Context: an optimization exercise on an open-source flow, tuned for small area, a short achievable clock period and few clock cycles per item. The choices shown serve that exercise and are no tape-out recipe.
RTL that was checked went through simulation tests only; none was proved equivalent to the original.
The series may have gaps, and a smaller design here may also do less where the tests do not look.
The RTL of runs 5 and 6 was laid out without a check of its function.

<file path="flow/flow/run.sh">
#!/bin/bash
# Own layout flow: the standard synthesis unchanged, then the standard ORFS layout with
#  - port buffers of the plain sky130_fd_sc_hd__buf_2 cell.
# Each step's full output goes to a log file in this folder (ORFS's own logs are under orfs/logs).
set -euo pipefail
bash standard.sh synth > flow_synth.log 2>&1
bash standard.sh SETUP_SLACK_MARGIN=6 "BUFFER_PORTS_ARGS=-buffer_cell sky130_fd_sc_hd__buf_2" finish > flow_layout.log 2>&1
</file>
<file path="flow/standard.sh">
#!/bin/bash
# synth_recipe.tcl (not shown) runs the flow's synth.tcl, then flattens the netlist and writes it again
# the make line also repeats each setting of config.mk as NAME=value (left out here)
make -C /OpenROAD-flow-scripts/flow DESIGN_CONFIG=/design/flow/config.mk WORK_HOME=/design/flow/orfs CLKGATE_MAP_FILE= SYNTH_SCRIPT=/design/flow/synth_recipe.tcl "${@:-finish}"
</file>
<file path="flow/config.mk">
export PLATFORM = sky130hd
export DESIGN_NAME = rs_mul
export DESIGN_NICKNAME = rs_mul
export VERILOG_FILES = /design/flow/design.v
export SDC_FILE = /design/flow/constraint.sdc
export NUM_CORES = 8
export LEC_CHECK = 0
export ABC_AREA = 1
export CAP_MARGIN = 40
export CORE_MARGIN = 2
export CORE_UTILIZATION = 40
export SLEW_MARGIN = 40
</file>
<file path="flow/constraint.sdc">
create_clock -name core_clock -period 10.0 [get_ports {clk}]
set_input_delay 2.0000 -clock core_clock [delete_from_list [all_inputs] [get_ports {clk}]]
set_output_delay 2.0000 -clock core_clock [all_outputs]
set_load 0.01 [all_outputs]
</file>
<file path="flow/design.v">
module rs_mul
#(
    parameter int RS_COUNT = 2,
    parameter ROB_DEPTH = 32,
    parameter TAG_LEN = $clog2(ROB_DEPTH) - 1
)(
    input logic clk,
    input logic rst,branch_mispredicted,
    input logic [TAG_LEN:0] cdb_tag1,cdb_tag2, cdb_tag3,cdb_tag4,
    input logic [31:0] cdb_result1,cdb_result2,cdb_result3,cdb_result4,
    input logic update_add,update_rob,update_lsq,update_bp,
    input logic dis_valid,
    input logic [1:0] dis_rs_type,
    input logic [4:0] dis_aluop,
    input logic dis_rs1_rdy, dis_rs2_rdy,
    input logic [TAG_LEN:0] dis_Qj, dis_Qk, dis_rob_num,
    input logic [31:0] dis_rs1_data, dis_rs2_data,
    output logic mul_rdy,mul_full,
    output logic [TAG_LEN:0] rob_num_mul,
    output  logic [31:0] rs1m,rs2m,
    output logic [31:0] result_mul
);
localparam int NE = RS_COUNT;
localparam int IW = (NE > 1) ? $clog2(NE) : 1;
wire flush = rst | branch_mispredicted;
logic [NE-1:0] busy, r1, r2, iss;
logic [2:0]  opc [NE];       
logic [4:0]  q1 [NE], q2 [NE], rob [NE];
logic [31:0] v1 [NE], v2 [NE];
logic          nxt_any;      
logic [IW-1:0] nxt_sel;      
logic        out_valid;
logic [4:0]  out_rob;
logic [31:0] out_res, out_a, out_b;
logic          w_valid, w_div, w_hi, w_neg;
logic [IW-1:0] w_idx;
logic          e_busy;       
logic [IW-1:0] e_idx;
logic          e_div;
logic          e_first;      
logic          e_align;      
logic [5:0]    e_cnt;        
logic [17:0]   e_bc;         
logic          e_swap;       
logic          e_hi;         
logic          e_neg;        
logic          e_bn;         
logic          e_dz;         
logic [5:0]    e_bla, e_blb;  
logic [32:0]   M;            
logic [34:0]   D;            
logic [63:0]   S, C;         
assign mul_rdy     = out_valid;
assign rob_num_mul = out_rob;
assign result_mul  = out_res;
assign rs1m        = out_a;
assign rs2m        = out_b;
logic [NE-1:0] freeing;
always_comb for (int i = 0; i < NE; i++) freeing[i] = w_valid & (w_idx == IW'(i));
logic [NE-1:0] avail;
assign avail = ~busy | freeing;
logic full_r;        
assign mul_full = full_r;
logic [NE-1:0] alloc;
always_comb begin
    alloc = '0;
    for (int i = NE-1; i >= 0; i--) if (avail[i]) alloc = NE'(1) << i;
end
logic pres;      
assign pres = dis_valid & (dis_rs_type == 2'b01);
function automatic logic [4:0] tmatch(input logic [4:0] t);
    tmatch[0] = out_valid  & (t == out_rob);
    tmatch[1] = update_rob & (t == cdb_tag1);
    tmatch[2] = update_add & (t == cdb_tag2);
    tmatch[3] = update_lsq & (t == cdb_tag3);
    tmatch[4] = update_bp  & (t == cdb_tag4);
endfunction
function automatic logic [31:0] tval(input logic [4:0] m);
    tval = ({32{m[0]}} & out_res) | ({32{m[1]}} & cdb_result1) | ({32{m[2]}} & cdb_result2)
         | ({32{m[3]}} & cdb_result3) | ({32{m[4]}} & cdb_result4);
endfunction
logic [4:0] dm1, dm2;
assign dm1 = dis_rs1_rdy ? 5'd0 : tmatch(dis_Qj);
assign dm2 = dis_rs2_rdy ? 5'd0 : tmatch(dis_Qk);
logic [31:0] dval1, dval2;
assign dval1 = ({32{dis_rs1_rdy}} & dis_rs1_data) | tval(dm1);
assign dval2 = ({32{dis_rs2_rdy}} & dis_rs2_data) | tval(dm2);
logic [2:0] dis_opc;
assign dis_opc = (dis_aluop[4] | dis_aluop[2]) ? {1'b1, dis_aluop[4], dis_aluop[0]}
                                               : {1'b0, dis_aluop[1:0]};
logic can_issue;
assign can_issue = nxt_any & (~e_busy | (~e_align & (e_cnt == 6'd0)));
logic [NE-1:0] busy_n, r1_n, r2_n, iss_n, rdy_n, cap1, cap2;
logic [31:0]   cv1 [NE], cv2 [NE];
always_comb begin
    for (int i = 0; i < NE; i++) begin
        logic [4:0] m1, m2;
        m1 = r1[i] ? 5'd0 : tmatch(q1[i]);
        m2 = r2[i] ? 5'd0 : tmatch(q2[i]);
        cap1[i] = |m1;
        cap2[i] = |m2;
        cv1[i] = tval(m1);
        cv2[i] = tval(m2);
        if (alloc[i]) begin
            busy_n[i] = pres;
            iss_n[i]  = 1'b0;
            r1_n[i]   = dis_rs1_rdy | (|dm1);
            r2_n[i]   = dis_rs2_rdy | (|dm2);
        end else begin
            busy_n[i] = busy[i] & ~freeing[i];
            iss_n[i]  = iss[i] | (can_issue & (nxt_sel == IW'(i)));
            r1_n[i]   = r1[i] | cap1[i];
            r2_n[i]   = r2[i] | cap2[i];
        end
        rdy_n[i] = busy_n[i] & r1_n[i] & r2_n[i] & ~iss_n[i];
    end
end
logic [31:0] pa, pb;
logic [2:0]  popc;
assign pa = v1[nxt_sel];
assign pb = v2[nxt_sel];
assign popc = opc[nxt_sel];
function automatic logic [1:0] dfit(input logic [32:0] x);
    dfit[0] = (x[32:11] == 22'd0) || (x[32:11] == {22{1'b1}});
    dfit[1] = (x[32:23] == 10'd0) || (x[32:23] == {10{1'b1}});
endfunction
function automatic logic [17:0] benc(input logic [12:0] w);
    for (int i = 0; i < 6; i++) begin
        logic [2:0] g;
        g = w[2*i +: 3];
        benc[3*i]   = g[0] ^ g[1];
        benc[3*i+1] = (g == 3'b011) | (g == 3'b100);
        benc[3*i+2] = g[2];
    end
endfunction
logic p_sa, p_sb;
assign p_sa = (popc[1:0] != 2'b11);
assign p_sb = ~popc[1];
logic [32:0] pX, pY;
assign pX = {p_sa & pa[31], pa};
assign pY = {p_sb & pb[31], pb};
logic [1:0] p_fx, p_fy, p_fm;
assign p_fx = dfit(pX);
assign p_fy = dfit(pY);
assign p_fm = p_fx | p_fy;
logic p_swap;        
assign p_swap = |(p_fx & ~p_fy);
logic [2:0] p_pos;   
assign p_pos = {~p_fm[1], p_fm[1] & ~p_fm[0], p_fm[0]};
logic [1:0] p_mn1;
assign p_mn1 = {~p_fm[1], p_fm[1] & ~p_fm[0]};
logic [12:0] p_wx, p_wy;
assign p_wx = ({13{p_pos[0]}} & {pX[11:0], 1'b0}) | ({13{p_pos[1]}} & pX[23:11])
            | ({13{p_pos[2]}} & {{3{pX[32]}}, pX[32:23]});
assign p_wy = ({13{p_pos[0]}} & {pY[11:0], 1'b0}) | ({13{p_pos[1]}} & pY[23:11])
            | ({13{p_pos[2]}} & {{3{pY[32]}}, pY[32:23]});
logic [17:0] p_bc;
assign p_bc = benc(p_swap ? p_wx : p_wy);
function automatic logic [5:0] blen(input logic [31:0] x);
    blen = 6'd0;
    for (int k = 0; k < 32; k++) if (x[k]) blen = k[5:0] + 6'd1;
endfunction
logic p_dsg, p_an, p_bn, p_dz;
assign p_dsg = ~popc[0];
assign p_an = p_dsg & pa[31];
assign p_bn = p_dsg & pb[31];
assign p_dz = (pb == 32'd0);
logic [5:0] p_bla, p_blb;
assign p_bla = blen(pa ^ {32{p_an}}) + {5'd0, p_an};    
assign p_blb = blen(pb ^ {32{p_bn}});                   
logic [31:0] p_amag;
assign p_amag = (pa ^ {32{p_an}}) + {31'd0, p_an};
logic [31:0] xa, xb;
assign xa = v1[e_idx];
assign xb = v2[e_idx];
logic [31:0] mP;
assign mP = e_swap ? xa : xb;
logic [12:0] nw;     
assign nw = (e_cnt[1:0] == 2'd2) ? mP[23:11] : {mP[11:0], 1'b0};
function automatic logic [34:0] brow(input logic [2:0] bc, input logic [32:0] m);
    logic [33:0] s;
    s = ({34{bc[0]}} & {m[32], m}) | ({34{bc[1]}} & {m, 1'b0});
    brow = {35{bc[2]}} ^ {s[33], s};
endfunction
function automatic logic [127:0] csa(input logic [63:0] a, input logic [63:0] b, input logic [63:0] c);
    csa[63:0]   = a ^ b ^ c;
    csa[127:64] = {(a[62:0] & b[62:0]) | (a[62:0] & c[62:0]) | (b[62:0] & c[62:0]), 1'b0};
endfunction
logic [34:0] bw [6];
logic [63:0] rw [6];
always_comb begin
    for (int i = 0; i < 6; i++) begin
        bw[i] = brow(e_bc[3*i +: 3], M);
        rw[i] = {{29{bw[i][34]}}, bw[i]} << (2*i);
    end
end
logic [63:0] aS, aC;
assign aS = {(e_first ? 52'd0 : S[51:0]), 1'b0, e_bc[17], 1'b0, e_bc[14], 1'b0, e_bc[11],
             1'b0, e_bc[8], 1'b0, e_bc[5], 1'b0, e_bc[2]};
assign aC = {(e_first ? 52'd0 : C[51:0]), 12'd0};
logic [127:0] l1a, l1b, l1c, l2a, l2b, l3, l4;
assign l1a = csa(aS, aC, rw[0]);
assign l1b = csa(rw[1], rw[2], rw[3]);
assign l1c = csa(rw[4], rw[5], 64'd0);
assign l2a = csa(l1a[63:0], l1a[127:64], l1b[63:0]);
assign l2b = csa(l1b[127:64], l1c[63:0], l1c[127:64]);
assign l3  = csa(l2a[63:0], l2a[127:64], l2b[63:0]);
assign l4  = csa(l3[63:0], l3[127:64], l2b[127:64]);
logic [34:0] trial;
assign trial = {3'b0, S[31:0]} + (e_bn ? D : ~D) + {34'd0, ~e_bn};
logic dbit;
assign dbit = ~trial[34];
logic [6:0] a_sd;
assign a_sd = {1'b0, e_bla} - {1'b0, e_blb};
logic [5:0] a_s;
assign a_s = (a_sd[6] | e_dz) ? 6'd0 : a_sd[5:0];
logic [34:0] dsh;
assign dsh = {{3{e_bn & xb[31]}}, xb} << a_s;
logic [63:0] psum;
assign psum = S + C;
logic [31:0] wdiv;
assign wdiv = ((w_hi ? S[63:32] : S[31:0]) ^ {32{w_neg}}) + {31'd0, w_neg};
logic e_last;
assign e_last = e_busy & ~e_align & (e_cnt == 6'd0);
always_ff @(posedge clk) begin
    for (int i = 0; i < NE; i++) begin
        if (alloc[i]) begin
            opc[i] <= dis_opc;
            rob[i] <= dis_rob_num;
            q1[i]  <= dis_Qj;
            q2[i]  <= dis_Qk;
            v1[i]  <= dval1;
            v2[i]  <= dval2;
        end else begin
            if (cap1[i]) v1[i] <= cv1[i];
            if (cap2[i]) v2[i] <= cv2[i];
        end
    end
    r1 <= r1_n;
    r2 <= r2_n;
    if (w_valid) begin
        out_res <= w_div ? wdiv : (w_hi ? psum[63:32] : psum[31:0]);
        out_a   <= v1[w_idx];
        out_b   <= v2[w_idx];
        out_rob <= rob[w_idx];
    end
    if (e_last) begin
        w_idx <= e_idx;
        w_div <= e_div;
        w_hi  <= e_hi;
        w_neg <= e_neg;
    end
    if (e_busy) begin
        if (e_div) begin
            if (e_align) begin
                S <= {{32{e_dz}}, M[31:0]};
                D <= dsh;
                e_cnt <= a_s;
                e_align <= 1'b0;
            end else begin
                S <= {S[62:32], dbit, dbit ? trial[31:0] : S[31:0]};
                D <= {D[34], D[34:1]};
                e_cnt <= e_cnt - 6'd1;
            end
        end else begin
            S <= l4[63:0];
            C <= l4[127:64];
            e_bc <= benc(nw);
            e_first <= 1'b0;
            e_cnt <= e_cnt - 6'd1;
        end
    end
    if (can_issue) begin
        e_idx   <= nxt_sel;
        e_div   <= popc[2];
        e_first <= 1'b1;
        e_align <= popc[2];
        if (popc[2]) begin
            M      <= {1'b0, p_amag};
            e_hi   <= ~popc[1];
            e_neg  <= popc[1] ? p_an : ((p_an ^ p_bn) & ~p_dz);
            e_bn   <= p_bn;
            e_dz   <= p_dz;
            e_bla  <= p_bla;
            e_blb  <= p_blb;
        end else begin
            M      <= p_swap ? pY : pX;
            e_cnt  <= {4'b0, p_mn1};
            e_bc   <= p_bc;
            e_swap <= p_swap;
            e_hi   <= (popc[1:0] != 2'b00);
        end
    end
    if (flush) begin
        busy <= '0;
        iss <= '0;
        nxt_any <= 1'b0;
        full_r <= 1'b0;
        e_busy <= 1'b0;
        w_valid <= 1'b0;
        out_valid <= 1'b0;
    end else begin
        busy <= busy_n;
        iss <= iss_n;
        nxt_any <= |rdy_n;
        full_r <= &(busy_n & ~({NE{e_last}} & (NE'(1) << e_idx)));
        nxt_sel <= '0;
        for (int i = NE-1; i >= 0; i--) if (rdy_n[i]) nxt_sel <= IW'(i);
        e_busy <= can_issue | (e_busy & ~e_last);
        w_valid <= e_last;
        out_valid <= w_valid;
    end
end
endmodule
</file>
==> run_1/layer_met1.png <==
The bar under the picture is 100 µm long. Supply wires on this layer in grey.
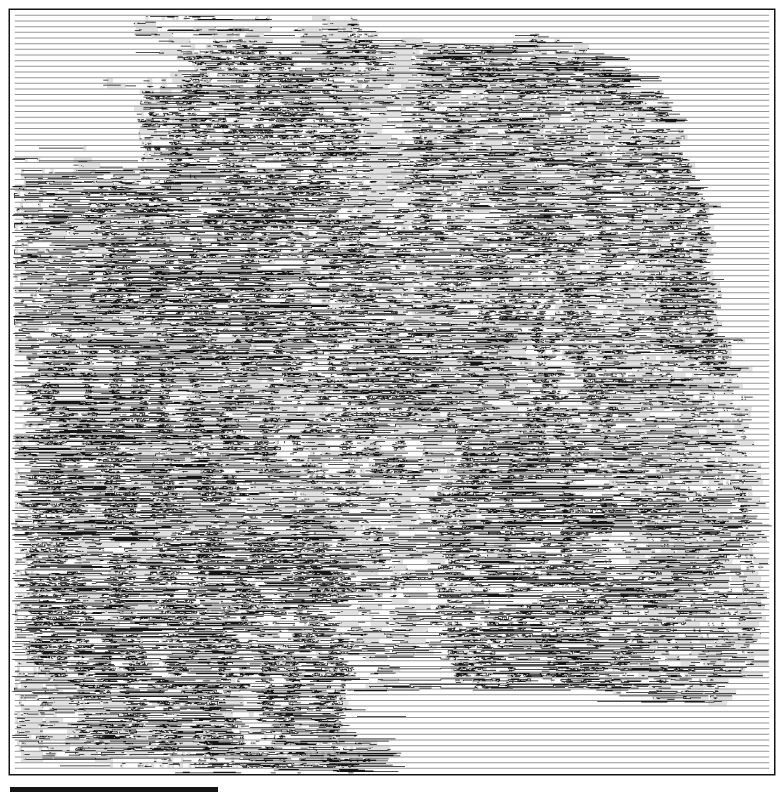
longest straight run = 81.4 µm
share of all routed wire = 37%
wire length on this layer = 95.1 mm
nets with wire on the layer = 7332

==> run_1/layer_met2.png <==
The bar under the picture is 100 µm long.
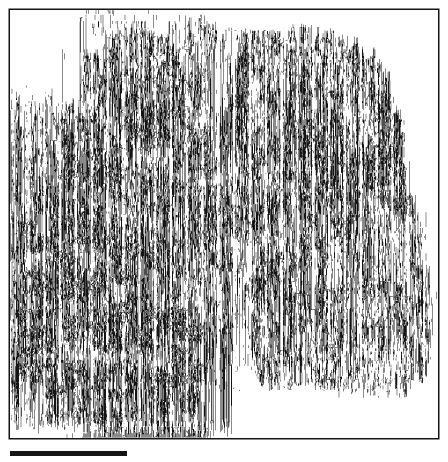
wire length on this layer = 110 mm
longest straight run = 132 µm
main direction = vertical
met2 Use GR: 55.8%
Detailed Route WL: 259 mm
vias: 55300

==> run_1/layer_met3.png <==
The bar under the picture is 100 µm long.
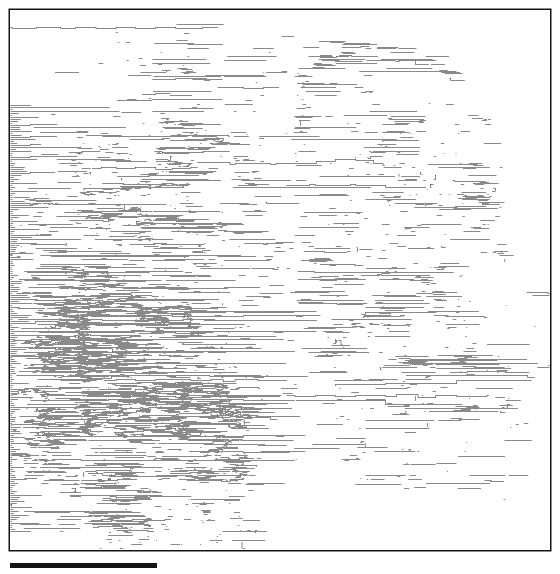
main direction = horizontal
longest straight run = 172 µm
grt met3 use: 9.84%

==> run_1/layer_met4.png <==
The bar under the picture is 100 µm long. Supply wires on this layer in grey.
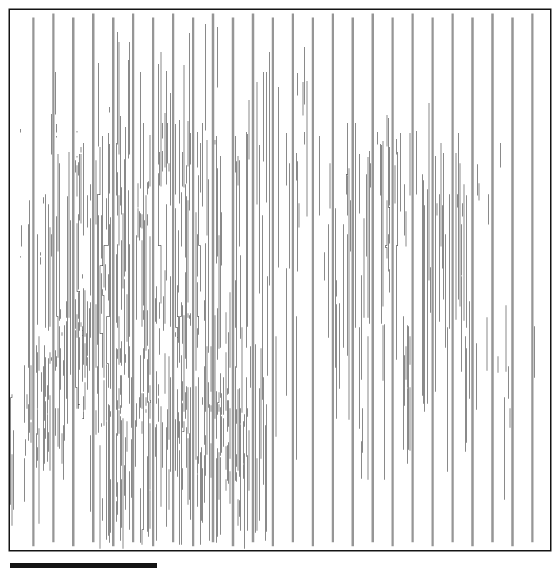
wire length on this layer = 23.2 mm
nets with wire on the layer = 361
longest straight run = 171 µm
main direction = vertical
share of all routed wire = 9.0%

==> results.sh, run 1 <==
export IMPL_clkbuf_count=73
export IMPL_buffer_area_share_pct=8.96
export IMPL_min_period_over_period_pct=42.1
export IMPL_mostFrequentLayoutCells="999 x inv_1, 900 x nand2_1, 567 x o21ai_0, 500 x o22ai_1, 482 x edfxtp_1"
export IMPL_met3WireLength_mm=30.0
export IMPL_fin_hold_ws_ns=0.465
export IMPL_port_buffers=345
export IMPL_vias_per_cell=6.22
export IMPL_hold_viol_final=0
export IMPL_antenna_found_initial=28
export IMPL_hold_end="w_hi"
export IMPL_crit_fanout=37
export IMPL_slew_headroom_pct=38.2
export IMPL_clk_path_buf_depth=3
export IMPL_regArea_um2=15300
export IMPL_multi_input_cells=4638
export IMPL_initial_core_util_pct=40.2
export IMPL_cp_num_cells=8
export IMPL_grt_total_usage_pct=36.6
export IMPL_grt_overflow_total=0
export IMPL_wl_met2_mm=110
export IMPL_n_all_inverters=1110
export IMPL_setup_viol=0
export IMPL_n_fill_cell=12800
export IMPL_nets=7791
export IMPL_synth_flop_cell="edfxtp_1"
export IMPL_multi_input_area_um2=33600
export IMPL_clock_root_buffer="clkbuf_16"
export IMPL_grt_pass1_wl_mm=362
export IMPL_routabilityCongestion=1.04
export IMPL_core_rowCount=133
export IMPL_synth_edf_count=482
export IMPL_min_period_ns=4.21
export IMPL_antenna_cells=17
export IMPL_max_cap_violations=0
export IMPL_drc=0
export IMPL_final_common_cell="inv_1"
export IMPL_cts_tree="yes"
export IMPL_placement_setup_worst_slack_ns=4.04
export IMPL_final_cells=8894
export IMPL_critPathRequiredTime_ns=10.33
export IMPL_synth_area_um2=52700
export IMPL_grt_busiest_layer="met2"
export IMPL_crit_arrival_ns=4.53
export IMPL_cts_hold_fix_buffers=0
export IMPL_worst_skew_pair_late_latency_ns=0.71
export IMPL_syn_inst=6667
export IMPL_yosysSeqAreaShare_pct=28.9
export IMPL_seq_cells=520
export IMPL_drt_pass1_iter_count=13
export IMPL_max_stage_delay_ns=0.60
export IMPL_synth_distinct_cells=68
export IMPL_skew_ns=0.0471
export IMPL_globalRouteMet1Util_pct=45.8
export IMPL_synth_simple_area_share_pct=12.4
export IMPL_outcome="no timing/DRC/antenna violations"
export IMPL_grt_pass1_vias=51400
export IMPL_drv_slew=0
export IMPL_drt_iter0_drc=8139
export IMPL_syn_to_final_growth_pct=20.5
export IMPL_placed_area_um2=56100
export IMPL_post_synth_top_count_cell="inv_1"
export IMPL_worstPathCellList="buf_2 > buf_6 > inv_1 > nand4_1 > buf_4 > o22ai_1 > a2111oi_0 > o21ai_0"
export IMPL_holdCritPathClass="register to register"
export IMPL_synth_xor_area_share_pct=7.41
export IMPL_worst_slew_pin_slew_ns=0.918
export IMPL_yosys_top_cells_count="1057 x inv_1, 940 x nand2_1, 684 x o21ai_0"
export IMPL_dominant_cells="multi-input combinational cells"
export IMPL_clock_area_share_pct=3.52
export IMPL_yosys_warnings=11
export IMPL_synth_fp_nets=7389
export IMPL_endpoint="v2[1][12]"
export IMPL_wl_per_cell_um=29.1
export IMPL_num_io_pins=347
export IMPL_clkTransAtPathRegs_ns=0.06
export IMPL_cts_sinks=520
export IMPL_syn_avg_cell_area_um2=7.91
export IMPL_final_core_util_pct=48.5
export IMPL_fp_dieW_um=367
export IMPL_synth_compound_area_share_pct=24.7
export IMPL_synth_top_family_by_area="compound AO/OA/AOI/OAI gates"
export IMPL_grt_max_degree=98
export IMPL_async_flop_share_pct=0
export IMPL_setup_slack_ns=5.79
export IMPL_num_nonclk_buffers=732
export IMPL_critPathLaunch="dis_rs2_rdy"
Testbench counts for the RTL of run 1, summed over its fixed seeds: cycles 7,036, items 1,840.
==> run_1/chip.png <==
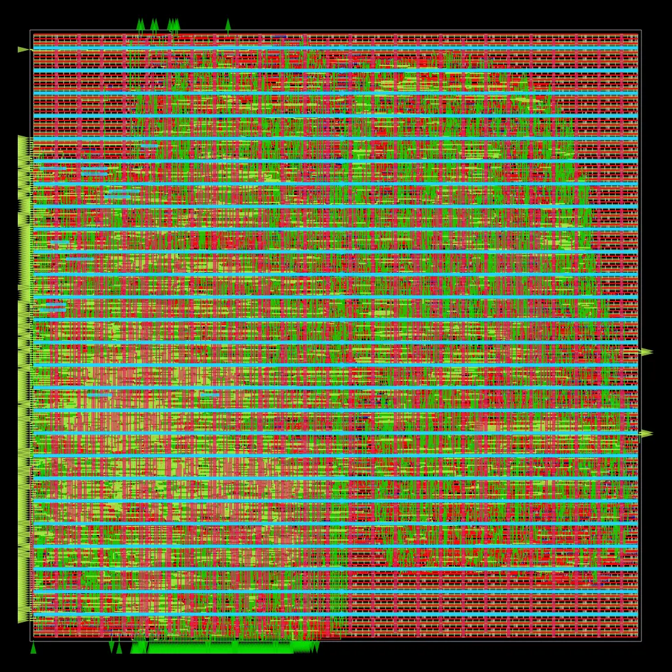

==> run 1 -> run 2 <==
--- a/flow/design.v
+++ b/flow/design.v
@@ -34,5 +34,6 @@
 logic [31:0] out_res, out_a, out_b;
 logic          w_valid, w_div, w_hi, w_neg;
-logic [IW-1:0] w_idx;
+logic [4:0]    w_rob;
+logic [31:0]   w_a, w_b;
 logic          e_busy;       
 logic [IW-1:0] e_idx;
@@ -47,8 +48,11 @@
 logic          e_bn;         
 logic          e_dz;         
+logic          e_triv;       
 logic [5:0]    e_bla, e_blb;  
 logic [32:0]   M;            
+logic          e_an;         
 logic [34:0]   D;            
 logic [63:0]   S, C;         
+logic          e_last;       
 assign mul_rdy     = out_valid;
 assign rob_num_mul = out_rob;
@@ -57,5 +61,5 @@
 assign rs2m        = out_b;
 logic [NE-1:0] freeing;
-always_comb for (int i = 0; i < NE; i++) freeing[i] = w_valid & (w_idx == IW'(i));
+always_comb for (int i = 0; i < NE; i++) freeing[i] = e_last & (e_idx == IW'(i));
 logic [NE-1:0] avail;
 assign avail = ~busy | freeing;
@@ -90,5 +94,5 @@
                                                : {1'b0, dis_aluop[1:0]};
 logic can_issue;
-assign can_issue = nxt_any & (~e_busy | (~e_align & (e_cnt == 6'd0)));
+assign can_issue = nxt_any & (~e_busy | e_last);
 logic [NE-1:0] busy_n, r1_n, r2_n, iss_n, rdy_n, cap1, cap2;
 logic [31:0]   cv1 [NE], cv2 [NE];
@@ -103,5 +107,5 @@
         cv2[i] = tval(m2);
         if (alloc[i]) begin
-            busy_n[i] = pres;
+            busy_n[i] = pres & ~full_r;
             iss_n[i]  = 1'b0;
             r1_n[i]   = dis_rs1_rdy | (|dm1);
@@ -156,5 +160,8 @@
             | ({13{p_pos[2]}} & {{3{pY[32]}}, pY[32:23]});
 logic [17:0] p_bc;
-assign p_bc = benc(p_swap ? p_wx : p_wy);
+logic [17:0] p_bcx, p_bcy;
+assign p_bcx = benc(p_wx);
+assign p_bcy = benc(p_wy);
+assign p_bc = p_swap ? p_bcx : p_bcy;
 function automatic logic [5:0] blen(input logic [31:0] x);
     blen = 6'd0;
@@ -167,8 +174,20 @@
 assign p_dz = (pb == 32'd0);
 logic [5:0] p_bla, p_blb;
-assign p_bla = blen(pa ^ {32{p_an}}) + {5'd0, p_an};    
+assign p_bla = blen(pa ^ {32{p_an}});                   
 assign p_blb = blen(pb ^ {32{p_bn}});                   
-logic [31:0] p_amag;
-assign p_amag = (pa ^ {32{p_an}}) + {31'd0, p_an};
+logic [31:0] p_ta, p_tb;
+always_comb begin
+    logic [31:0] xa_, xb_;
+    xa_ = pa ^ {32{p_an}};
+    xb_ = pb ^ {32{p_bn}};
+    for (int k = 0; k < 32; k++) begin
+        p_ta[k] = |(xa_ >> k);
+        p_tb[k] = |(xb_ >> k);
+    end
+end
+logic p_triv;
+assign p_triv = (p_an ? |(p_tb[31:1] & ~p_ta[30:0]) : |(p_tb & ~p_ta)) | p_dz;
+logic [31:0] p_amag;      
+assign p_amag = pa ^ {32{p_an}};
 logic [31:0] xa, xb;
 assign xa = v1[e_idx];
@@ -212,5 +231,5 @@
 assign dbit = ~trial[34];
 logic [6:0] a_sd;
-assign a_sd = {1'b0, e_bla} - {1'b0, e_blb};
+assign a_sd = {1'b0, e_bla} + {6'd0, e_an} - {1'b0, e_blb};
 logic [5:0] a_s;
 assign a_s = (a_sd[6] | e_dz) ? 6'd0 : a_sd[5:0];
@@ -221,6 +240,17 @@
 logic [31:0] wdiv;
 assign wdiv = ((w_hi ? S[63:32] : S[31:0]) ^ {32{w_neg}}) + {31'd0, w_neg};
-logic e_last;
-assign e_last = e_busy & ~e_align & (e_cnt == 6'd0);
+assign e_last = e_busy & (e_align ? e_triv : (e_cnt == 6'd0));
+logic          el_n;
+logic [NE-1:0] freeing_n;
+always_comb begin
+    if (can_issue)
+        el_n = ~popc[2] & (p_mn1 == 2'd0);    
+    else if (e_busy & ~e_last)
+        el_n = e_align ? (a_s == 6'd0) : (e_cnt == 6'd1);
+    else
+        el_n = 1'b0;
+    for (int i = 0; i < NE; i++)
+        freeing_n[i] = el_n & ((can_issue ? nxt_sel : e_idx) == IW'(i));
+end
 always_ff @(posedge clk) begin
     for (int i = 0; i < NE; i++) begin
@@ -233,6 +263,6 @@
             v2[i]  <= dval2;
         end else begin
-            if (cap1[i]) v1[i] <= cv1[i];
-            if (cap2[i]) v2[i] <= cv2[i];
+            if (!r1[i]) v1[i] <= cv1[i];
+            if (!r2[i]) v2[i] <= cv2[i];
         end
     end
@@ -241,10 +271,12 @@
     if (w_valid) begin
         out_res <= w_div ? wdiv : (w_hi ? psum[63:32] : psum[31:0]);
-        out_a   <= v1[w_idx];
-        out_b   <= v2[w_idx];
-        out_rob <= rob[w_idx];
+        out_a   <= w_a;
+        out_b   <= w_b;
+        out_rob <= w_rob;
     end
     if (e_last) begin
-        w_idx <= e_idx;
+        w_a   <= xa;
+        w_b   <= xb;
+        w_rob <= rob[e_idx];
         w_div <= e_div;
         w_hi  <= e_hi;
@@ -254,5 +286,5 @@
         if (e_div) begin
             if (e_align) begin
-                S <= {{32{e_dz}}, M[31:0]};
+                S <= {{32{e_dz}}, M[31:0] + {31'd0, e_an}};
                 D <= dsh;
                 e_cnt <= a_s;
@@ -280,6 +312,8 @@
             e_hi   <= ~popc[1];
             e_neg  <= popc[1] ? p_an : ((p_an ^ p_bn) & ~p_dz);
+            e_an   <= p_an;
             e_bn   <= p_bn;
             e_dz   <= p_dz;
+            e_triv <= p_triv;
             e_bla  <= p_bla;
             e_blb  <= p_blb;
@@ -304,5 +338,5 @@
         iss <= iss_n;
         nxt_any <= |rdy_n;
-        full_r <= &(busy_n & ~({NE{e_last}} & (NE'(1) << e_idx)));
+        full_r <= &(busy_n & ~freeing_n);
         nxt_sel <= '0;
         for (int i = NE-1; i >= 0; i--) if (rdy_n[i]) nxt_sel <= IW'(i);
==> run_2/chip.png <==
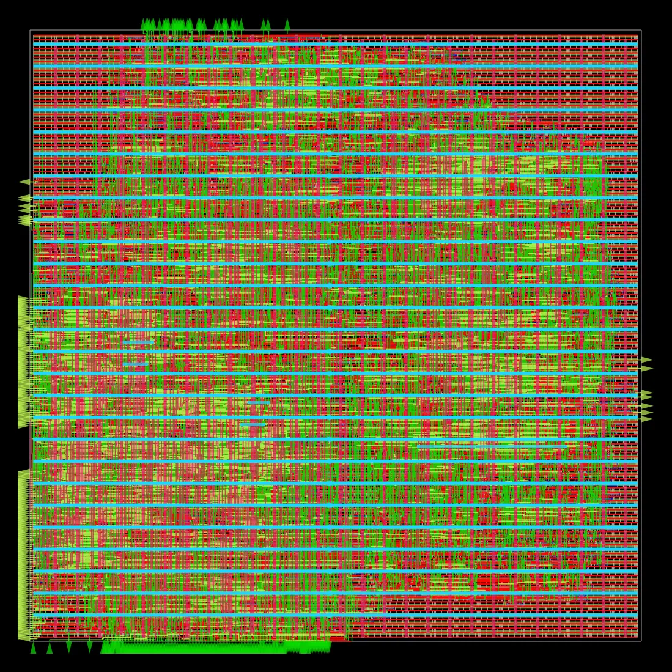
Ports: 347
Final Instance Area: 68400 µm²
Detailed Route WL: 282 mm

==> run 2 against run 1 <==
  * Worst setup slack improved by 0.091 ns
  * Via count rose by 7.2%
  * Still clean
  * Core utilization rose by 0.59 points
  * Final cell count rose by 7.2%
==> results.sh, run 2 <==
export IMPL_outcome="no timing/DRC/antenna violations"
export IMPL_routabilityCongestion=1.05
export IMPL_grt_overflow_total=0
export IMPL_drt_iter0_drc=8935
export IMPL_port_buffers=345
export IMPL_cp_num_cells=9
export IMPL_syn_inst=7077
export IMPL_cts_sinks=590
export IMPL_grt_pass1_vias=54100
export IMPL_drv_slew=0
export IMPL_buffer_area_share_pct=9.14
export IMPL_fp_dieW_um=379
export IMPL_worst_skew_pair_late_latency_ns=0.71
export IMPL_n_fill_cell=13500
export IMPL_critPathLaunch="dis_rs2_rdy"
export IMPL_multi_input_cells=4954
export IMPL_hold_viol_final=0
export IMPL_wl_met2_mm=117
export IMPL_async_flop_share_pct=0
export IMPL_synth_edf_count=551
export IMPL_syn_to_final_growth_pct=21.7
export IMPL_clk_path_buf_depth=3
export IMPL_placed_area_um2=59900
export IMPL_grtUsageMet3_pct=8.43
export IMPL_syn_avg_cell_area_um2=7.93
export IMPL_nets=8302
export IMPL_endpoint="v2[0][25]"
export IMPL_synth_distinct_cells=78
export IMPL_antenna_cells=30
export IMPL_cts_tree="yes"
export IMPL_wl_per_cell_um=29.6
export IMPL_core_rowCount=137
export IMPL_max_cap_violations=0
export IMPL_clkbuf_count=89
export IMPL_synth_flop_cell="edfxtp_1"
export IMPL_clkTransAtPathRegs_ns=0.06
export IMPL_num_nonclk_buffers=777
export IMPL_dominant_cells="multi-input combinational cells"
export IMPL_met3WireLength_mm=33.7
export IMPL_worstPathCellList="buf_2 > buf_6 > or2_2 > nor3_1 > nand3_1 > buf_4 > o21ai_0 > a2111oi_2 > o21ai_0"
export IMPL_synth_area_um2=56200
export IMPL_final_common_cell="inv_1"
export IMPL_yosysSeqAreaShare_pct=30.9
export IMPL_synth_simple_area_share_pct=15.0
export IMPL_setup_viol=0
export IMPL_slew_headroom_pct=31.7
export IMPL_synth_xor_area_share_pct=6.53
export IMPL_synth_compound_area_share_pct=21.9
export IMPL_crit_fanout=38
export IMPL_setup_slack_ns=5.88
export IMPL_synth_fp_nets=7815
export IMPL_drt_pass1_iter_count=8
export IMPL_placement_setup_worst_slack_ns=4.42
export IMPL_mostFrequentLayoutCells="1031 x inv_1, 1019 x nand2_1, 551 x edfxtp_1, 551 x nor2_1, 502 x o22ai_1"
export IMPL_antenna_found_initial=37
export IMPL_clock_root_buffer="clkbuf_16"
export IMPL_crit_arrival_ns=4.54
export IMPL_final_core_util_pct=49.1
export IMPL_n_all_inverters=1166
export IMPL_hold_end="out_b[3]"
export IMPL_fin_hold_ws_ns=0.417
export IMPL_min_period_over_period_pct=41.2
export IMPL_worst_slew_pin_slew_ns=1.02
export IMPL_critPathRequiredTime_ns=10.42
export IMPL_yosys_top_cells_count="1096 x inv_1, 1064 x nand2_1, 588 x o21ai_0"
export IMPL_met2_usage_pct=54.9
export IMPL_grt_total_usage_pct=37.5
export IMPL_initial_core_util_pct=40.3
export IMPL_drc=0
Testbench counts for the RTL of run 2, summed over its fixed seeds: cycles 6,453, items 1,840.
==> run_2/layer_met1.png <==
The bar under the picture is 100 µm long. Supply wires on this layer in grey.
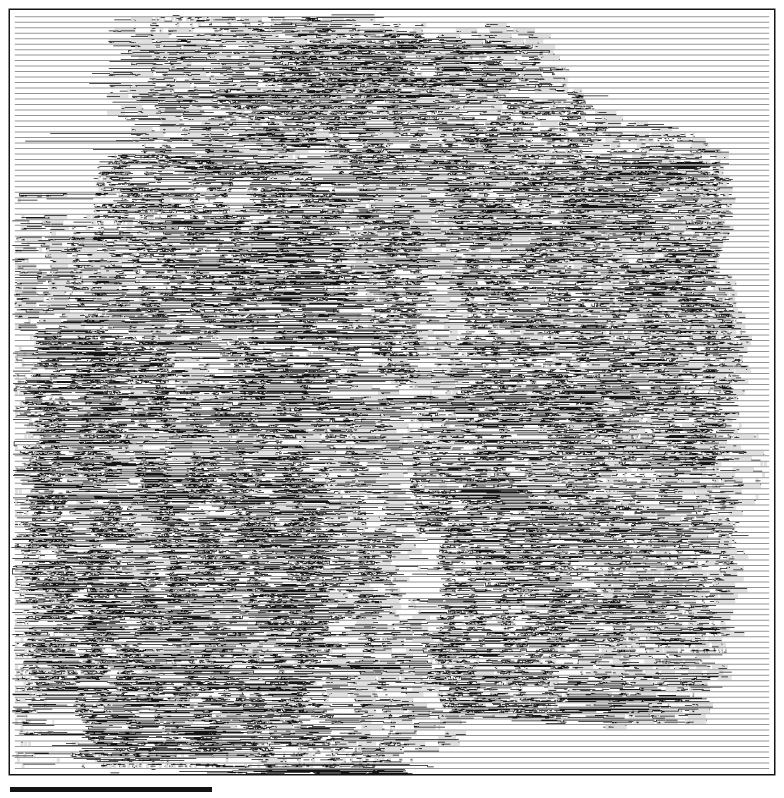
main direction = horizontal
nets with wire on the layer = 7781
share of all routed wire = 37%
longest straight run = 115 µm
vias: 59300
GR Util met1: 48.6%

==> run 2 -> run 3 <==
--- a/flow/design.v
+++ b/flow/design.v
@@ -52,5 +52,5 @@
 logic [32:0]   M;            
 logic          e_an;         
-logic [34:0]   D;            
+logic [36:0]   D;            
 logic [63:0]   S, C;         
 logic          e_last;       
@@ -226,14 +226,23 @@
 assign l3  = csa(l2a[63:0], l2a[127:64], l2b[63:0]);
 assign l4  = csa(l3[63:0], l3[127:64], l2b[127:64]);
-logic [34:0] trial;
-assign trial = {3'b0, S[31:0]} + (e_bn ? D : ~D) + {34'd0, ~e_bn};
-logic dbit;
-assign dbit = ~trial[34];
+logic [36:0] dX, tR, t1, t2a, t2b, x3s, x3c;
+assign dX  = {D[35:0], ~e_bn};                     
+assign tR  = {5'b0, S[31:0]};
+assign x3s = tR ^ dX ^ D;
+assign x3c = {(tR[35:0] & dX[35:0]) | (tR[35:0] & D[35:0]) | (dX[35:0] & D[35:0]), ~e_bn};
+assign t1  = tR + dX + {36'd0, ~e_bn};             
+assign t2a = x3s + x3c + {36'd0, ~e_bn};           
+assign t2b = tR + D + {36'd0, ~e_bn};              
+logic qh, ql;
+assign qh = ~t1[36];
+assign ql = qh ? ~t2a[36] : ~t2b[36];
+logic [31:0] rnext;
+assign rnext = qh ? (ql ? t2a[31:0] : t1[31:0]) : (ql ? t2b[31:0] : S[31:0]);
 logic [6:0] a_sd;
 assign a_sd = {1'b0, e_bla} + {6'd0, e_an} - {1'b0, e_blb};
 logic [5:0] a_s;
-assign a_s = (a_sd[6] | e_dz) ? 6'd0 : a_sd[5:0];
-logic [34:0] dsh;
-assign dsh = {{3{e_bn & xb[31]}}, xb} << a_s;
+assign a_s = (a_sd[6] | e_dz) ? 6'd0 : {a_sd[5:1], 1'b0};    
+logic [36:0] dsh;
+assign dsh = {{5{e_bn & xb[31]}}, xb} << a_s;
 logic [63:0] psum;
 assign psum = S + C;
@@ -247,5 +256,5 @@
         el_n = ~popc[2] & (p_mn1 == 2'd0);    
     else if (e_busy & ~e_last)
-        el_n = e_align ? (a_s == 6'd0) : (e_cnt == 6'd1);
+        el_n = e_align ? (a_s == 6'd0) : (e_cnt == (e_div ? 6'd2 : 6'd1));
     else
         el_n = 1'b0;
@@ -287,11 +296,11 @@
             if (e_align) begin
                 S <= {{32{e_dz}}, M[31:0] + {31'd0, e_an}};
-                D <= dsh;
+                D <= e_bn ? dsh : ~dsh;
                 e_cnt <= a_s;
                 e_align <= 1'b0;
             end else begin
-                S <= {S[62:32], dbit, dbit ? trial[31:0] : S[31:0]};
-                D <= {D[34], D[34:1]};
-                e_cnt <= e_cnt - 6'd1;
+                S <= {S[61:32], qh, ql, rnext};
+                D <= {{2{D[36]}}, D[36:2]};
+                e_cnt <= e_cnt - 6'd2;
             end
         end else begin
==> run 3 against run 2 <==
  * Still clean
  * Sequential share of layout area fell by 2.3 points
  * Wire length rose by 8.3%
  * Synthesized area rose by 7.8%
  * First-iteration DRC count fell by 6.4%
  * Design area rose by 10%
  * Worst setup slack got worse by 0.12 ns
  * Clock skew rose by 0.017 ns
  * Register-to-register slack got worse by 0.13 ns
  * Critical path type is now register to register
==> results.sh, run 3 <==
export IMPL_cp_num_cells=22
export IMPL_cts_hold_fix_buffers=0
export IMPL_num_io_pins=347
export IMPL_yosys_top_cells_count="1174 x nand2_1, 1097 x inv_1, 682 x nor2_1"
export IMPL_synth_simple_area_share_pct=16.1
export IMPL_met3WireLength_mm=30.7
export IMPL_wl_met2_mm=131
export IMPL_n_fill_cell=14500
export IMPL_slew_headroom_pct=37.4
export IMPL_fin_hold_ws_ns=0.413
export IMPL_num_nonclk_buffers=980
export IMPL_n_all_inverters=1149
export IMPL_vias=63900
export IMPL_globalRouteMet1Util_pct=47.3
export IMPL_placed_area_um2=64400
export IMPL_critPathLaunch="S[15]"
export IMPL_synth_compound_area_share_pct=21.5
export IMPL_multi_input_cells=5605
export IMPL_async_flop_share_pct=0
export IMPL_initial_core_util_pct=40.3
export IMPL_synth_distinct_cells=76
export IMPL_clk_path_buf_depth=3
export IMPL_port_buffers=345
export IMPL_routabilityCongestion=1.02
export IMPL_grtUsageMet3_pct=8.69
export IMPL_grt_total_usage_pct=37.9
export IMPL_top_layer_used="met5"
export IMPL_synth_fp_nets=8591
export IMPL_yosysSeqAreaShare_pct=28.7
export IMPL_r2r_end="S[30]"
export IMPL_clock_root_buffer="clkbuf_16"
export IMPL_endpoint="S[30]"
export IMPL_wl_per_cell_um=29.1
export IMPL_nets=9247
export IMPL_synth_xor_area_share_pct=7.26
export IMPL_grt_pass1_vias=59000
export IMPL_worst_slew_pin_slew_ns=0.937
export IMPL_hold_start="w_a[1]"
export IMPL_core_rowCount=142
export IMPL_worst_skew_pair_late_latency_ns=0.73
export IMPL_dominant_cells="multi-input combinational cells"
export IMPL_critPathRequiredTime_ns=10.45
export IMPL_antenna_found_initial=16
export IMPL_buffer_area_share_pct=10.4
export IMPL_syn_inst=7745
export IMPL_outcome="no timing/DRC/antenna violations"
export IMPL_max_cap_violations=0
export IMPL_min_period_over_period_pct=42.4
export IMPL_crit_arrival_ns=4.68
export IMPL_multi_input_area_share_pct=53.7
export IMPL_crit_fanout=8
export IMPL_placement_setup_worst_slack_ns=4.38
export IMPL_mostFrequentLayoutCells="1097 x nand2_1, 1007 x inv_1, 631 x nor2_1, 573 x o22ai_1, 553 x edfxtp_1"
export IMPL_ant_nets=0
export IMPL_hold_end="out_a[1]"
export IMPL_grt_overflow_total=0
export IMPL_met2_usage_pct=57.5
export IMPL_syn_avg_cell_area_um2=7.82
export IMPL_finalInstanceArea_um2=75500
export IMPL_layout_drive_gt1_share_pct=21.5
export IMPL_setup_slack_ns=5.76
export IMPL_syn_to_final_growth_pct=24.8
export IMPL_setup_viol=0
export IMPL_clkTransAtPathRegs_ns=0.06
export IMPL_synth_edf_count=553
export IMPL_cts_tree="yes"
export IMPL_drc=0
export IMPL_drt_pass1_iter_count=6
export IMPL_hold_viol_final=0
export IMPL_dpl_hpwl_mm=222
export IMPL_drv_slew=0
export IMPL_antenna_cells=7
export IMPL_drt_iter0_drc=8361
export IMPL_final_common_cell="nand2_1"
export IMPL_worstPathCellList="buf_4 > fa_1 > ha_4 > nand2_2 > nor2_4 > nand2_4 > o21ai_4 > a21oi_4 > o311ai_4 > nand2_1 > nand3_1 > nand2_1 > nand2_2 > buf_12 > nor2_4 > nor2_4 > buf_12 > inv_16 > o211ai_1 > o211ai_1 > o211ai_1 > nand2_1"
export IMPL_cts_sinks=592
export IMPL_synth_flop_cell="edfxtp_1"
export IMPL_clkbuf_count=90
export IMPL_synth_area_um2=60500
Testbench counts for the RTL of run 3, summed over its fixed seeds: cycles 5,405, items 1,840.
==> run_3/chip.png <==
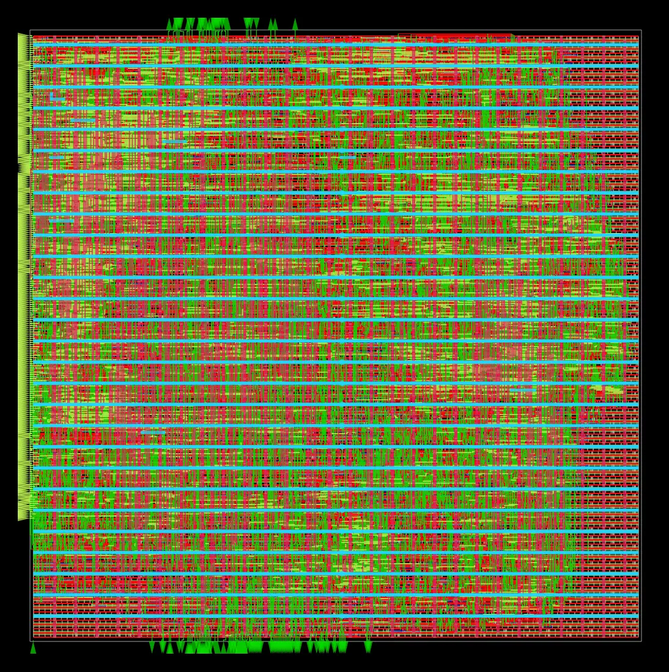
Util after Layout: 50.3%
die width: 393 µm
Post-Layout Cell Count: 10500
Detailed Route WL: 305 mm

==> run_3/layer_met4.png <==
The bar under the picture is 100 µm long. Supply wires on this layer in grey.
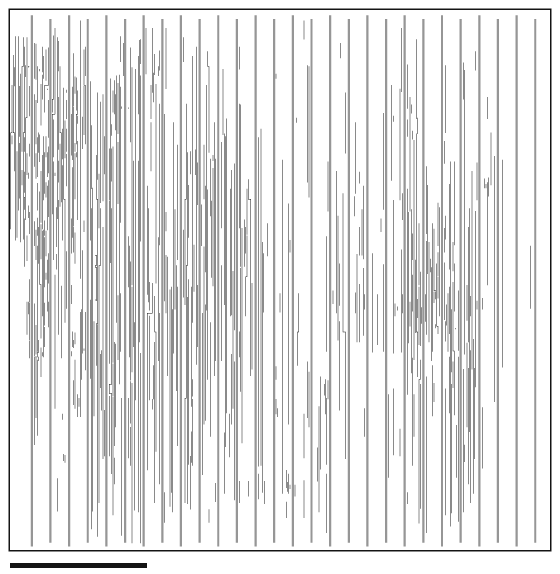
nets with wire on the layer = 345
share of all routed wire = 9.4%
longest straight run = 265 µm
wire length on this layer = 28.7 mm

==> run 3 -> run 4 <==
==> flow/flow/run.sh (replaced) <==
#!/bin/bash
# Own layout flow: the standard synthesis unchanged, then the standard ORFS layout with
#  - port buffers of the plain sky130_fd_sc_hd__buf_2 cell.
# Each step's full output goes to a log file in this folder (ORFS's own logs are under orfs/logs).
set -euo pipefail
B="BUFFER_PORTS_ARGS=-buffer_cell sky130_fd_sc_hd__buf_2"
bash standard.sh synth > flow_synth.log 2>&1
bash standard.sh SETUP_SLACK_MARGIN=6 "$B" cts > flow_cts.log 2>&1
bash standard.sh SETUP_SLACK_MARGIN=5.5 "$B" finish > flow_finish.log 2>&1
==> run_4/chip.png <==
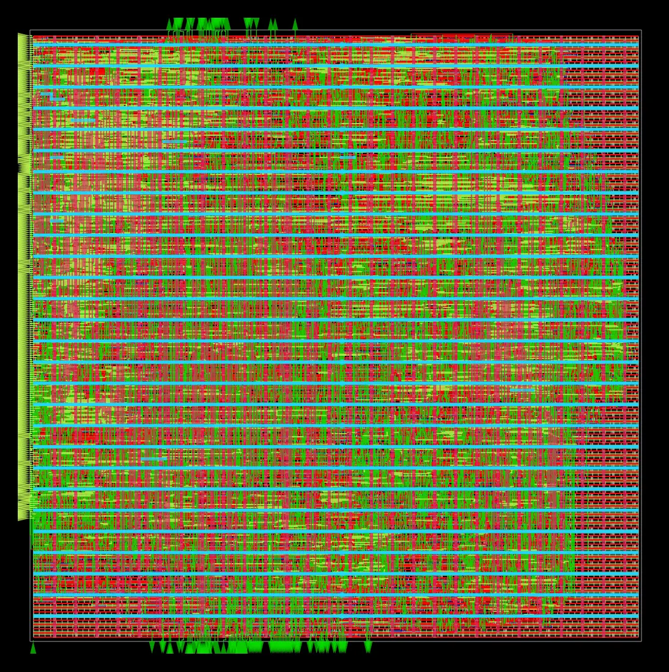
Util after Layout: 47.5%
Die ar.: 154000 µm²
Final Instance Area: 71300 µm²

==> run 4 against run 3 <==
  * Synthesized cell count did not move
  * First-iteration DRC count fell by 4.9%
  * Design area fell by 5.6%
  * Largest cell class unchanged
  * Highest routed layer unchanged
==> results.sh, run 4 <==
export IMPL_met2_usage_pct=57.5
export IMPL_clkTransAtPathRegs_ns=0.06
export IMPL_setup_viol=0
export IMPL_dpl_hpwl_mm=222
export IMPL_hold_end="out_rob[2]"
export IMPL_buffer_area_share_pct=7.63
export IMPL_drv_slew=0
export IMPL_wl_met2_mm=128
export IMPL_final_cells=10200
export IMPL_final_common_cell="nand2_1"
export IMPL_synth_area_um2=60500
export IMPL_fp_dieW_um=393
export IMPL_ant_nets=0
export IMPL_cts_sinks=592
export IMPL_worstPathCellList="buf_2 > buf_6 > inv_1 > nand2_1 > nor4_1 > nand3_1 > buf_4 > o22ai_1 > a2111oi_0 > o21ai_0"
export IMPL_mostFrequentLayoutCells="1146 x nand2_1, 1051 x inv_1, 657 x nor2_1, 587 x o22ai_1, 553 x edfxtp_1"
export IMPL_port_buffers=345
export IMPL_nets=9003
export IMPL_drt_pass1_iter_count=7
export IMPL_max_cap_violations=0
export IMPL_synth_compound_area_share_pct=21.5
export IMPL_antenna_cells=6
export IMPL_fin_hold_ws_ns=0.411
export IMPL_endpoint="v2[0][13]"
export IMPL_outcome="no timing/DRC/antenna violations"
export IMPL_multi_input_cells=5604
export IMPL_grtUsageMet3_pct=8.69
export IMPL_initial_core_util_pct=40.3
export IMPL_num_io_pins=347
export IMPL_synth_xor_area_share_pct=7.26
export IMPL_multi_input_area_share_pct=54.5
export IMPL_n_fill_cell=14800
export IMPL_yosys_top_cells_count="1174 x nand2_1, 1097 x inv_1, 682 x nor2_1"
export IMPL_synth_simple_area_share_pct=16.1
export IMPL_min_period_over_period_pct=44.3
export IMPL_dominant_cells="multi-input combinational cells"
export IMPL_syn_inst=7745
export IMPL_synth_flop_cell="edfxtp_1"
export IMPL_crit_fanout=37
export IMPL_syn_to_final_growth_pct=17.8
export IMPL_rr_startpoint="S[0]"
export IMPL_synth_fp_nets=8591
export IMPL_met3WireLength_mm=29.4
export IMPL_drc=0
export IMPL_placed_area_um2=64400
export IMPL_hold_start="w_rob[2]"
export IMPL_n_all_inverters=1144
export IMPL_critPathLaunch="dis_rs2_rdy"
export IMPL_clk_path_buf_depth=3
export IMPL_cts_tree="yes"
export IMPL_routabilityCongestion=1.02
export IMPL_yosysSeqAreaShare_pct=28.7
export IMPL_grt_total_usage_pct=37.9
export IMPL_clkbuf_count=90
export IMPL_core_rowCount=142
export IMPL_worst_skew_pair_late_latency_ns=0.73
export IMPL_critPathRequiredTime_ns=10.37
export IMPL_worst_slew_pin_slew_ns=0.904
export IMPL_grt_pass1_vias=59000
export IMPL_globalRouteMet1Util_pct=47.3
export IMPL_async_flop_share_pct=0
export IMPL_crit_arrival_ns=4.80
==> run_4/layer_met4.png <==
The bar under the picture is 100 µm long. Supply wires on this layer in grey.
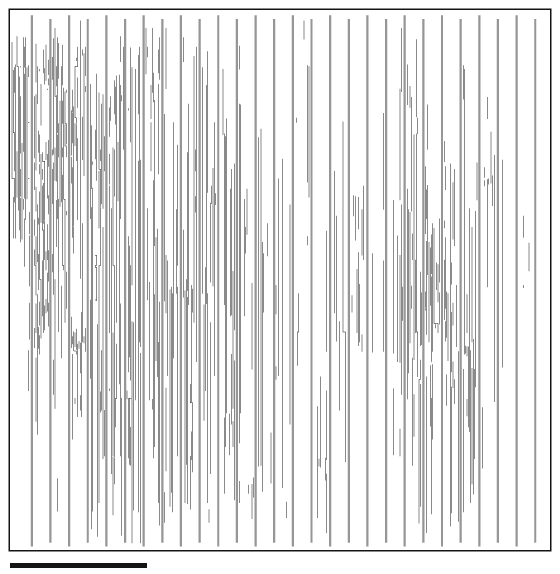
vias: 62200
Detailed Route WL: 298 mm

==> run_4/layer_met1.png <==
The bar under the picture is 100 µm long. Supply wires on this layer in grey.
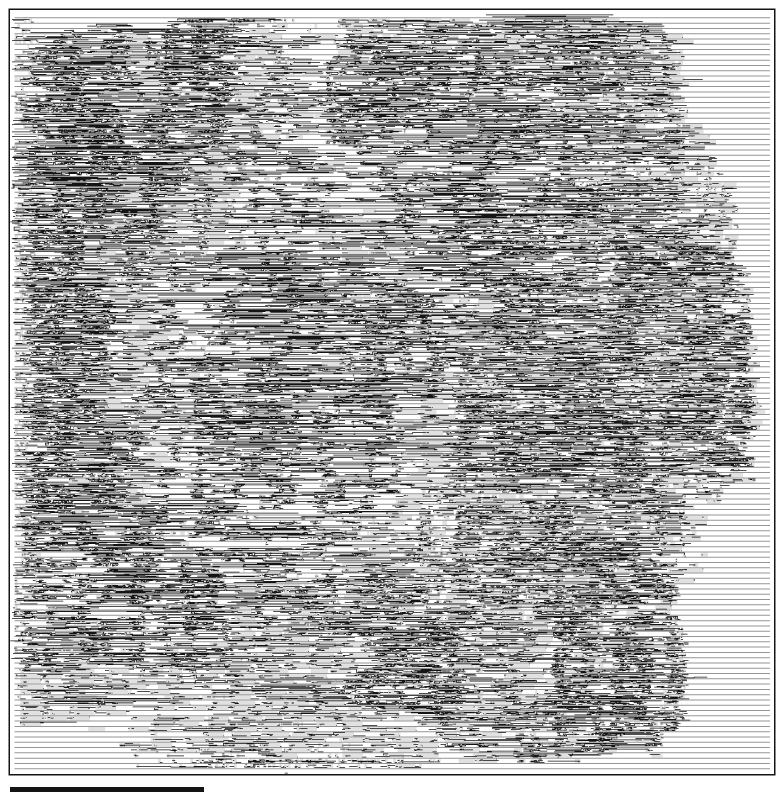

## Run 5: files that changed since run 4, shown whole
removed: flow/flow/run.sh
removed: flow/standard.sh
==> flow/design.v <==
module rs_mul
#(
    parameter int RS_COUNT = 2,
    parameter ROB_DEPTH = 32,
    parameter TAG_LEN = $clog2(ROB_DEPTH) - 1
)(
    input logic clk,
    input logic rst,branch_mispredicted,
    input logic [TAG_LEN:0] cdb_tag1,cdb_tag2, cdb_tag3,cdb_tag4,
    input logic [31:0] cdb_result1,cdb_result2,cdb_result3,cdb_result4,
    input logic update_add,update_rob,update_lsq,update_bp,
    input logic dis_valid,
    input logic [1:0] dis_rs_type,
    input logic [4:0] dis_aluop,
    input logic dis_rs1_rdy, dis_rs2_rdy,
    input logic [TAG_LEN:0] dis_Qj, dis_Qk, dis_rob_num,
    input logic [31:0] dis_rs1_data, dis_rs2_data,
    output logic mul_rdy,mul_full,
    output logic [TAG_LEN:0] rob_num_mul,
    output  logic [31:0] rs1m,rs2m,
    output logic [31:0] result_mul
);
localparam int NE = RS_COUNT;
localparam int IW = (NE > 1) ? $clog2(NE) : 1;
wire flush = rst | branch_mispredicted;
logic [NE-1:0] busy, r1, r2, iss;
logic [2:0]  opc [NE];       
logic [4:0]  q1 [NE], q2 [NE], rob [NE];
logic [31:0] v1 [NE], v2 [NE];
logic          nxt_any;      
logic [IW-1:0] nxt_sel;      
logic        out_valid;
logic [4:0]  out_rob;
logic [31:0] out_res, out_a, out_b;
logic          w_valid, w_div, w_hi, w_neg;
logic [IW-1:0] w_idx;
logic          e_busy;       
logic [IW-1:0] e_idx;
logic          e_div;
logic          e_first;      
logic          e_align;      
logic [5:0]    e_cnt;        
logic [14:0]   e_bc;         
logic          e_swap;       
logic          e_hi;         
logic          e_neg;        
logic          e_bn;         
logic          e_dz;         
logic [5:0]    e_bla, e_blb;  
logic [32:0]   M;            
logic [34:0]   D;            
logic [63:0]   S, C;         
assign mul_rdy     = out_valid;
assign rob_num_mul = out_rob;
assign result_mul  = out_res;
assign rs1m        = out_a;
assign rs2m        = out_b;
logic [NE-1:0] freeing;
always_comb for (int i = 0; i < NE; i++) freeing[i] = w_valid & (w_idx == IW'(i));
logic [NE-1:0] avail;
assign avail = ~busy | freeing;
assign mul_full = ~|avail;
logic [NE-1:0] alloc;
always_comb begin
    alloc = '0;
    for (int i = NE-1; i >= 0; i--) if (avail[i]) alloc = NE'(1) << i;
end
logic pres;      
assign pres = dis_valid & (dis_rs_type == 2'b01);
function automatic logic [4:0] tmatch(input logic [4:0] t);
    tmatch[0] = out_valid  & (t == out_rob);
    tmatch[1] = update_rob & (t == cdb_tag1);
    tmatch[2] = update_add & (t == cdb_tag2);
    tmatch[3] = update_lsq & (t == cdb_tag3);
    tmatch[4] = update_bp  & (t == cdb_tag4);
endfunction
function automatic logic [31:0] tval(input logic [4:0] m);
    tval = ({32{m[0]}} & out_res) | ({32{m[1]}} & cdb_result1) | ({32{m[2]}} & cdb_result2)
         | ({32{m[3]}} & cdb_result3) | ({32{m[4]}} & cdb_result4);
endfunction
logic [4:0] dm1, dm2;
assign dm1 = dis_rs1_rdy ? 5'd0 : tmatch(dis_Qj);
assign dm2 = dis_rs2_rdy ? 5'd0 : tmatch(dis_Qk);
logic [31:0] dval1, dval2;
assign dval1 = ({32{dis_rs1_rdy}} & dis_rs1_data) | tval(dm1);
assign dval2 = ({32{dis_rs2_rdy}} & dis_rs2_data) | tval(dm2);
logic [2:0] dis_opc;
assign dis_opc = (dis_aluop[4] | dis_aluop[2]) ? {1'b1, dis_aluop[4], dis_aluop[0]}
                                               : {1'b0, dis_aluop[1:0]};
logic can_issue;
assign can_issue = nxt_any & (~e_busy | (~e_align & (e_cnt == 6'd0)));
logic [NE-1:0] busy_n, r1_n, r2_n, iss_n, rdy_n, cap1, cap2;
logic [31:0]   cv1 [NE], cv2 [NE];
always_comb begin
    for (int i = 0; i < NE; i++) begin
        logic [4:0] m1, m2;
        m1 = r1[i] ? 5'd0 : tmatch(q1[i]);
        m2 = r2[i] ? 5'd0 : tmatch(q2[i]);
        cap1[i] = |m1;
        cap2[i] = |m2;
        cv1[i] = tval(m1);
        cv2[i] = tval(m2);
        if (alloc[i]) begin
            busy_n[i] = pres;
            iss_n[i]  = 1'b0;
            r1_n[i]   = dis_rs1_rdy | (|dm1);
            r2_n[i]   = dis_rs2_rdy | (|dm2);
        end else begin
            busy_n[i] = busy[i] & ~freeing[i];
            iss_n[i]  = iss[i] | (can_issue & (nxt_sel == IW'(i)));
            r1_n[i]   = r1[i] | cap1[i];
            r2_n[i]   = r2[i] | cap2[i];
        end
        rdy_n[i] = busy_n[i] & r1_n[i] & r2_n[i] & ~iss_n[i];
    end
end
logic [31:0] pa, pb;
logic [2:0]  popc;
assign pa = v1[nxt_sel];
assign pb = v2[nxt_sel];
assign popc = opc[nxt_sel];
function automatic logic [2:0] dfit(input logic [32:0] x);
    for (int k = 1; k <= 3; k++) begin
        logic [32:0] t;
        t = $signed(x) >>> (8*k);
        dfit[k-1] = (t == 33'd0) || (t == {33{1'b1}});
    end
endfunction
function automatic logic [14:0] benc(input logic [8:0] d);
    logic [9:0] e;
    e = {d, 1'b0};
    for (int i = 0; i < 5; i++) begin
        logic [2:0] g;
        g = (i == 4) ? {d[8], d[8], d[7]} : e[2*i +: 3];
        benc[3*i]   = g[0] ^ g[1];
        benc[3*i+1] = (g == 3'b011) | (g == 3'b100);
        benc[3*i+2] = g[2];
    end
endfunction
logic p_sa, p_sb;
assign p_sa = (popc[1:0] != 2'b11);
assign p_sb = ~popc[1];
logic [32:0] pX, pY;
assign pX = {p_sa & pa[31], pa};
assign pY = {p_sb & pb[31], pb};
logic [2:0] p_fx, p_fy, p_fm;
assign p_fx = dfit(pX);
assign p_fy = dfit(pY);
assign p_fm = p_fx | p_fy;
logic p_swap;        
assign p_swap = |(p_fx & ~p_fy);
logic [3:0] p_pos;   
assign p_pos = {~p_fm[2], p_fm[2] & ~p_fm[1], p_fm[1] & ~p_fm[0], p_fm[0]};
logic [1:0] p_mn1;
assign p_mn1 = {~p_fm[1], ~p_fm[2] | (p_fm[1] & ~p_fm[0])};
logic [8:0] p_dx, p_dy;
assign p_dx = ({9{p_pos[0]}} & pX[8:0])   | ({9{p_pos[1]}} & pX[16:8])
            | ({9{p_pos[2]}} & pX[24:16]) | ({9{p_pos[3]}} & pX[32:24]);
assign p_dy = ({9{p_pos[0]}} & pY[8:0])   | ({9{p_pos[1]}} & pY[16:8])
            | ({9{p_pos[2]}} & pY[24:16]) | ({9{p_pos[3]}} & pY[32:24]);
logic [14:0] p_bc;
assign p_bc = benc(p_swap ? p_dx : p_dy);
function automatic logic [5:0] blen(input logic [31:0] x);
    blen = 6'd0;
    for (int k = 0; k < 32; k++) if (x[k]) blen = k[5:0] + 6'd1;
endfunction
logic p_dsg, p_an, p_bn, p_dz;
assign p_dsg = ~popc[0];
assign p_an = p_dsg & pa[31];
assign p_bn = p_dsg & pb[31];
assign p_dz = (pb == 32'd0);
logic [5:0] p_bla, p_blb;
assign p_bla = blen(pa ^ {32{p_an}}) + {5'd0, p_an};    
assign p_blb = blen(pb ^ {32{p_bn}});                   
logic [31:0] p_amag;
assign p_amag = (pa ^ {32{p_an}}) + {31'd0, p_an};
logic [31:0] xa, xb;
assign xa = v1[e_idx];
assign xb = v2[e_idx];
logic [31:0] mP;
assign mP = e_swap ? xa : xb;
logic [7:0] nd;      
always_comb begin
    case (e_cnt[1:0])
        2'd1: nd = mP[7:0];
        2'd2: nd = mP[15:8];
        default: nd = mP[23:16];
    endcase
end
function automatic logic [34:0] brow(input logic [2:0] bc, input logic [32:0] m);
    logic [33:0] s;
    s = ({34{bc[0]}} & {m[32], m}) | ({34{bc[1]}} & {m, 1'b0});
    brow = {35{bc[2]}} ^ {s[33], s};
endfunction
function automatic logic [127:0] csa(input logic [63:0] a, input logic [63:0] b, input logic [63:0] c);
    csa[63:0]   = a ^ b ^ c;
    csa[127:64] = {(a[62:0] & b[62:0]) | (a[62:0] & c[62:0]) | (b[62:0] & c[62:0]), 1'b0};
endfunction
logic [34:0] bw [5];
logic [63:0] rw [5];
always_comb begin
    for (int i = 0; i < 5; i++) begin
        bw[i] = brow(e_bc[3*i +: 3], M);
        rw[i] = 64'($signed(bw[i])) << (2*i);
    end
end
logic [63:0] aS, aC;
assign aS = {(e_first ? 56'd0 : S[55:0]), e_bc[14], e_bc[11], 1'b0, e_bc[8], 1'b0, e_bc[5], 1'b0, e_bc[2]};
assign aC = {(e_first ? 56'd0 : C[55:0]), e_bc[14], 7'd0};
logic [127:0] l1a, l1b, l2, l3, l4;
assign l1a = csa(aS, aC, rw[0]);
assign l1b = csa(rw[1], rw[2], rw[3]);
assign l2  = csa(l1a[63:0], l1a[127:64], l1b[63:0]);
assign l3  = csa(l2[63:0], l2[127:64], l1b[127:64]);
assign l4  = csa(l3[63:0], l3[127:64], rw[4]);
logic [34:0] trial;
assign trial = {3'b0, S[31:0]} + (e_bn ? D : ~D) + {34'd0, ~e_bn};
logic dbit;
assign dbit = ~trial[34];
logic [6:0] a_sd;
assign a_sd = {1'b0, e_bla} - {1'b0, e_blb};
logic [5:0] a_s;
assign a_s = (a_sd[6] | e_dz) ? 6'd0 : a_sd[5:0];
logic [34:0] dsh;
assign dsh = {{3{e_bn & xb[31]}}, xb} << a_s;
logic [63:0] psum;
assign psum = S + C;
logic [31:0] wdiv;
assign wdiv = ((w_hi ? S[63:32] : S[31:0]) ^ {32{w_neg}}) + {31'd0, w_neg};
logic e_last;
assign e_last = e_busy & ~e_align & (e_cnt == 6'd0);
always_ff @(posedge clk) begin
    for (int i = 0; i < NE; i++) begin
        if (alloc[i]) begin
            opc[i] <= dis_opc;
            rob[i] <= dis_rob_num;
            q1[i]  <= dis_Qj;
            q2[i]  <= dis_Qk;
            v1[i]  <= dval1;
            v2[i]  <= dval2;
        end else begin
            if (cap1[i]) v1[i] <= cv1[i];
            if (cap2[i]) v2[i] <= cv2[i];
        end
    end
    r1 <= r1_n;
    r2 <= r2_n;
    if (w_valid) begin
        out_res <= w_div ? wdiv : (w_hi ? psum[63:32] : psum[31:0]);
        out_a   <= v1[w_idx];
        out_b   <= v2[w_idx];
        out_rob <= rob[w_idx];
    end
    if (e_last) begin
        w_idx <= e_idx;
        w_div <= e_div;
        w_hi  <= e_hi;
        w_neg <= e_neg;
    end
    if (e_busy) begin
        if (e_div) begin
            if (e_align) begin
                S <= {{32{e_dz}}, M[31:0]};
                D <= dsh;
                e_cnt <= a_s;
                e_align <= 1'b0;
            end else begin
                S <= {S[62:32], dbit, dbit ? trial[31:0] : S[31:0]};
                D <= {D[34], D[34:1]};
                e_cnt <= e_cnt - 6'd1;
            end
        end else begin
            S <= l4[63:0];
            C <= l4[127:64];
            e_bc <= benc({1'b0, nd});
            e_first <= 1'b0;
            e_cnt <= e_cnt - 6'd1;
        end
    end
    if (can_issue) begin
        e_idx   <= nxt_sel;
        e_div   <= popc[2];
        e_first <= 1'b1;
        e_align <= popc[2];
        if (popc[2]) begin
            M      <= {1'b0, p_amag};
            e_hi   <= ~popc[1];
            e_neg  <= popc[1] ? p_an : ((p_an ^ p_bn) & ~p_dz);
            e_bn   <= p_bn;
            e_dz   <= p_dz;
            e_bla  <= p_bla;
            e_blb  <= p_blb;
        end else begin
            M      <= p_swap ? pY : pX;
            e_cnt  <= {4'b0, p_mn1};
            e_bc   <= p_bc;
            e_swap <= p_swap;
            e_hi   <= (popc[1:0] != 2'b00);
        end
    end
    if (flush) begin
        busy <= '0;
        iss <= '0;
        nxt_any <= 1'b0;
        e_busy <= 1'b0;
        w_valid <= 1'b0;
        out_valid <= 1'b0;
    end else begin
        busy <= busy_n;
        iss <= iss_n;
        nxt_any <= |rdy_n;
        nxt_sel <= '0;
        for (int i = NE-1; i >= 0; i--) if (rdy_n[i]) nxt_sel <= IW'(i);
        e_busy <= can_issue | (e_busy & ~e_last);
        w_valid <= e_last;
        out_valid <= w_valid;
    end
end
endmodule
==> flow/run.sh <==
#!/bin/bash
# synth_recipe.tcl (not shown) runs the flow's synth.tcl, then flattens the netlist and writes it again
# the make line also repeats each setting of config.mk as NAME=value (left out here)
make -C /OpenROAD-flow-scripts/flow DESIGN_CONFIG=/design/flow/config.mk WORK_HOME=/design/flow/orfs CLKGATE_MAP_FILE= SYNTH_SCRIPT=/design/flow/synth_recipe.tcl finish
==> flow/config.mk <==
export PLATFORM = sky130hd
export DESIGN_NAME = rs_mul
export DESIGN_NICKNAME = rs_mul
export VERILOG_FILES = /design/flow/design.v
export SDC_FILE = /design/flow/constraint.sdc
export NUM_CORES = 8
export LEC_CHECK = 0
export CAP_MARGIN = 40
export CORE_MARGIN = 2
export CORE_UTILIZATION = 40
export SETUP_SLACK_MARGIN = 5
export SLEW_MARGIN = 40
==> run_5/layer_met1.png <==
The bar under the picture is 100 µm long. Supply wires on this layer in grey.
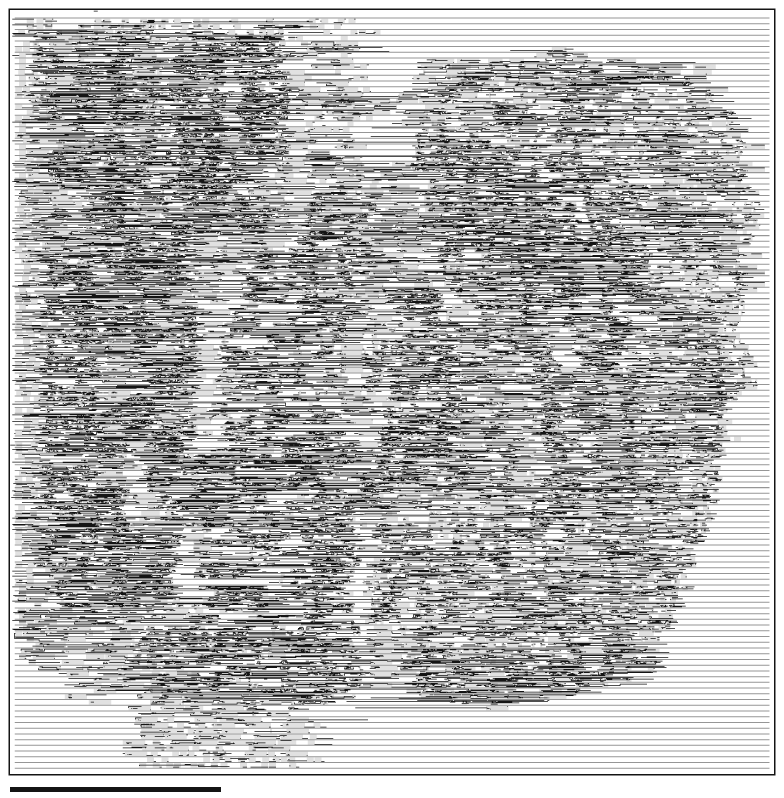
nets with wire on the layer = 5707
wire length on this layer = 87.8 mm
Detailed Route WL: 232 mm
GR Util met1: 43.4%
vias: 48100

==> run 5 against run 4 <==
  * Still clean on timing, DRC and antenna
  * Clock skew grew 0.019 ns
  * Worst setup slack worse by 0.43 ns
  * Wire length shrank 22%
  * Sequential share of layout area increased by 1.4 points
  * Synthesized area decreased by 15%
  * Non-clock buffer count shrank 282
  * Design area down 18%
  * Critical path type unchanged
  * Critical endpoint is now nxt_sel
  * Largest cell class unchanged
==> results.sh, run 5 <==
export IMPL_outcome="no timing/DRC/antenna violations"
export IMPL_synth_compound_area_share_pct=22.7
export IMPL_antenna_cells=5
export IMPL_dieArea_um2=132000
export IMPL_drv_slew=0
export IMPL_vias_per_cell=6.64
export IMPL_multi_input_area_um2=33700
export IMPL_clkbuf_count=74
export IMPL_routabilityCongestion=1.03
export IMPL_syn_to_final_growth_pct=14.1
export IMPL_max_cap_violations=0
export IMPL_drc=0
export IMPL_syn_inst=5470
export IMPL_synth_flop_cell="edfxtp_1"
export IMPL_grt_total_usage_pct=34.2
export IMPL_dpl_hpwl_mm=169
export IMPL_nets=6158
export IMPL_n_all_inverters=302
export IMPL_mostFrequentLayoutCells="492 x a22oi_1, 482 x edfxtp_1, 357 x nand2_1, 349 x xnor2_1, 344 x clkdlybuf4s50_1"
export IMPL_finalInstanceArea_um2=58800
export IMPL_num_io_pins=347
export IMPL_crit_family="buffers and inverters"
export IMPL_n_fill_cell=12100
export IMPL_drt_pass1_iter_count=13
export IMPL_setup_slack_ns=5.14
export IMPL_critPathLaunch="cdb_tag1[0]"
export IMPL_critPathRequiredTime_ns=10.51
export IMPL_final_cells=7239
export IMPL_port_buffers=345
export IMPL_clk_path_buf_depth=3
export IMPL_met2_usage_pct=53.3
export IMPL_grt_busiest_layer="met2"
export IMPL_worst_slew_pin_slew_ns=0.930
export IMPL_synth_area_um2=51500
export IMPL_grt_overflow_total=0
export IMPL_crit_fanout=33
export IMPL_hold_start="e_hi"
export IMPL_buffer_area_share_pct=7.57
export IMPL_final_common_cell="a22oi_1"
export IMPL_core_rowCount=131
export IMPL_synth_fp_nets=6109
export IMPL_multi_input_cells=4178
export IMPL_m1WireLength_mm=87.8
export IMPL_grt_pass1_vias=46200
export IMPL_synth_xor_area_share_pct=9.13
export IMPL_wl_met2_mm=103
export IMPL_clkTransAtPathRegs_ns=0.07
export IMPL_setup_viol=0
export IMPL_yosysSeqAreaShare_pct=29.4
export IMPL_cts_sinks=516
export IMPL_initial_core_util_pct=40.3
export IMPL_min_period_over_period_pct=48.6
export IMPL_crit_arrival_ns=5.37
export IMPL_hold_end="w_hi"
export IMPL_multi_input_area_share_pct=57.3
export IMPL_cts_htree_levels=2
export IMPL_yosys_top_cells_count="492 x a22oi_1, 482 x edfxtp_1, 377 x clkbuf_1"
export IMPL_worstPathCellList="clkdlybuf4s50_1 > xnor2_1 > nand4_1 > o41ai_2 > buf_4 > nor3_1 > nand2_1 > buf_4 > o22ai_1 > or3_1 > nor2b_1"
export IMPL_fp_dieW_um=363
export IMPL_holdCritPathClass="register to register"
export IMPL_endpoint="nxt_sel"
export IMPL_met3WireLength_mm=23.6
export IMPL_synthMuxAreaShare_pct=7.36
export IMPL_fin_hold_ws_ns=0.485
export IMPL_r2r_end="S[61]"
export IMPL_grtUsageMet3_pct=7.61
export IMPL_rr_startpoint="e_bc[4]"
export IMPL_final_core_util_pct=46.0
==> run_5/layer_met4.png <==
The bar under the picture is 100 µm long. Supply wires on this layer in grey.
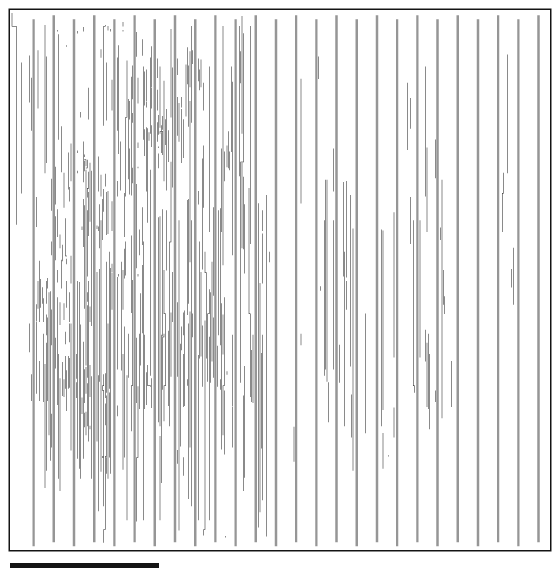

==> run 6: a larger rewrite; changed files in full <==
==> flow/design.v <==
module rs_mul
#(
    parameter int RS_COUNT = 2,
    parameter ROB_DEPTH = 32,
    parameter TAG_LEN = $clog2(ROB_DEPTH) - 1
)(
    input logic clk,
    input logic rst,branch_mispredicted,
    input logic [TAG_LEN:0] cdb_tag1,cdb_tag2, cdb_tag3,cdb_tag4,
    input logic [31:0] cdb_result1,cdb_result2,cdb_result3,cdb_result4,
    input logic update_add,update_rob,update_lsq,update_bp,
    input logic dis_valid,
    input logic [1:0] dis_rs_type,
    input logic [4:0] dis_aluop,
    input logic dis_rs1_rdy, dis_rs2_rdy,
    input logic [TAG_LEN:0] dis_Qj, dis_Qk, dis_rob_num,
    input logic [31:0] dis_rs1_data, dis_rs2_data,
    output logic mul_rdy,mul_full,
    output logic [TAG_LEN:0] rob_num_mul,
    output  logic [31:0] rs1m,rs2m,
    output logic [31:0] result_mul
);
localparam int NE = RS_COUNT;
localparam int IW = (NE > 1) ? $clog2(NE) : 1;
wire flush = rst | branch_mispredicted;
logic [NE-1:0] busy, r1, r2, iss;
logic [2:0]  opc [NE];       
logic [4:0]  q1 [NE], q2 [NE], rob [NE];
logic [31:0] v1 [NE], v2 [NE];
logic          out_valid;
logic [IW-1:0] out_idx;
logic [31:0]   out_res;
assign mul_rdy     = out_valid;
assign rob_num_mul = rob[out_idx];
assign result_mul  = out_res;
assign rs1m        = v1[out_idx];
assign rs2m        = v2[out_idx];
function automatic logic [32:0] snoop(input logic [4:0] t);
    logic m0, m1, m2, m3, m4;
    m0 = out_valid  & (t == rob_num_mul);
    m1 = update_rob & (t == cdb_tag1);
    m2 = update_add & (t == cdb_tag2);
    m3 = update_lsq & (t == cdb_tag3);
    m4 = update_bp  & (t == cdb_tag4);
    snoop[32]   = m0 | m1 | m2 | m3 | m4;
    snoop[31:0] = ({32{m0}} & out_res) | ({32{m1}} & cdb_result1) | ({32{m2}} & cdb_result2)
                | ({32{m3}} & cdb_result3) | ({32{m4}} & cdb_result4);
endfunction
logic [NE-1:0] freeing;
always_comb for (int i = 0; i < NE; i++) freeing[i] = out_valid & (out_idx == IW'(i));
logic [NE-1:0] avail;
assign avail = ~busy | freeing;
assign mul_full = ~|avail;
logic accept;
assign accept = dis_valid & (dis_rs_type == 2'b01) & ~mul_full;
logic [NE-1:0] alloc;
always_comb begin
    alloc = '0;
    for (int i = NE-1; i >= 0; i--) if (avail[i]) alloc = NE'(1) << i;
end
logic [32:0] dsn1, dsn2;
assign dsn1 = snoop(dis_Qj);
assign dsn2 = snoop(dis_Qk);
logic [2:0] dis_opc;
assign dis_opc = (dis_aluop[4] | dis_aluop[2]) ? {1'b1, dis_aluop[4], dis_aluop[0]}
                                               : {1'b0, dis_aluop[1:0]};
logic          e_busy;       
logic [IW-1:0] e_idx;
logic          e_div;        
logic          e_first;      
logic          e_load;       
logic [5:0]    e_cnt;        
logic          e_swap;       
logic          e_hi;         
logic          e_neg;        
logic          e_dsub;       
logic          e_dz;         
logic          e_neg_a;      
logic [34:0]   D;            
logic [63:0]   acc;
logic e_last;
assign e_last = e_busy & ~e_load & (e_cnt == 6'd0);
logic [NE-1:0] rdy;
always_comb for (int i = 0; i < NE; i++) rdy[i] = busy[i] & r1[i] & r2[i] & ~iss[i];
logic          can_issue;
logic [IW-1:0] sel;
always_comb begin
    sel = '0;
    for (int i = NE-1; i >= 0; i--) if (rdy[i]) sel = IW'(i);
end
assign can_issue = (|rdy) & (~e_busy | e_last);
logic [31:0] pa, pb;
logic [2:0]  popc;
assign pa = v1[sel];
assign pb = v2[sel];
assign popc = opc[sel];
logic [31:0] xa, xb;
assign xa = v1[e_idx];
assign xb = v2[e_idx];
function automatic logic [3:0] ndig(input logic [32:0] x);
    logic [3:0] n;
    logic [32:0] t;
    n = 4'd8;
    for (int k = 7; k >= 1; k--) begin
        t = $signed(x) >>> (4*k);
        if ((t == 33'd0) || (t == {33{1'b1}})) n = k[3:0];
    end
    ndig = n;
endfunction
logic p_sa, p_sb;        
assign p_sa = (popc[1:0] != 2'b11);
assign p_sb = ~popc[1];
logic [32:0] pX, pY;
assign pX = {p_sa & pa[31], pa};
assign pY = {p_sb & pb[31], pb};
logic [3:0] pnX, pnY;
assign pnX = ndig(pX);
assign pnY = ndig(pY);
logic p_swap;
assign p_swap = (pnX < pnY);
logic [3:0] p_mn;
assign p_mn = p_swap ? pnX : pnY;
function automatic logic [5:0] blen(input logic [31:0] x);
    logic [5:0] n;
    n = 6'd0;
    for (int k = 0; k < 32; k++) if (x[k]) n = k[5:0] + 6'd1;
    blen = n;
endfunction
logic p_dsg;             
assign p_dsg = ~popc[0];
logic p_an, p_bn;
assign p_an = p_dsg & pa[31];
assign p_bn = p_dsg & pb[31];
logic p_dz;
assign p_dz = (pb == 32'd0);
logic [5:0] p_bla, p_blb;
assign p_bla = blen(pa ^ {32{p_an}}) + {5'd0, p_an};    
assign p_blb = blen(pb ^ {32{p_bn}});                   
logic [6:0] p_sd;
assign p_sd = {1'b0, p_bla} - {1'b0, p_blb};
logic [5:0] p_s;
assign p_s = (p_sd[6] | p_dz) ? 6'd0 : p_sd[5:0];
logic [34:0] p_D;
assign p_D = {{3{p_bn}}, pb} << p_s;
logic [2:0] xopc;
assign xopc = opc[e_idx];
logic x_sa, x_sb;
assign x_sa = xopc[2] ? ~xopc[0] : (xopc[1:0] != 2'b11);
assign x_sb = ~xopc[1];
logic [32:0] X, Y;
assign X = {x_sa & xa[31], xa};
assign Y = {x_sb & xb[31], xb};
logic [32:0] mM, mP;
assign mM = (e_swap & ~e_div) ? Y : X;
assign mP = e_swap ? X : Y;
logic [35:0] mPx;
assign mPx = {{3{mP[32]}}, mP};
logic [4:0] fld;
assign fld = mPx[4*e_cnt[2:0] +: 5];
logic [4:0] dg;
assign dg = e_div ? 5'b11111 : (e_first ? fld : {1'b0, fld[3:0]});
logic signed [37:0] pp;
assign pp = $signed(mM) * $signed(dg);
logic [63:0] hbase, hnext;
assign hbase = (e_first | e_div) ? 64'd0 : {acc[59:0], 4'b0};
assign hnext = hbase + {{26{pp[37]}}, pp};
logic [31:0] dR, dQ;
assign dR = (e_first & ~e_neg_a) ? xa : acc[31:0];
assign dQ = e_first ? {32{e_dz}} : acc[63:32];
logic [34:0] trial;
assign trial = {3'b0, dR} + (e_dsub ? ~D : D) + {34'd0, e_dsub};
logic dbit;
assign dbit = ~trial[34];
logic [63:0] dnext;
assign dnext = {dQ[30:0], dbit, dbit ? trial[31:0] : dR};
logic          w_valid, w_hi, w_neg;
logic [IW-1:0] w_idx;
always_ff @(posedge clk) begin
    if (flush) begin
        busy <= '0;
        iss <= '0;
        e_busy <= 1'b0;
        w_valid <= 1'b0;
        out_valid <= 1'b0;
    end else begin
        for (int i = 0; i < NE; i++) begin
            logic [32:0] s1, s2;
            s1 = snoop(q1[i]);
            s2 = snoop(q2[i]);
            if (!r1[i] && s1[32]) begin v1[i] <= s1[31:0]; r1[i] <= 1'b1; end
            if (!r2[i] && s2[32]) begin v2[i] <= s2[31:0]; r2[i] <= 1'b1; end
            if (freeing[i]) begin busy[i] <= 1'b0; iss[i] <= 1'b0; end
        end
        for (int i = 0; i < NE; i++) begin
            if (accept && alloc[i]) begin
                busy[i] <= 1'b1;
                iss[i]  <= 1'b0;
                opc[i]  <= dis_opc;
                rob[i]  <= dis_rob_num;
                q1[i]   <= dis_Qj;
                q2[i]   <= dis_Qk;
                r1[i]   <= dis_rs1_rdy | dsn1[32];
                r2[i]   <= dis_rs2_rdy | dsn2[32];
                v1[i]   <= dis_rs1_rdy ? dis_rs1_data : dsn1[31:0];
                v2[i]   <= dis_rs2_rdy ? dis_rs2_data : dsn2[31:0];
            end
        end
        out_valid <= w_valid;
        out_idx   <= w_idx;
        if (w_valid) out_res <= ((w_hi ? acc[63:32] : acc[31:0]) ^ {32{w_neg}}) + {31'd0, w_neg};
        w_valid <= e_last;
        if (e_last) begin
            w_idx <= e_idx;
            w_hi  <= e_hi;
            w_neg <= e_neg;
        end
        if (e_busy) begin
            if (e_div) begin
                if (e_load) begin
                    acc <= hnext;
                    e_load <= 1'b0;
                end else begin
                    acc <= dnext;
                    D <= {D[34], D[34:1]};
                    e_first <= 1'b0;
                    e_cnt <= e_cnt - 6'd1;
                end
            end else begin
                acc <= hnext;
                e_first <= 1'b0;
                e_cnt <= e_cnt - 6'd1;
            end
            if (e_last) e_busy <= 1'b0;
        end
        if (can_issue) begin
            iss[sel] <= 1'b1;
            e_busy <= 1'b1;
            e_idx <= sel;
            e_div <= popc[2];
            e_first <= 1'b1;
            if (popc[2]) begin
                e_load  <= p_an;
                e_neg_a <= p_an;
                e_cnt   <= p_s;
                e_swap  <= 1'b0;
                e_hi    <= ~popc[1];
                e_neg   <= popc[1] ? p_an : ((p_an ^ p_bn) & ~p_dz);
                e_dsub  <= ~p_bn;
                e_dz    <= p_dz;
                D       <= p_D;
            end else begin
                e_load  <= 1'b0;
                e_neg_a <= 1'b0;
                e_cnt   <= {2'b0, p_mn - 4'd1};
                e_swap  <= p_swap;
                e_hi    <= (popc[1:0] != 2'b00);
                e_neg   <= 1'b0;
                e_dsub  <= 1'b0;
                e_dz    <= 1'b0;
            end
        end
    end
end
endmodule
==> flow/config.mk <==
export PLATFORM = sky130hd
export DESIGN_NAME = rs_mul
export DESIGN_NICKNAME = rs_mul
export VERILOG_FILES = /design/flow/design.v
export SDC_FILE = /design/flow/constraint.sdc
export NUM_CORES = 8
export LEC_CHECK = 0
export CAP_MARGIN = 40
export CORE_MARGIN = 2
export CORE_UTILIZATION = 40
export SLEW_MARGIN = 40
==> run_6/layer_met2.png <==
The bar under the picture is 100 µm long.
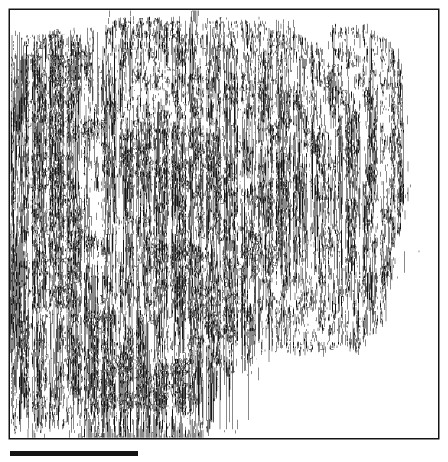
wire length on this layer = 82.5 mm
main direction = vertical
Detailed Route WL: 193 mm
met2 Use GR: 50.8%
vias: 45500

==> run 6 against run 5 <==
  * Clock-buffer cell count shrank 34
  * Via count shrank 5.3%
  * Maximum frequency shrank 49%
  * Still clean on timing, DRC and antenna
  * Largest cell class unchanged
  * Register-to-register slack lost 4.8 ns
  * Core utilization grew 1.5 points
  * Design area shrank 13%
==> results.sh, run 6 <==
export IMPL_synth_xor_area_share_pct=7.38
export IMPL_min_path_cells=0
export IMPL_core_rowCount=120
export IMPL_critPathRequiredTime_ns=10.33
export IMPL_grt_pass1_vias=43300
export IMPL_holdCritPathClass="register to register"
export IMPL_met3WireLength_mm=21.6
export IMPL_nets=6008
export IMPL_grt_overflow_total=0
export IMPL_finalInstanceArea_um2=51100
export IMPL_synth_fp_nets=5724
export IMPL_yosysSeqAreaShare_pct=22.4
export IMPL_clk_path_buf_depth=3
export IMPL_setup_slack_ns=0.391
export IMPL_grt_total_usage_pct=33.4
export IMPL_routabilityCongestion=1.04
export IMPL_cts_htree_levels=2
export IMPL_crit_family="compound AO/OA/AOI/OAI gates"
export IMPL_vias_per_cell=6.58
export IMPL_hold_start="e_hi"
export IMPL_synth_compound_area_share_pct=25.5
export IMPL_globalRouteMet1Util_pct=43.8
export IMPL_dpl_hpwl_mm=147
export IMPL_syn_inst=5199
export IMPL_mostFrequentLayoutCells="505 x nand2_1, 354 x nor2_1, 343 x clkdlybuf4s50_1, 341 x buf_4, 319 x edfxtp_1"
export IMPL_fin_hold_ws_ns=0.426
export IMPL_critPathLaunch="e_idx"
export IMPL_rr_startpoint="e_idx"
export IMPL_port_buffers=345
export IMPL_fp_dieW_um=333
export IMPL_initial_core_util_pct=40.4
export IMPL_wl_met2_mm=82.5
export IMPL_final_core_util_pct=47.6
export IMPL_drv_slew=0
export IMPL_clkbuf_count=40
export IMPL_final_cells=6919
export IMPL_synthMuxAreaShare_pct=10.9
export IMPL_min_period_over_period_pct=96.1
export IMPL_setup_viol=0
export IMPL_max_cap_violations=0
export IMPL_grt_busiest_layer="met2"
export IMPL_outcome="no timing/DRC/antenna violations"
export IMPL_crit_fanout=10
export IMPL_num_io_pins=347
export IMPL_cts_sinks=326
export IMPL_multi_input_cells=4152
export IMPL_final_common_cell="nand2_1"
export IMPL_synth_area_um2=43400
export IMPL_antenna_cells=5
export IMPL_hold_end="w_hi"
export IMPL_drc=0
export IMPL_worst_slew_pin_slew_ns=0.904
export IMPL_n_all_inverters=262
export IMPL_drt_pass1_iter_count=7
export IMPL_synth_flop_cell="edfxtp_1"
export IMPL_yosys_top_cells_count="506 x nand2_1, 364 x clkbuf_1, 358 x nor2_1"
export IMPL_multi_input_area_share_pct=60.9
export IMPL_multi_input_area_um2=31100
==> run_6/layer_met1.png <==
The bar under the picture is 100 µm long. Supply wires on this layer in grey.
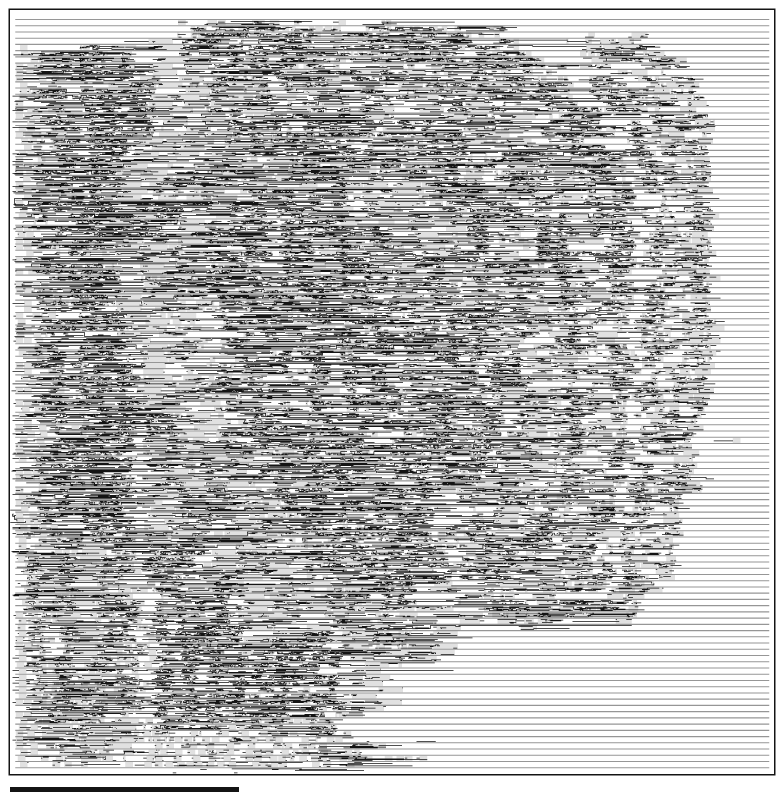
wire length on this layer = 75.5 mm
main direction = horizontal
longest straight run = 85.6 µm
nets with wire on the layer = 5616

--- run 7: outline of the changes from run 6 ---
flow/design.v: 264 -> 842 lines; modules unchanged: 0
  rs_mul: edited, 264 -> 842 lines
==> flow/flow/run.sh (new file) <==
#!/bin/bash
# Own layout flow: the standard synthesis unchanged, then the standard ORFS layout with
#  - port buffers of the plain sky130_fd_sc_hd__buf_2 cell.
# Each step's full output goes to a log file in this folder (ORFS's own logs are under orfs/logs).
set -euo pipefail
bash standard.sh synth > flow_synth.log 2>&1
bash standard.sh SETUP_SLACK_MARGIN=6 "BUFFER_PORTS_ARGS=-buffer_cell sky130_fd_sc_hd__buf_2" finish > flow_layout.log 2>&1
==> flow/standard.sh (new file) <==
#!/bin/bash
# synth_recipe.tcl (not shown) runs the flow's synth.tcl, then flattens the netlist and writes it again
# the make line also repeats each setting of config.mk as NAME=value (left out here)
make -C /OpenROAD-flow-scripts/flow DESIGN_CONFIG=/design/flow/config.mk WORK_HOME=/design/flow/orfs CLKGATE_MAP_FILE= SYNTH_SCRIPT=/design/flow/synth_recipe.tcl "${@:-finish}"
--- a/flow/config.mk
+++ b/flow/config.mk
@@ -6,4 +6,5 @@
 export NUM_CORES = 8
 export LEC_CHECK = 0
+export ABC_AREA = 1
 export CAP_MARGIN = 40
 export CORE_MARGIN = 2
removed: flow/run.sh
==> run 7 against run 6 <==
  * Core utilization rose by 2.1 points
  * Sequential cell count rose by 233
  * Via count rose by 38%
  * Design area rose by 37%
  * Worst hold slack got worse by 0.0095 ns
  * Non-clock buffer count rose by 190
  * Wire length rose by 63%
  * Die area rose by 31%
  * Synthesized area rose by 31%
  * Still clean on timing, DRC and antenna
  * Sequential share of layout area rose by 4.4 points
  * Worst setup slack improved by 5.4 ns
==> results.sh, run 7 <==
export IMPL_outcome="no timing/DRC/antenna violations"
export IMPL_synth_xor_area_share_pct=7.50
export IMPL_multi_input_area_um2=37900
export IMPL_hold_end="out_b[5]"
export IMPL_worst_skew_pair_late_latency_ns=0.72
export IMPL_dieArea_um2=145000
export IMPL_cts_hold_fix_buffers=0
export IMPL_max_stage_delay_ns=0.60
export IMPL_min_period_ns=4.22
export IMPL_final_core_util_pct=49.6
export IMPL_vias=63000
export IMPL_final_common_cell="nand2_1"
export IMPL_fin_hold_ws_ns=0.416
export IMPL_num_nonclk_buffers=894
export IMPL_core_rowCount=138
export IMPL_synth_fp_nets=8095
export IMPL_num_io_pins=347
export IMPL_final_cells=9904
export IMPL_setup_slack_ns=5.78
export IMPL_placement_setup_worst_slack_ns=3.98
export IMPL_min_path_cells=0
export IMPL_yosys_top_cells_count="1142 x nand2_1, 964 x inv_1, 602 x o21ai_0"
export IMPL_grt_busiest_layer="met2"
export IMPL_endpoint="S[20]"
export IMPL_crit_family="compound AO/OA/AOI/OAI gates"
export IMPL_fp_dieW_um=381
export IMPL_rr_startpoint="S[28]"
export IMPL_r2r_slack_ns=5.78
export IMPL_finalInstanceArea_um2=70100
export IMPL_wl_met2_mm=132
export IMPL_multi_input_cells=5400
export IMPL_sh_seq_area_pct=23.4
export IMPL_hold_start="w_b[5]"
export IMPL_multi_input_area_share_pct=54.0
export IMPL_synth_area_leader_cell="edfxtp_1"
export IMPL_met2_usage_pct=61.6
export IMPL_synth_compound_area_share_pct=23.6
export IMPL_placed_area_um2=60600
export IMPL_grt_overflow_total=0
export IMPL_path_buf_inv=3
export IMPL_r2r_end="S[20]"
export IMPL_wl_per_cell_um=31.8
export IMPL_yosysSeqAreaShare_pct=28.8
export IMPL_grt_total_usage_pct=41.4
export IMPL_crit_fanout=7
export IMPL_end_kind="register"
export IMPL_initial_core_util_pct=40.2
export IMPL_mostFrequentLayoutCells="1086 x nand2_1, 905 x inv_1, 550 x nor2_1, 544 x o22ai_1, 520 x edfxtp_1"
export IMPL_cts_sinks=559
export IMPL_wirelength_mm=315
export IMPL_drc=0
export IMPL_min_period_over_period_pct=42.2
export IMPL_cts_tree="yes"
export IMPL_drt_pass1_iter_count=9
export IMPL_clkbuf_count=88
export IMPL_vias_per_cell=6.36
export IMPL_port_buffers=345
export IMPL_holdCritPathClass="register to register"
export IMPL_taps=1890
export IMPL_cts_htree_levels=3
export IMPL_n_all_inverters=1030
export IMPL_postCtsSetupBuffers=239
export IMPL_critPathRequiredTime_ns=10.42
export IMPL_critPathLaunch="S[28]"
export IMPL_n_fill_cell=14000
export IMPL_synth_flop_cell="edfxtp_1"
export IMPL_setup_viol=0
export IMPL_async_flop_share_pct=0
export IMPL_synth_area_um2=56800
export IMPL_nets=8658
export IMPL_buffer_area_share_pct=9.88
export IMPL_synthMuxAreaShare_pct=1.13
export IMPL_crit_type="register to register"
export IMPL_grt_max_degree=74
export IMPL_reg2regPathDepth=20
export IMPL_met3WireLength_mm=37.4
export IMPL_slowest_stage="edfxtp_1"
export IMPL_globalRouteMet1Util_pct=52.4
export IMPL_clk_path_buf_depth=3
export IMPL_syn_inst=7391
export IMPL_cp_num_cells=20
export IMPL_worst_slew_pin_slew_ns=1.07
export IMPL_max_cap_violations=0
export IMPL_routabilityCongestion=1.03
export IMPL_dpl_hpwl_mm=225
export IMPL_antenna_cells=5
export IMPL_grt_pass1_vias=58800
export IMPL_drv_slew=0
Testbench counts for the RTL of run 7, summed over its fixed seeds: cycles 5,405, items 1,840.
==> run_7/layer_met2.png <==
The bar under the picture is 100 µm long.
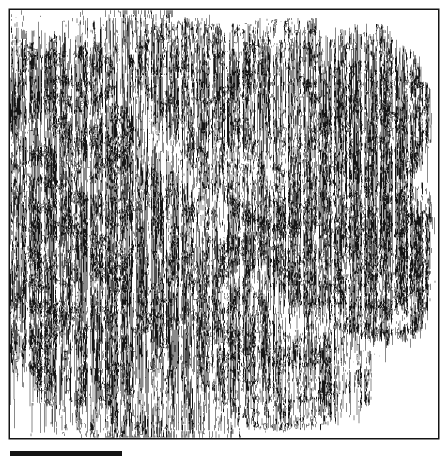
longest straight run = 120 µm
wire length on this layer = 132 mm
share of all routed wire = 42%
main direction = vertical

==> run_7/layer_met1.png <==
The bar under the picture is 100 µm long. Supply wires on this layer in grey.
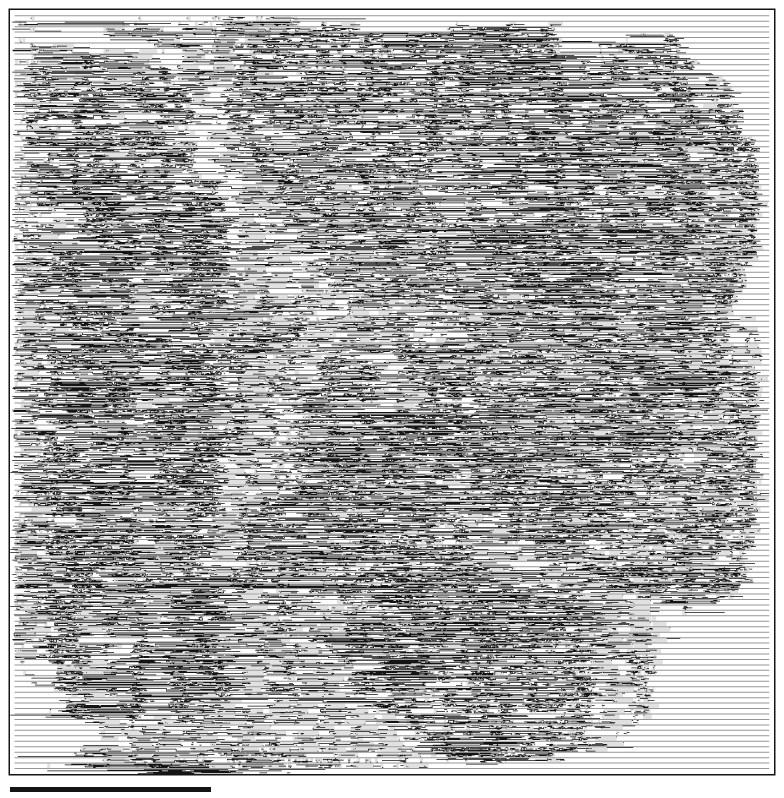
share of all routed wire = 37%
longest straight run = 110 µm

==> run 7 -> run 8 <==
--- a/flow/design.v
+++ b/flow/design.v
@@ -56,4 +56,6 @@
 assign D = C[36:0];
 logic          e_last;       
+logic          e_freed;      
+logic          e_fr;         
 assign mul_rdy     = out_valid;
 assign rob_num_mul = out_rob;
@@ -62,5 +64,5 @@
 assign rs2m        = out_b;
 logic [NE-1:0] freeing;
-always_comb for (int i = 0; i < NE; i++) freeing[i] = e_last & (e_idx == IW'(i));
+always_comb for (int i = 0; i < NE; i++) freeing[i] = e_fr & (e_idx == IW'(i));
 logic [NE-1:0] avail;
 assign avail = ~busy | freeing;
@@ -735,11 +737,12 @@
 assign wdiv = ((w_hi ? S[63:32] : S[31:0]) ^ {32{w_neg}}) + {31'd0, w_neg};
 assign e_last = e_busy & (e_align ? e_triv : (e_cnt == 6'd0));
+assign e_fr = e_busy & ~e_freed & (e_last | e_align | (~e_div & (e_cnt == 6'd1)));
 logic          el_n;
 logic [NE-1:0] freeing_n;
 always_comb begin
     if (can_issue)
-        el_n = ~popc[2] & (p_mn1 == 2'd0);    
+        el_n = popc[2] | ~p_mn1[1];
     else if (e_busy & ~e_last)
-        el_n = e_align ? (a_s == 6'd0) : (e_cnt == (e_div ? 6'd2 : 6'd1));
+        el_n = ~e_div & (e_cnt == 6'd2);
     else
         el_n = 1'b0;
@@ -769,8 +772,12 @@
         out_rob <= w_rob;
     end
-    if (e_last) begin
+    if (e_fr) begin
         w_a   <= xa;
         w_b   <= xb;
         w_rob <= rob[e_idx];
+    end
+    if (e_fr) e_freed <= 1'b1;
+    if (can_issue) e_freed <= 1'b0;
+    if (e_last) begin
         w_div <= e_div;
         w_hi  <= e_hi;
==> run 8 against run 7 <==
  * Wire length down 4.5%
  * Worst hold slack gained 0.00050 ns
  * Maximum frequency decreased by 6.0%
  * Synthesized cell count up 1.8%
  * Worst setup slack got worse by 0.27 ns
  * Non-clock buffer count shrank 48
  * Critical endpoint is now S[3]
  * Largest cell class unchanged
  * Highest routed layer unchanged
==> results.sh, run 8 <==
export IMPL_min_period_ns=4.50
export IMPL_grt_pass1_vias=57600
export IMPL_synthMuxAreaShare_pct=0.562
export IMPL_port_buffers=345
export IMPL_final_cells=9994
export IMPL_syn_inst=7527
export IMPL_fin_hold_ws_ns=0.417
export IMPL_dpl_hpwl_mm=209
export IMPL_wl_met2_mm=121
export IMPL_synth_compound_area_share_pct=22.5
export IMPL_mostFrequentLayoutCells="1166 x nand2_1, 923 x inv_1, 621 x nor2_1, 545 x o22ai_1, 520 x edfxtp_1"
export IMPL_r2r_slack_ns=5.50
export IMPL_hold_end="out_b[25]"
export IMPL_taps=1890
export IMPL_buffer_area_share_pct=9.51
export IMPL_nets=8738
export IMPL_routabilityCongestion=1.05
export IMPL_critPathLaunch="S[31]"
export IMPL_min_period_over_period_pct=45.0
export IMPL_clk_path_buf_depth=3
export IMPL_endpoint="S[3]"
export IMPL_grt_total_usage_pct=39.2
export IMPL_cts_sinks=560
export IMPL_final_core_util_pct=49.0
export IMPL_setup_slack_ns=5.50
export IMPL_antenna_cells=14
export IMPL_synth_fp_nets=8231
export IMPL_multi_input_area_share_pct=54.1
export IMPL_holdCritPathClass="register to register"
export IMPL_cts_tree="yes"
export IMPL_cts_hold_fix_buffers=0
export IMPL_outcome="no timing/DRC/antenna violations"
export IMPL_path_buf_inv=5
export IMPL_n_all_inverters=1024
export IMPL_num_nonclk_buffers=846
export IMPL_grt_overflow_total=0
export IMPL_grt_busiest_layer="met2"
export IMPL_multi_input_cells=5534
export IMPL_yosys_top_cells_count="1212 x nand2_1, 974 x inv_1, 669 x nor2_1"
export IMPL_r2r_end="S[3]"
export IMPL_placement_setup_worst_slack_ns=4.07
export IMPL_grt_max_degree=87
export IMPL_slowest_stage="edfxtp_1"
export IMPL_final_common_cell="nand2_1"
export IMPL_drc=0
export IMPL_rr_startpoint="S[31]"
export IMPL_synth_flop_cell="edfxtp_1"
export IMPL_min_path_cells=0
export IMPL_crit_type="register to register"
export IMPL_drt_pass1_iter_count=9
export IMPL_crit_fanout=7
export IMPL_cp_num_cells=19
Testbench counts for the RTL of run 8, summed over its fixed seeds: cycles 5,196, items 1,840.
==> run_8/layer_met4.png <==
The bar under the picture is 100 µm long. Supply wires on this layer in grey.
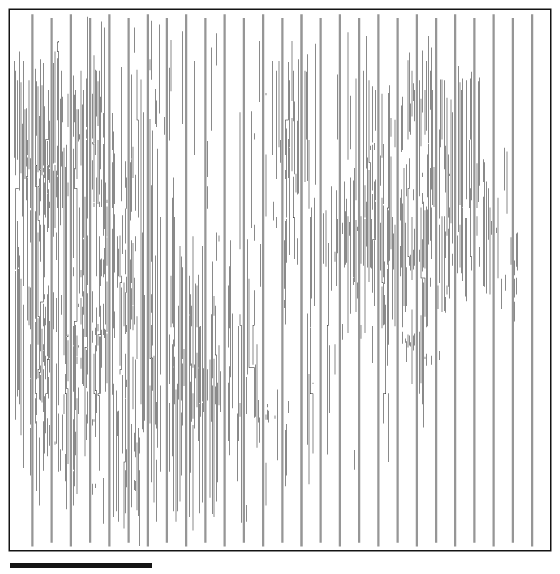
vias: 63700
Detailed Route WL: 301 mm

==> run_8/layer_met1.png <==
The bar under the picture is 100 µm long. Supply wires on this layer in grey.
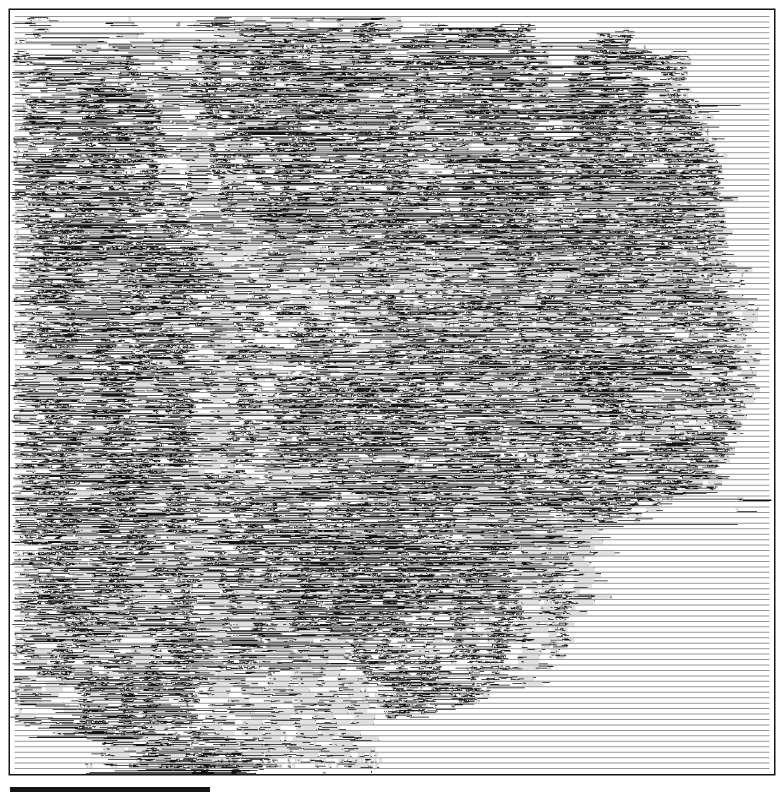
wire length on this layer = 109 mm
longest straight run = 121 µm
main direction = horizontal
GR Util met1: 50.1%

==> run 8 -> run 9 <==
==> flow/flow/run.sh (replaced) <==
#!/bin/bash
set -euo pipefail
B="BUFFER_PORTS_ARGS=-buffer_cell sky130_fd_sc_hd__buf_2"
bash standard.sh synth > flow_synth.log 2>&1
bash standard.sh SETUP_SLACK_MARGIN=6 "$B" cts > flow_cts.log 2>&1
bash standard.sh SETUP_SLACK_MARGIN=5.75 "$B" finish > flow_finish.log 2>&1
==> run_9/layer_met1.png <==
The bar under the picture is 100 µm long. Supply wires on this layer in grey.
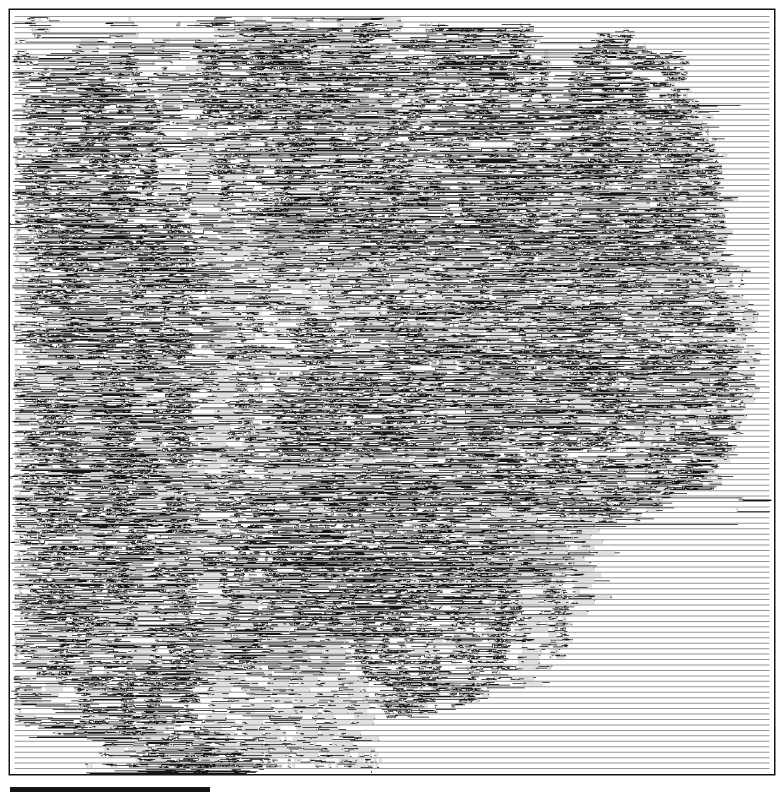
wire length on this layer = 108 mm
share of all routed wire = 36%

==> run 9 against run 8 <==
  * Still clean
  * Non-clock buffer count fell by 90
  * Worst hold slack got worse by 0.00072 ns
  * Synthesized cell count did not move
  * Wire length fell by 0.90%
  * Critical path depth did not move
  * Worst setup slack got worse by 0.032 ns
  * Core utilization fell by 1.2 points
==> results.sh, run 9 <==
export IMPL_outcome="no timing/DRC/antenna violations"
export IMPL_r2r_end="S[3]"
export IMPL_ant_nets=0
export IMPL_cts_tree="yes"
export IMPL_met3WireLength_mm=40.4
export IMPL_clk_path_buf_depth=3
export IMPL_grt_total_usage_pct=39.2
export IMPL_n_all_inverters=1019
export IMPL_port_buffers=345
export IMPL_cts_buffers=68
export IMPL_multi_input_area_share_pct=54.5
export IMPL_holdCritPathClass="register to register"
export IMPL_end_kind="register"
export IMPL_setup_slack_ns=5.47
export IMPL_crit_type="register to register"
export IMPL_min_period_over_period_pct=45.3
export IMPL_buffer_area_share_pct=8.42
export IMPL_final_core_util_pct=47.8
export IMPL_r2r_slack_ns=5.47
export IMPL_min_path_cells=0
export IMPL_globalRouteMet1Util_pct=50.1
export IMPL_yosys_top_cells_count="1212 x nand2_1, 974 x inv_1, 669 x nor2_1"
export IMPL_synth_fp_nets=8231
export IMPL_slowest_stage="edfxtp_1"
export IMPL_synthMuxAreaShare_pct=0.562
export IMPL_met2_usage_pct=56.8
export IMPL_rr_startpoint="S[31]"
export IMPL_grt_overflow_total=0
export IMPL_hold_end="out_b[25]"
export IMPL_wl_met2_mm=120
export IMPL_vias=63100
export IMPL_fin_hold_ws_ns=0.416
export IMPL_critPathLaunch="S[31]"
export IMPL_grt_busiest_layer="met2"
export IMPL_synth_top_area_share_pct=27.4
export IMPL_num_nonclk_buffers=756
export IMPL_synth_compound_area_share_pct=22.5
export IMPL_grt_max_degree=87
export IMPL_antenna_cells=13
export IMPL_mostFrequentLayoutCells="1182 x nand2_1, 941 x inv_1, 640 x nor2_1, 550 x o22ai_1, 529 x o21ai_0"
export IMPL_nets=8642
export IMPL_path_buf_inv=5
export IMPL_drt_pass1_iter_count=8
export IMPL_endpoint="S[3]"
export IMPL_cts_hold_fix_buffers=0
export IMPL_crit_fanout=7
export IMPL_grt_pass1_vias=57600
export IMPL_cts_sinks=560
==> run_9/chip.png <==
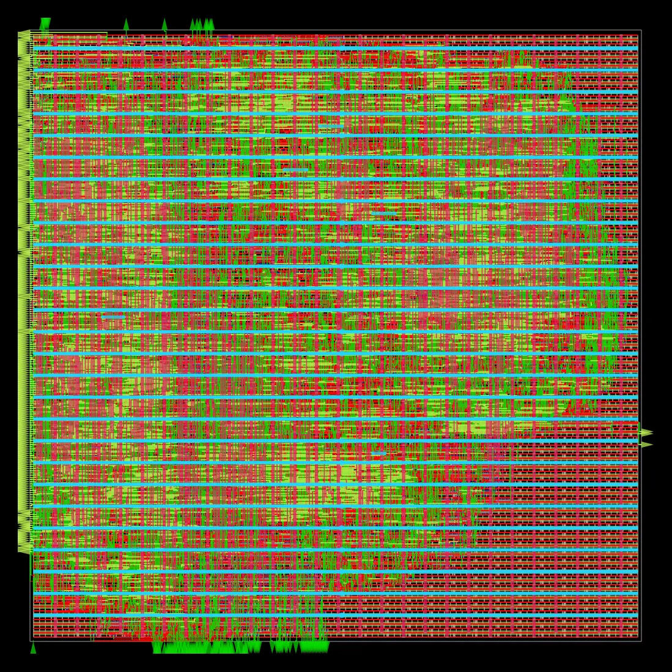
die width: 381 µm
row cnt: 138
Post-Layout Cell Count: 9897
Die ar.: 145000 µm²

==> run 9 -> run 10 <==
--- a/flow/design.v
+++ b/flow/design.v
@@ -719,5 +719,6 @@
 assign ql = qh ? ~t2a[36] : ~t2b[36];
 logic [31:0] rnext;
-assign rnext = qh ? (ql ? t2a[31:0] : t1[31:0]) : (ql ? t2b[31:0] : S[31:0]);
+assign rnext = ({32{qh & ql}} & t2a[31:0]) | ({32{qh & ~ql}} & t1[31:0])
+             | ({32{~qh & ql}} & t2b[31:0]) | ({32{~qh & ~ql}} & S[31:0]);
 logic [6:0] a_sd;
 assign a_sd = {1'b0, e_bla} + {6'd0, e_an} - {1'b0, e_blb};
@@ -757,19 +758,16 @@
             q1[i]  <= dis_Qj;
             q2[i]  <= dis_Qk;
-            v1[i]  <= dval1;
-            v2[i]  <= dval2;
-        end else begin
-            if (!r1[i]) v1[i] <= cv1[i];
-            if (!r2[i]) v2[i] <= cv2[i];
         end
+        v1[i] <= ({32{alloc[i]}} & dval1) | ({32{~alloc[i] & r1[i]}} & v1[i])
+               | ({32{~alloc[i] & ~r1[i]}} & cv1[i]);
+        v2[i] <= ({32{alloc[i]}} & dval2) | ({32{~alloc[i] & r2[i]}} & v2[i])
+               | ({32{~alloc[i] & ~r2[i]}} & cv2[i]);
     end
     r1 <= r1_n;
     r2 <= r2_n;
-    if (w_valid) begin
-        out_res <= w_div ? wdiv : (w_hi ? psum[63:32] : psum[31:0]);
-        out_a   <= w_a;
-        out_b   <= w_b;
-        out_rob <= w_rob;
-    end
+    out_res <= w_div ? wdiv : (w_hi ? psum[63:32] : psum[31:0]);
+    out_a   <= w_a;
+    out_b   <= w_b;
+    out_rob <= w_rob;
     if (e_fr) begin
         w_a   <= xa;
@@ -779,29 +777,36 @@
     if (e_fr) e_freed <= 1'b1;
     if (can_issue) e_freed <= 1'b0;
-    if (e_last) begin
-        w_div <= e_div;
-        w_hi  <= e_hi;
-        w_neg <= e_neg;
+    w_div <= e_div;
+    w_hi  <= e_hi;
+    w_neg <= e_neg;
+    if (!e_div) begin
+        S <= dS;
+        C <= dC;
+    end else if (e_align) begin
+        S <= {{32{e_dz}}, M[31:0] + {31'd0, e_an}};
+        C <= {dC[63:37], dsh};
+    end else begin
+        S <= {S[61:32], qh, ql, rnext};
+        C <= {dC[63:37], {2{D[36]}}, D[36:2]};
     end
+    e_bc <= benc(nw);
     if (e_busy) begin
         if (e_div) begin
             if (e_align) begin
-                S <= {{32{e_dz}}, M[31:0] + {31'd0, e_an}};
-                C[36:0] <= dsh;
                 e_cnt <= a_s;
                 e_align <= 1'b0;
             end else begin
-                S <= {S[61:32], qh, ql, rnext};
-                C[36:0] <= {{2{D[36]}}, D[36:2]};
                 e_cnt <= e_cnt - 6'd2;
             end
         end else begin
-            S <= dS;
-            C <= dC;
-            e_bc <= benc(nw);
             e_first <= 1'b0;
             e_cnt <= e_cnt - 6'd1;
         end
     end
+    e_an   <= p_an;
+    e_dz   <= p_dz;
+    e_triv <= p_triv;
+    e_bla  <= p_bla;
+    e_blb  <= p_blb;
     if (can_issue) begin
         e_idx   <= nxt_sel;
@@ -813,10 +818,5 @@
             e_hi   <= ~popc[1];
             e_neg  <= popc[1] ? p_an : ((p_an ^ p_bn) & ~p_dz);
-            e_an   <= p_an;
             e_bn   <= p_bn;
-            e_dz   <= p_dz;
-            e_triv <= p_triv;
-            e_bla  <= p_bla;
-            e_blb  <= p_blb;
         end else begin
             M      <= p_swap ? pY : pX;
@@ -831,4 +831,5 @@
         iss <= '0;
         nxt_any <= 1'b0;
+        nxt_sel <= '0;
         full_r <= 1'b0;
         e_busy <= 1'b0;
==> run 10 against run 9 <==
  * Critical path type unchanged
  * First-iteration DRC count down 11%
  * Design area decreased by 6.3%
  * Wire length up 0.86%
  * Largest cell class unchanged
  * Maximum frequency grew 4.4%
  * Worst hold slack worse by 0.078 ns
==> results.sh, run 10 <==
export IMPL_rr_startpoint="S[2]"
export IMPL_clk_path_buf_depth=3
export IMPL_core_rowCount=135
export IMPL_r2r_slack_ns=5.66
export IMPL_port_buffers=345
export IMPL_ant_nets=0
export IMPL_reg2regPathDepth=23
export IMPL_fin_hold_ws_ns=0.338
export IMPL_multi_input_area_um2=37800
export IMPL_clkbuf_count=91
export IMPL_async_flop_share_pct=0
export IMPL_dieArea_um2=139000
export IMPL_synth_top_area_share_pct=15.3
export IMPL_cts_hold_fix_buffers=0
export IMPL_final_cells=9879
export IMPL_critPathRequiredTime_ns=10.64
export IMPL_grt_pass1_vias=57800
export IMPL_layout_drive_gt1_share_pct=14.7
export IMPL_end_kind="register"
export IMPL_max_stage_delay_ns=0.53
export IMPL_setup_viol=0
export IMPL_timing_fmax_mhz=231
export IMPL_synth_fp_nets=8468
export IMPL_outcome="no timing/DRC/antenna violations"
export IMPL_path_buf_inv=2
export IMPL_synth_edf_count=145
export IMPL_synth_distinct_cells=75
export IMPL_hold_end="out_a[22]"
export IMPL_holdCritPathClass="register to register"
export IMPL_mostFrequentLayoutCells="1440 x nand2_1, 956 x inv_1, 609 x nor2_1, 555 x o22ai_1, 405 x xor2_1"
export IMPL_synth_compound_area_share_pct=23.3
export IMPL_critPathLaunchType="register"
export IMPL_globalRouteMet1Util_pct=52.1
export IMPL_drt_iter0_drc=8713
export IMPL_nets=8731
export IMPL_endpoint="S[14]"
export IMPL_cts_sinks=560
export IMPL_grt_total_usage_pct=41.5
export IMPL_critPathLaunch="S[2]"
export IMPL_crit_family="compound AO/OA/AOI/OAI gates"
export IMPL_multi_input_cells=5757
export IMPL_grt_max_degree=81
export IMPL_slowest_stage="dfxtp_2"
export IMPL_sh_seq_area_pct=20.1
export IMPL_grt_busiest_layer="met2"
export IMPL_min_period_over_period_pct=43.4
export IMPL_r2r_end="S[14]"
export IMPL_antenna_cells=14
export IMPL_finalInstanceArea_um2=63400
export IMPL_met3WireLength_mm=35.0
export IMPL_buffer_area_share_pct=6.68
export IMPL_drt_pass1_iter_count=7
export IMPL_clkTransAtPathRegs_ns=0.06
export IMPL_final_common_cell="nand2_1"
export IMPL_wl_met2_mm=125
export IMPL_crit_fanout=6
export IMPL_synth_area_um2=54400
export IMPL_cts_buffers=71
export IMPL_cts_tree="yes"
export IMPL_final_core_util_pct=46.9
export IMPL_grt_pass1_wl_mm=420
export IMPL_yosys_top_cells_count="1464 x nand2_1, 975 x inv_1, 638 x nor2_1"
export IMPL_synth_top_family_by_area="compound AO/OA/AOI/OAI gates"
export IMPL_met2_usage_pct=61.7
export IMPL_worstPathCellList="fa_2 > ha_1 > inv_1 > nor2_4 > nand2_2 > nor2_4 > nor2_4 > o21ai_4 > a21oi_4 > o21ai_2 > a21oi_2 > o21bai_2 > a21oi_4 > o21ai_4 > nand2_2 > nand2_2 > nand2_2 > nand2_4 > nand2_8 > buf_12 > o211ai_1 > o211ai_1 > nand2_1"
export IMPL_num_nonclk_buffers=612
export IMPL_die_height_um=373
export IMPL_synthMuxAreaShare_pct=0.460
export IMPL_fp_dieW_um=373
export IMPL_grtUsageMet3_pct=10.3
export IMPL_setup_slack_ns=5.66
export IMPL_core_um2=135000
export IMPL_crit_type="register to register"
export IMPL_synth_flop_cell="dfxtp_1"
export IMPL_multi_input_area_share_pct=59.6
export IMPL_setup_tns_ns=0
export IMPL_dpl_hpwl_mm=222
export IMPL_drc=0
export IMPL_min_path_cells=0
export IMPL_grt_overflow_total=0
export IMPL_n_all_inverters=1025
Testbench counts for the RTL of run 10, summed over its fixed seeds: cycles 5,196, items 1,840.
==> run_10/layer_met1.png <==
The bar under the picture is 100 µm long. Supply wires on this layer in grey.
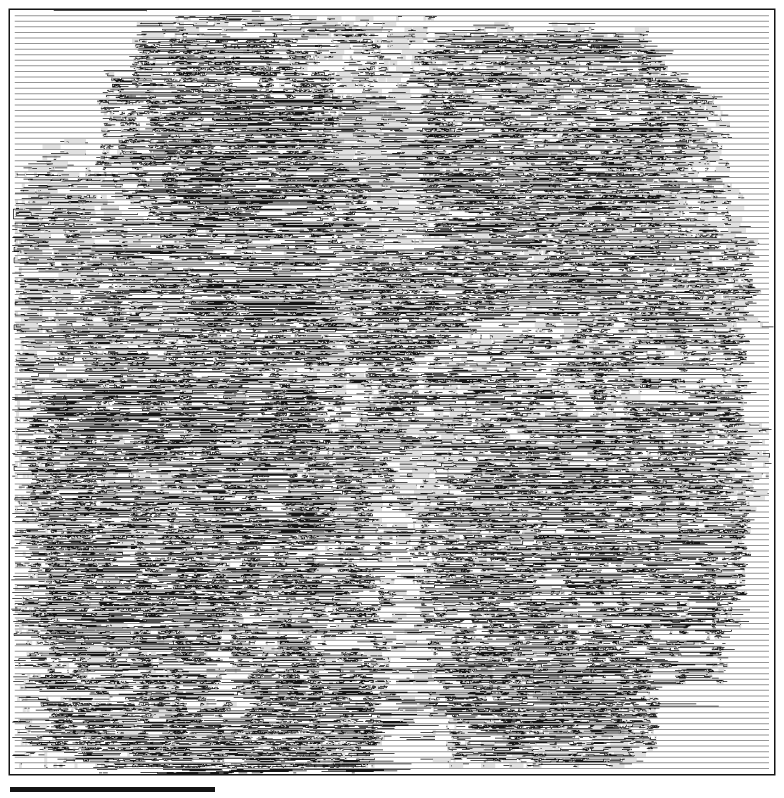
main direction = horizontal
share of all routed wire = 38%

==> run_10/layer_met4.png <==
The bar under the picture is 100 µm long. Supply wires on this layer in grey.
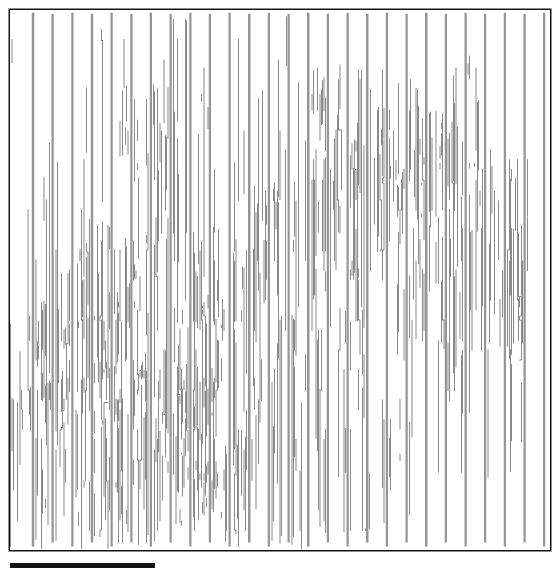
longest straight run = 195 µm
nets with wire on the layer = 391
share of all routed wire = 9.0%
main direction = vertical
Detailed Route WL: 300 mm
vias: 62100

==> run_10/layer_met3.png <==
The bar under the picture is 100 µm long.
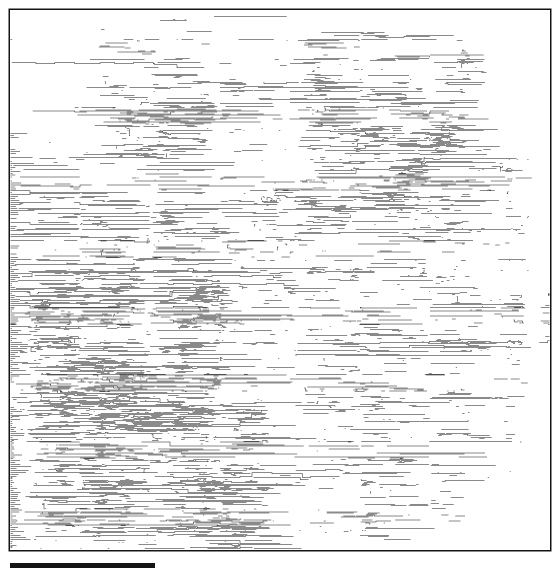

==> run 10 -> run 11 <==
--- a/flow/flow/run.sh
+++ b/flow/flow/run.sh
@@ -1,3 +1,6 @@
 #!/bin/bash
+# Own layout flow: the standard synthesis unchanged, then the standard ORFS layout with
+#  - port buffers of the plain sky130_fd_sc_hd__buf_2 cell.
+# Each step's full output goes to a log file in this folder (ORFS's own logs are under orfs/logs).
 set -euo pipefail
 B="BUFFER_PORTS_ARGS=-buffer_cell sky130_fd_sc_hd__buf_2"
--- a/flow/config.mk
+++ b/flow/config.mk
@@ -6,5 +6,4 @@
 export NUM_CORES = 8
 export LEC_CHECK = 0
-export ABC_AREA = 1
 export CAP_MARGIN = 40
 export CORE_MARGIN = 2
==> run_11/layer_met3.png <==
The bar under the picture is 100 µm long.
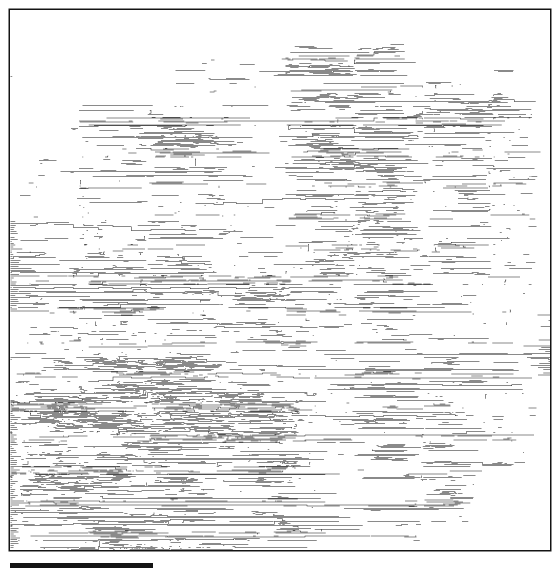
Detailed Route WL: 294 mm
vias: 59300

==> run 11 against run 10 <==
  * Synthesized area is 3.3% higher
  * Core utilization is 0.78 points lower
  * Via count is 4.4% lower
  * Critical path type unchanged
==> results.sh, run 11 <==
export IMPL_outcome="no timing/DRC/antenna violations"
export IMPL_n_all_inverters=335
export IMPL_final_common_cell="nand2_1"
export IMPL_skew_ns=0.0827
export IMPL_synth_area_leader_cell="dfxtp_1"
export IMPL_drc=0
export IMPL_grtUsageMet3_pct=10.6
export IMPL_synth_edf_count=145
export IMPL_endpoint="S[11]"
export IMPL_ys_ff_latch=560
export IMPL_dominant_cells="multi-input combinational cells"
export IMPL_r2r_end="S[11]"
export IMPL_dpl_cell_count=8565
export IMPL_cts_buffers=70
export IMPL_fp_dieW_um=379
export IMPL_taps=1876
export IMPL_grt_pass1_vias=56200
export IMPL_wl_met2_mm=125
export IMPL_path_buf_inv=2
export IMPL_drv_slew=0
export IMPL_crit_type="register to register"
export IMPL_multi_input_cells=5322
export IMPL_sh_seq_area_pct=20.0
export IMPL_hold_end="out_a[24]"
export IMPL_reg2regPathDepth=16
export IMPL_clkTransAtPathRegs_ns=0.07
export IMPL_async_flop_share_pct=0
export IMPL_yosys_top_cells_count="544 x nand2_1, 522 x a22oi_1, 494 x a21oi_1"
export IMPL_num_nonclk_buffers=585
export IMPL_rsz0062_at_grt="yes"
export IMPL_met2_usage_pct=59.9
export IMPL_holdCritPathClass="register to register"
export IMPL_finalInstanceArea_um2=64300
export IMPL_dieArea_um2=143000
export IMPL_clock_area_share_pct=3.83
export IMPL_synth_area_um2=56200
export IMPL_setup_tns_ns=0
export IMPL_end_kind="register"
export IMPL_drt_iter0_drc=9287
export IMPL_placed_area_um2=59100
export IMPL_final_cells=8860
export IMPL_clk_path_buf_depth=3
export IMPL_core_rowCount=137
export IMPL_synth_compound_area_share_pct=25.9
export IMPL_slowest_stage="dfxtp_4"
export IMPL_min_period_ns=4.24
export IMPL_antenna_cells=53
export IMPL_dpl_hpwl_mm=212
export IMPL_synthMuxAreaShare_pct=6.65
export IMPL_wl_per_cell_um=33.2
export IMPL_routabilityCongestion=1.01
export IMPL_drt_pass1_iter_count=17
export IMPL_syn_inst=6795
export IMPL_synth_top_family_by_area="compound AO/OA/AOI/OAI gates"
export IMPL_layout_drive_gt1_share_pct=17.5
export IMPL_critPathRequiredTime_ns=10.54
export IMPL_final_core_util_pct=46.1
export IMPL_ant_nets=0
export IMPL_grt_busiest_layer="met2"
export IMPL_synth_distinct_cells=118
export IMPL_critPathLaunchType="register"
export IMPL_vias_per_cell=6.70
export IMPL_min_period_over_period_pct=42.4
export IMPL_cp_num_cells=16
export IMPL_setup_slack_ns=5.76
export IMPL_num_io_pins=347
export IMPL_crit_fanout=8
export IMPL_grt_max_degree=88
export IMPL_die_height_um=379
export IMPL_synth_flop_cell="dfxtp_1"
export IMPL_cts_sinks=560
export IMPL_rr_startpoint="C[12]"
export IMPL_fin_hold_ws_ns=0.333
export IMPL_synth_fp_nets=7499
export IMPL_multi_input_area_um2=41000
export IMPL_mostFrequentLayoutCells="536 x nand2_1, 520 x a22oi_1, 478 x a21oi_1, 383 x nor2_1, 362 x xnor2_1"
export IMPL_globalRouteMet1Util_pct=49.1
export IMPL_setup_viol=0
export IMPL_multi_input_area_share_pct=63.8
export IMPL_cts_hold_fix_buffers=0
export IMPL_grt_total_usage_pct=39.9
export IMPL_max_stage_delay_ns=0.47
export IMPL_cts_tree="yes"
export IMPL_port_buffers=345
export IMPL_met3WireLength_mm=33.7
export IMPL_yosys_warnings=9
export IMPL_worstPathCellList="fa_1 > ha_2 > or2_2 > a21oi_1 > o21bai_1 > o31a_1 > a311o_2 > o21ai_4 > a31oi_4 > xnor2_4 > buf_12 > buf_12 > nor2_1 > a211oi_2 > nor2_2 > a221o_1"
export IMPL_clkbuf_count=91
export IMPL_crit_family="compound AO/OA/AOI/OAI gates"
export IMPL_nets=7578
export IMPL_buffer_area_share_pct=6.61
export IMPL_grt_pass1_wl_mm=414
export IMPL_synth_top_area_share_pct=14.8
export IMPL_timing_fmax_mhz=236
export IMPL_min_path_cells=0
export IMPL_r2r_slack_ns=5.76
export IMPL_grt_overflow_total=0
export IMPL_critPathLaunch="C[12]"
export IMPL_core_um2=140000
==> run_11/layer_met4.png <==
The bar under the picture is 100 µm long. Supply wires on this layer in grey.
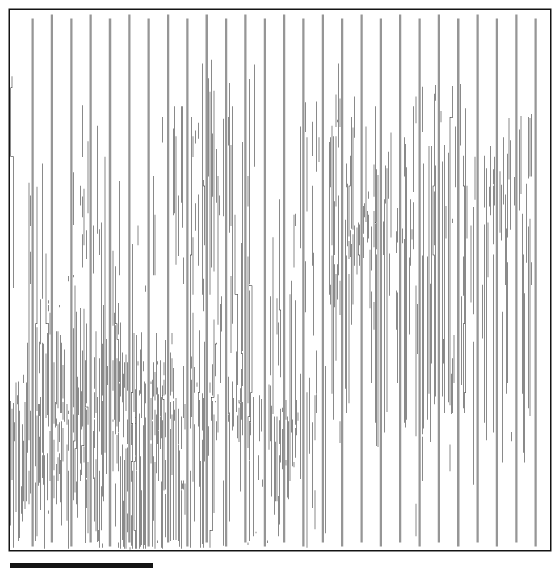
wire length on this layer = 27.4 mm
share of all routed wire = 9.3%
main direction = vertical

-- separate check: timing with driven ports --
Ports are ideal in the flow. The routed layouts listed here were re-timed in OpenROAD. Step 1 assumes that a clkbuf_16 drives the clock port and a buf_2 every other input. Step 2, shift: input delay + t, output delay - t, t = (earliest + latest rising clock arrival at the registers) / 2. This alone moves slack from input paths to output paths. Three values: ideal, step 1, step 2; two values: the first two.
| run | t, ns | setup slack, ns | worst slew at a driven data input, ns | pins driven straight from the clock port |
|---|---|---|---|---|
| run 1 | 0.770 | 5.793 / 5.793 / 5.080 | 0.16 | 1 |
| run 2 | 0.780 | 5.884 / 5.891 / 5.176 | 0.26 | 1 |
| run 3 | 0.793 | 5.763 / 5.763 / 5.190 | 0.22 | 1 |
| run 4 | 0.789 | 5.567 / 5.637 / 4.848 | 0.21 | 1 |
| run 5 | 0.814 | 5.139 / 5.051 / 4.386 | 0.14 | 1 |
| run 6 | 0.651 | 0.391 / 0.391 / 0.391 | 0.13 | 1 |
| run 7 | 0.763 | 5.776 / 5.776 / 5.272 | 0.16 | 1 |
| run 8 | 0.760 | 5.503 / 5.503 / 5.248 | 0.15 | 1 |
| run 9 | 0.758 | 5.472 / 5.472 / 5.045 | 0.16 | 1 |
| run 10 | 0.781 | 5.662 / 5.662 / 5.077 | 0.24 | 1 |
| run 11 | 0.774 | 5.761 / 5.761 / 5.058 | 0.28 | 1 |
After both steps setup and hold are still met in every run listed. For run 5, which loses most, drivers alone change the setup slack by -0.088 ns; drivers and shift together by -0.753 ns.
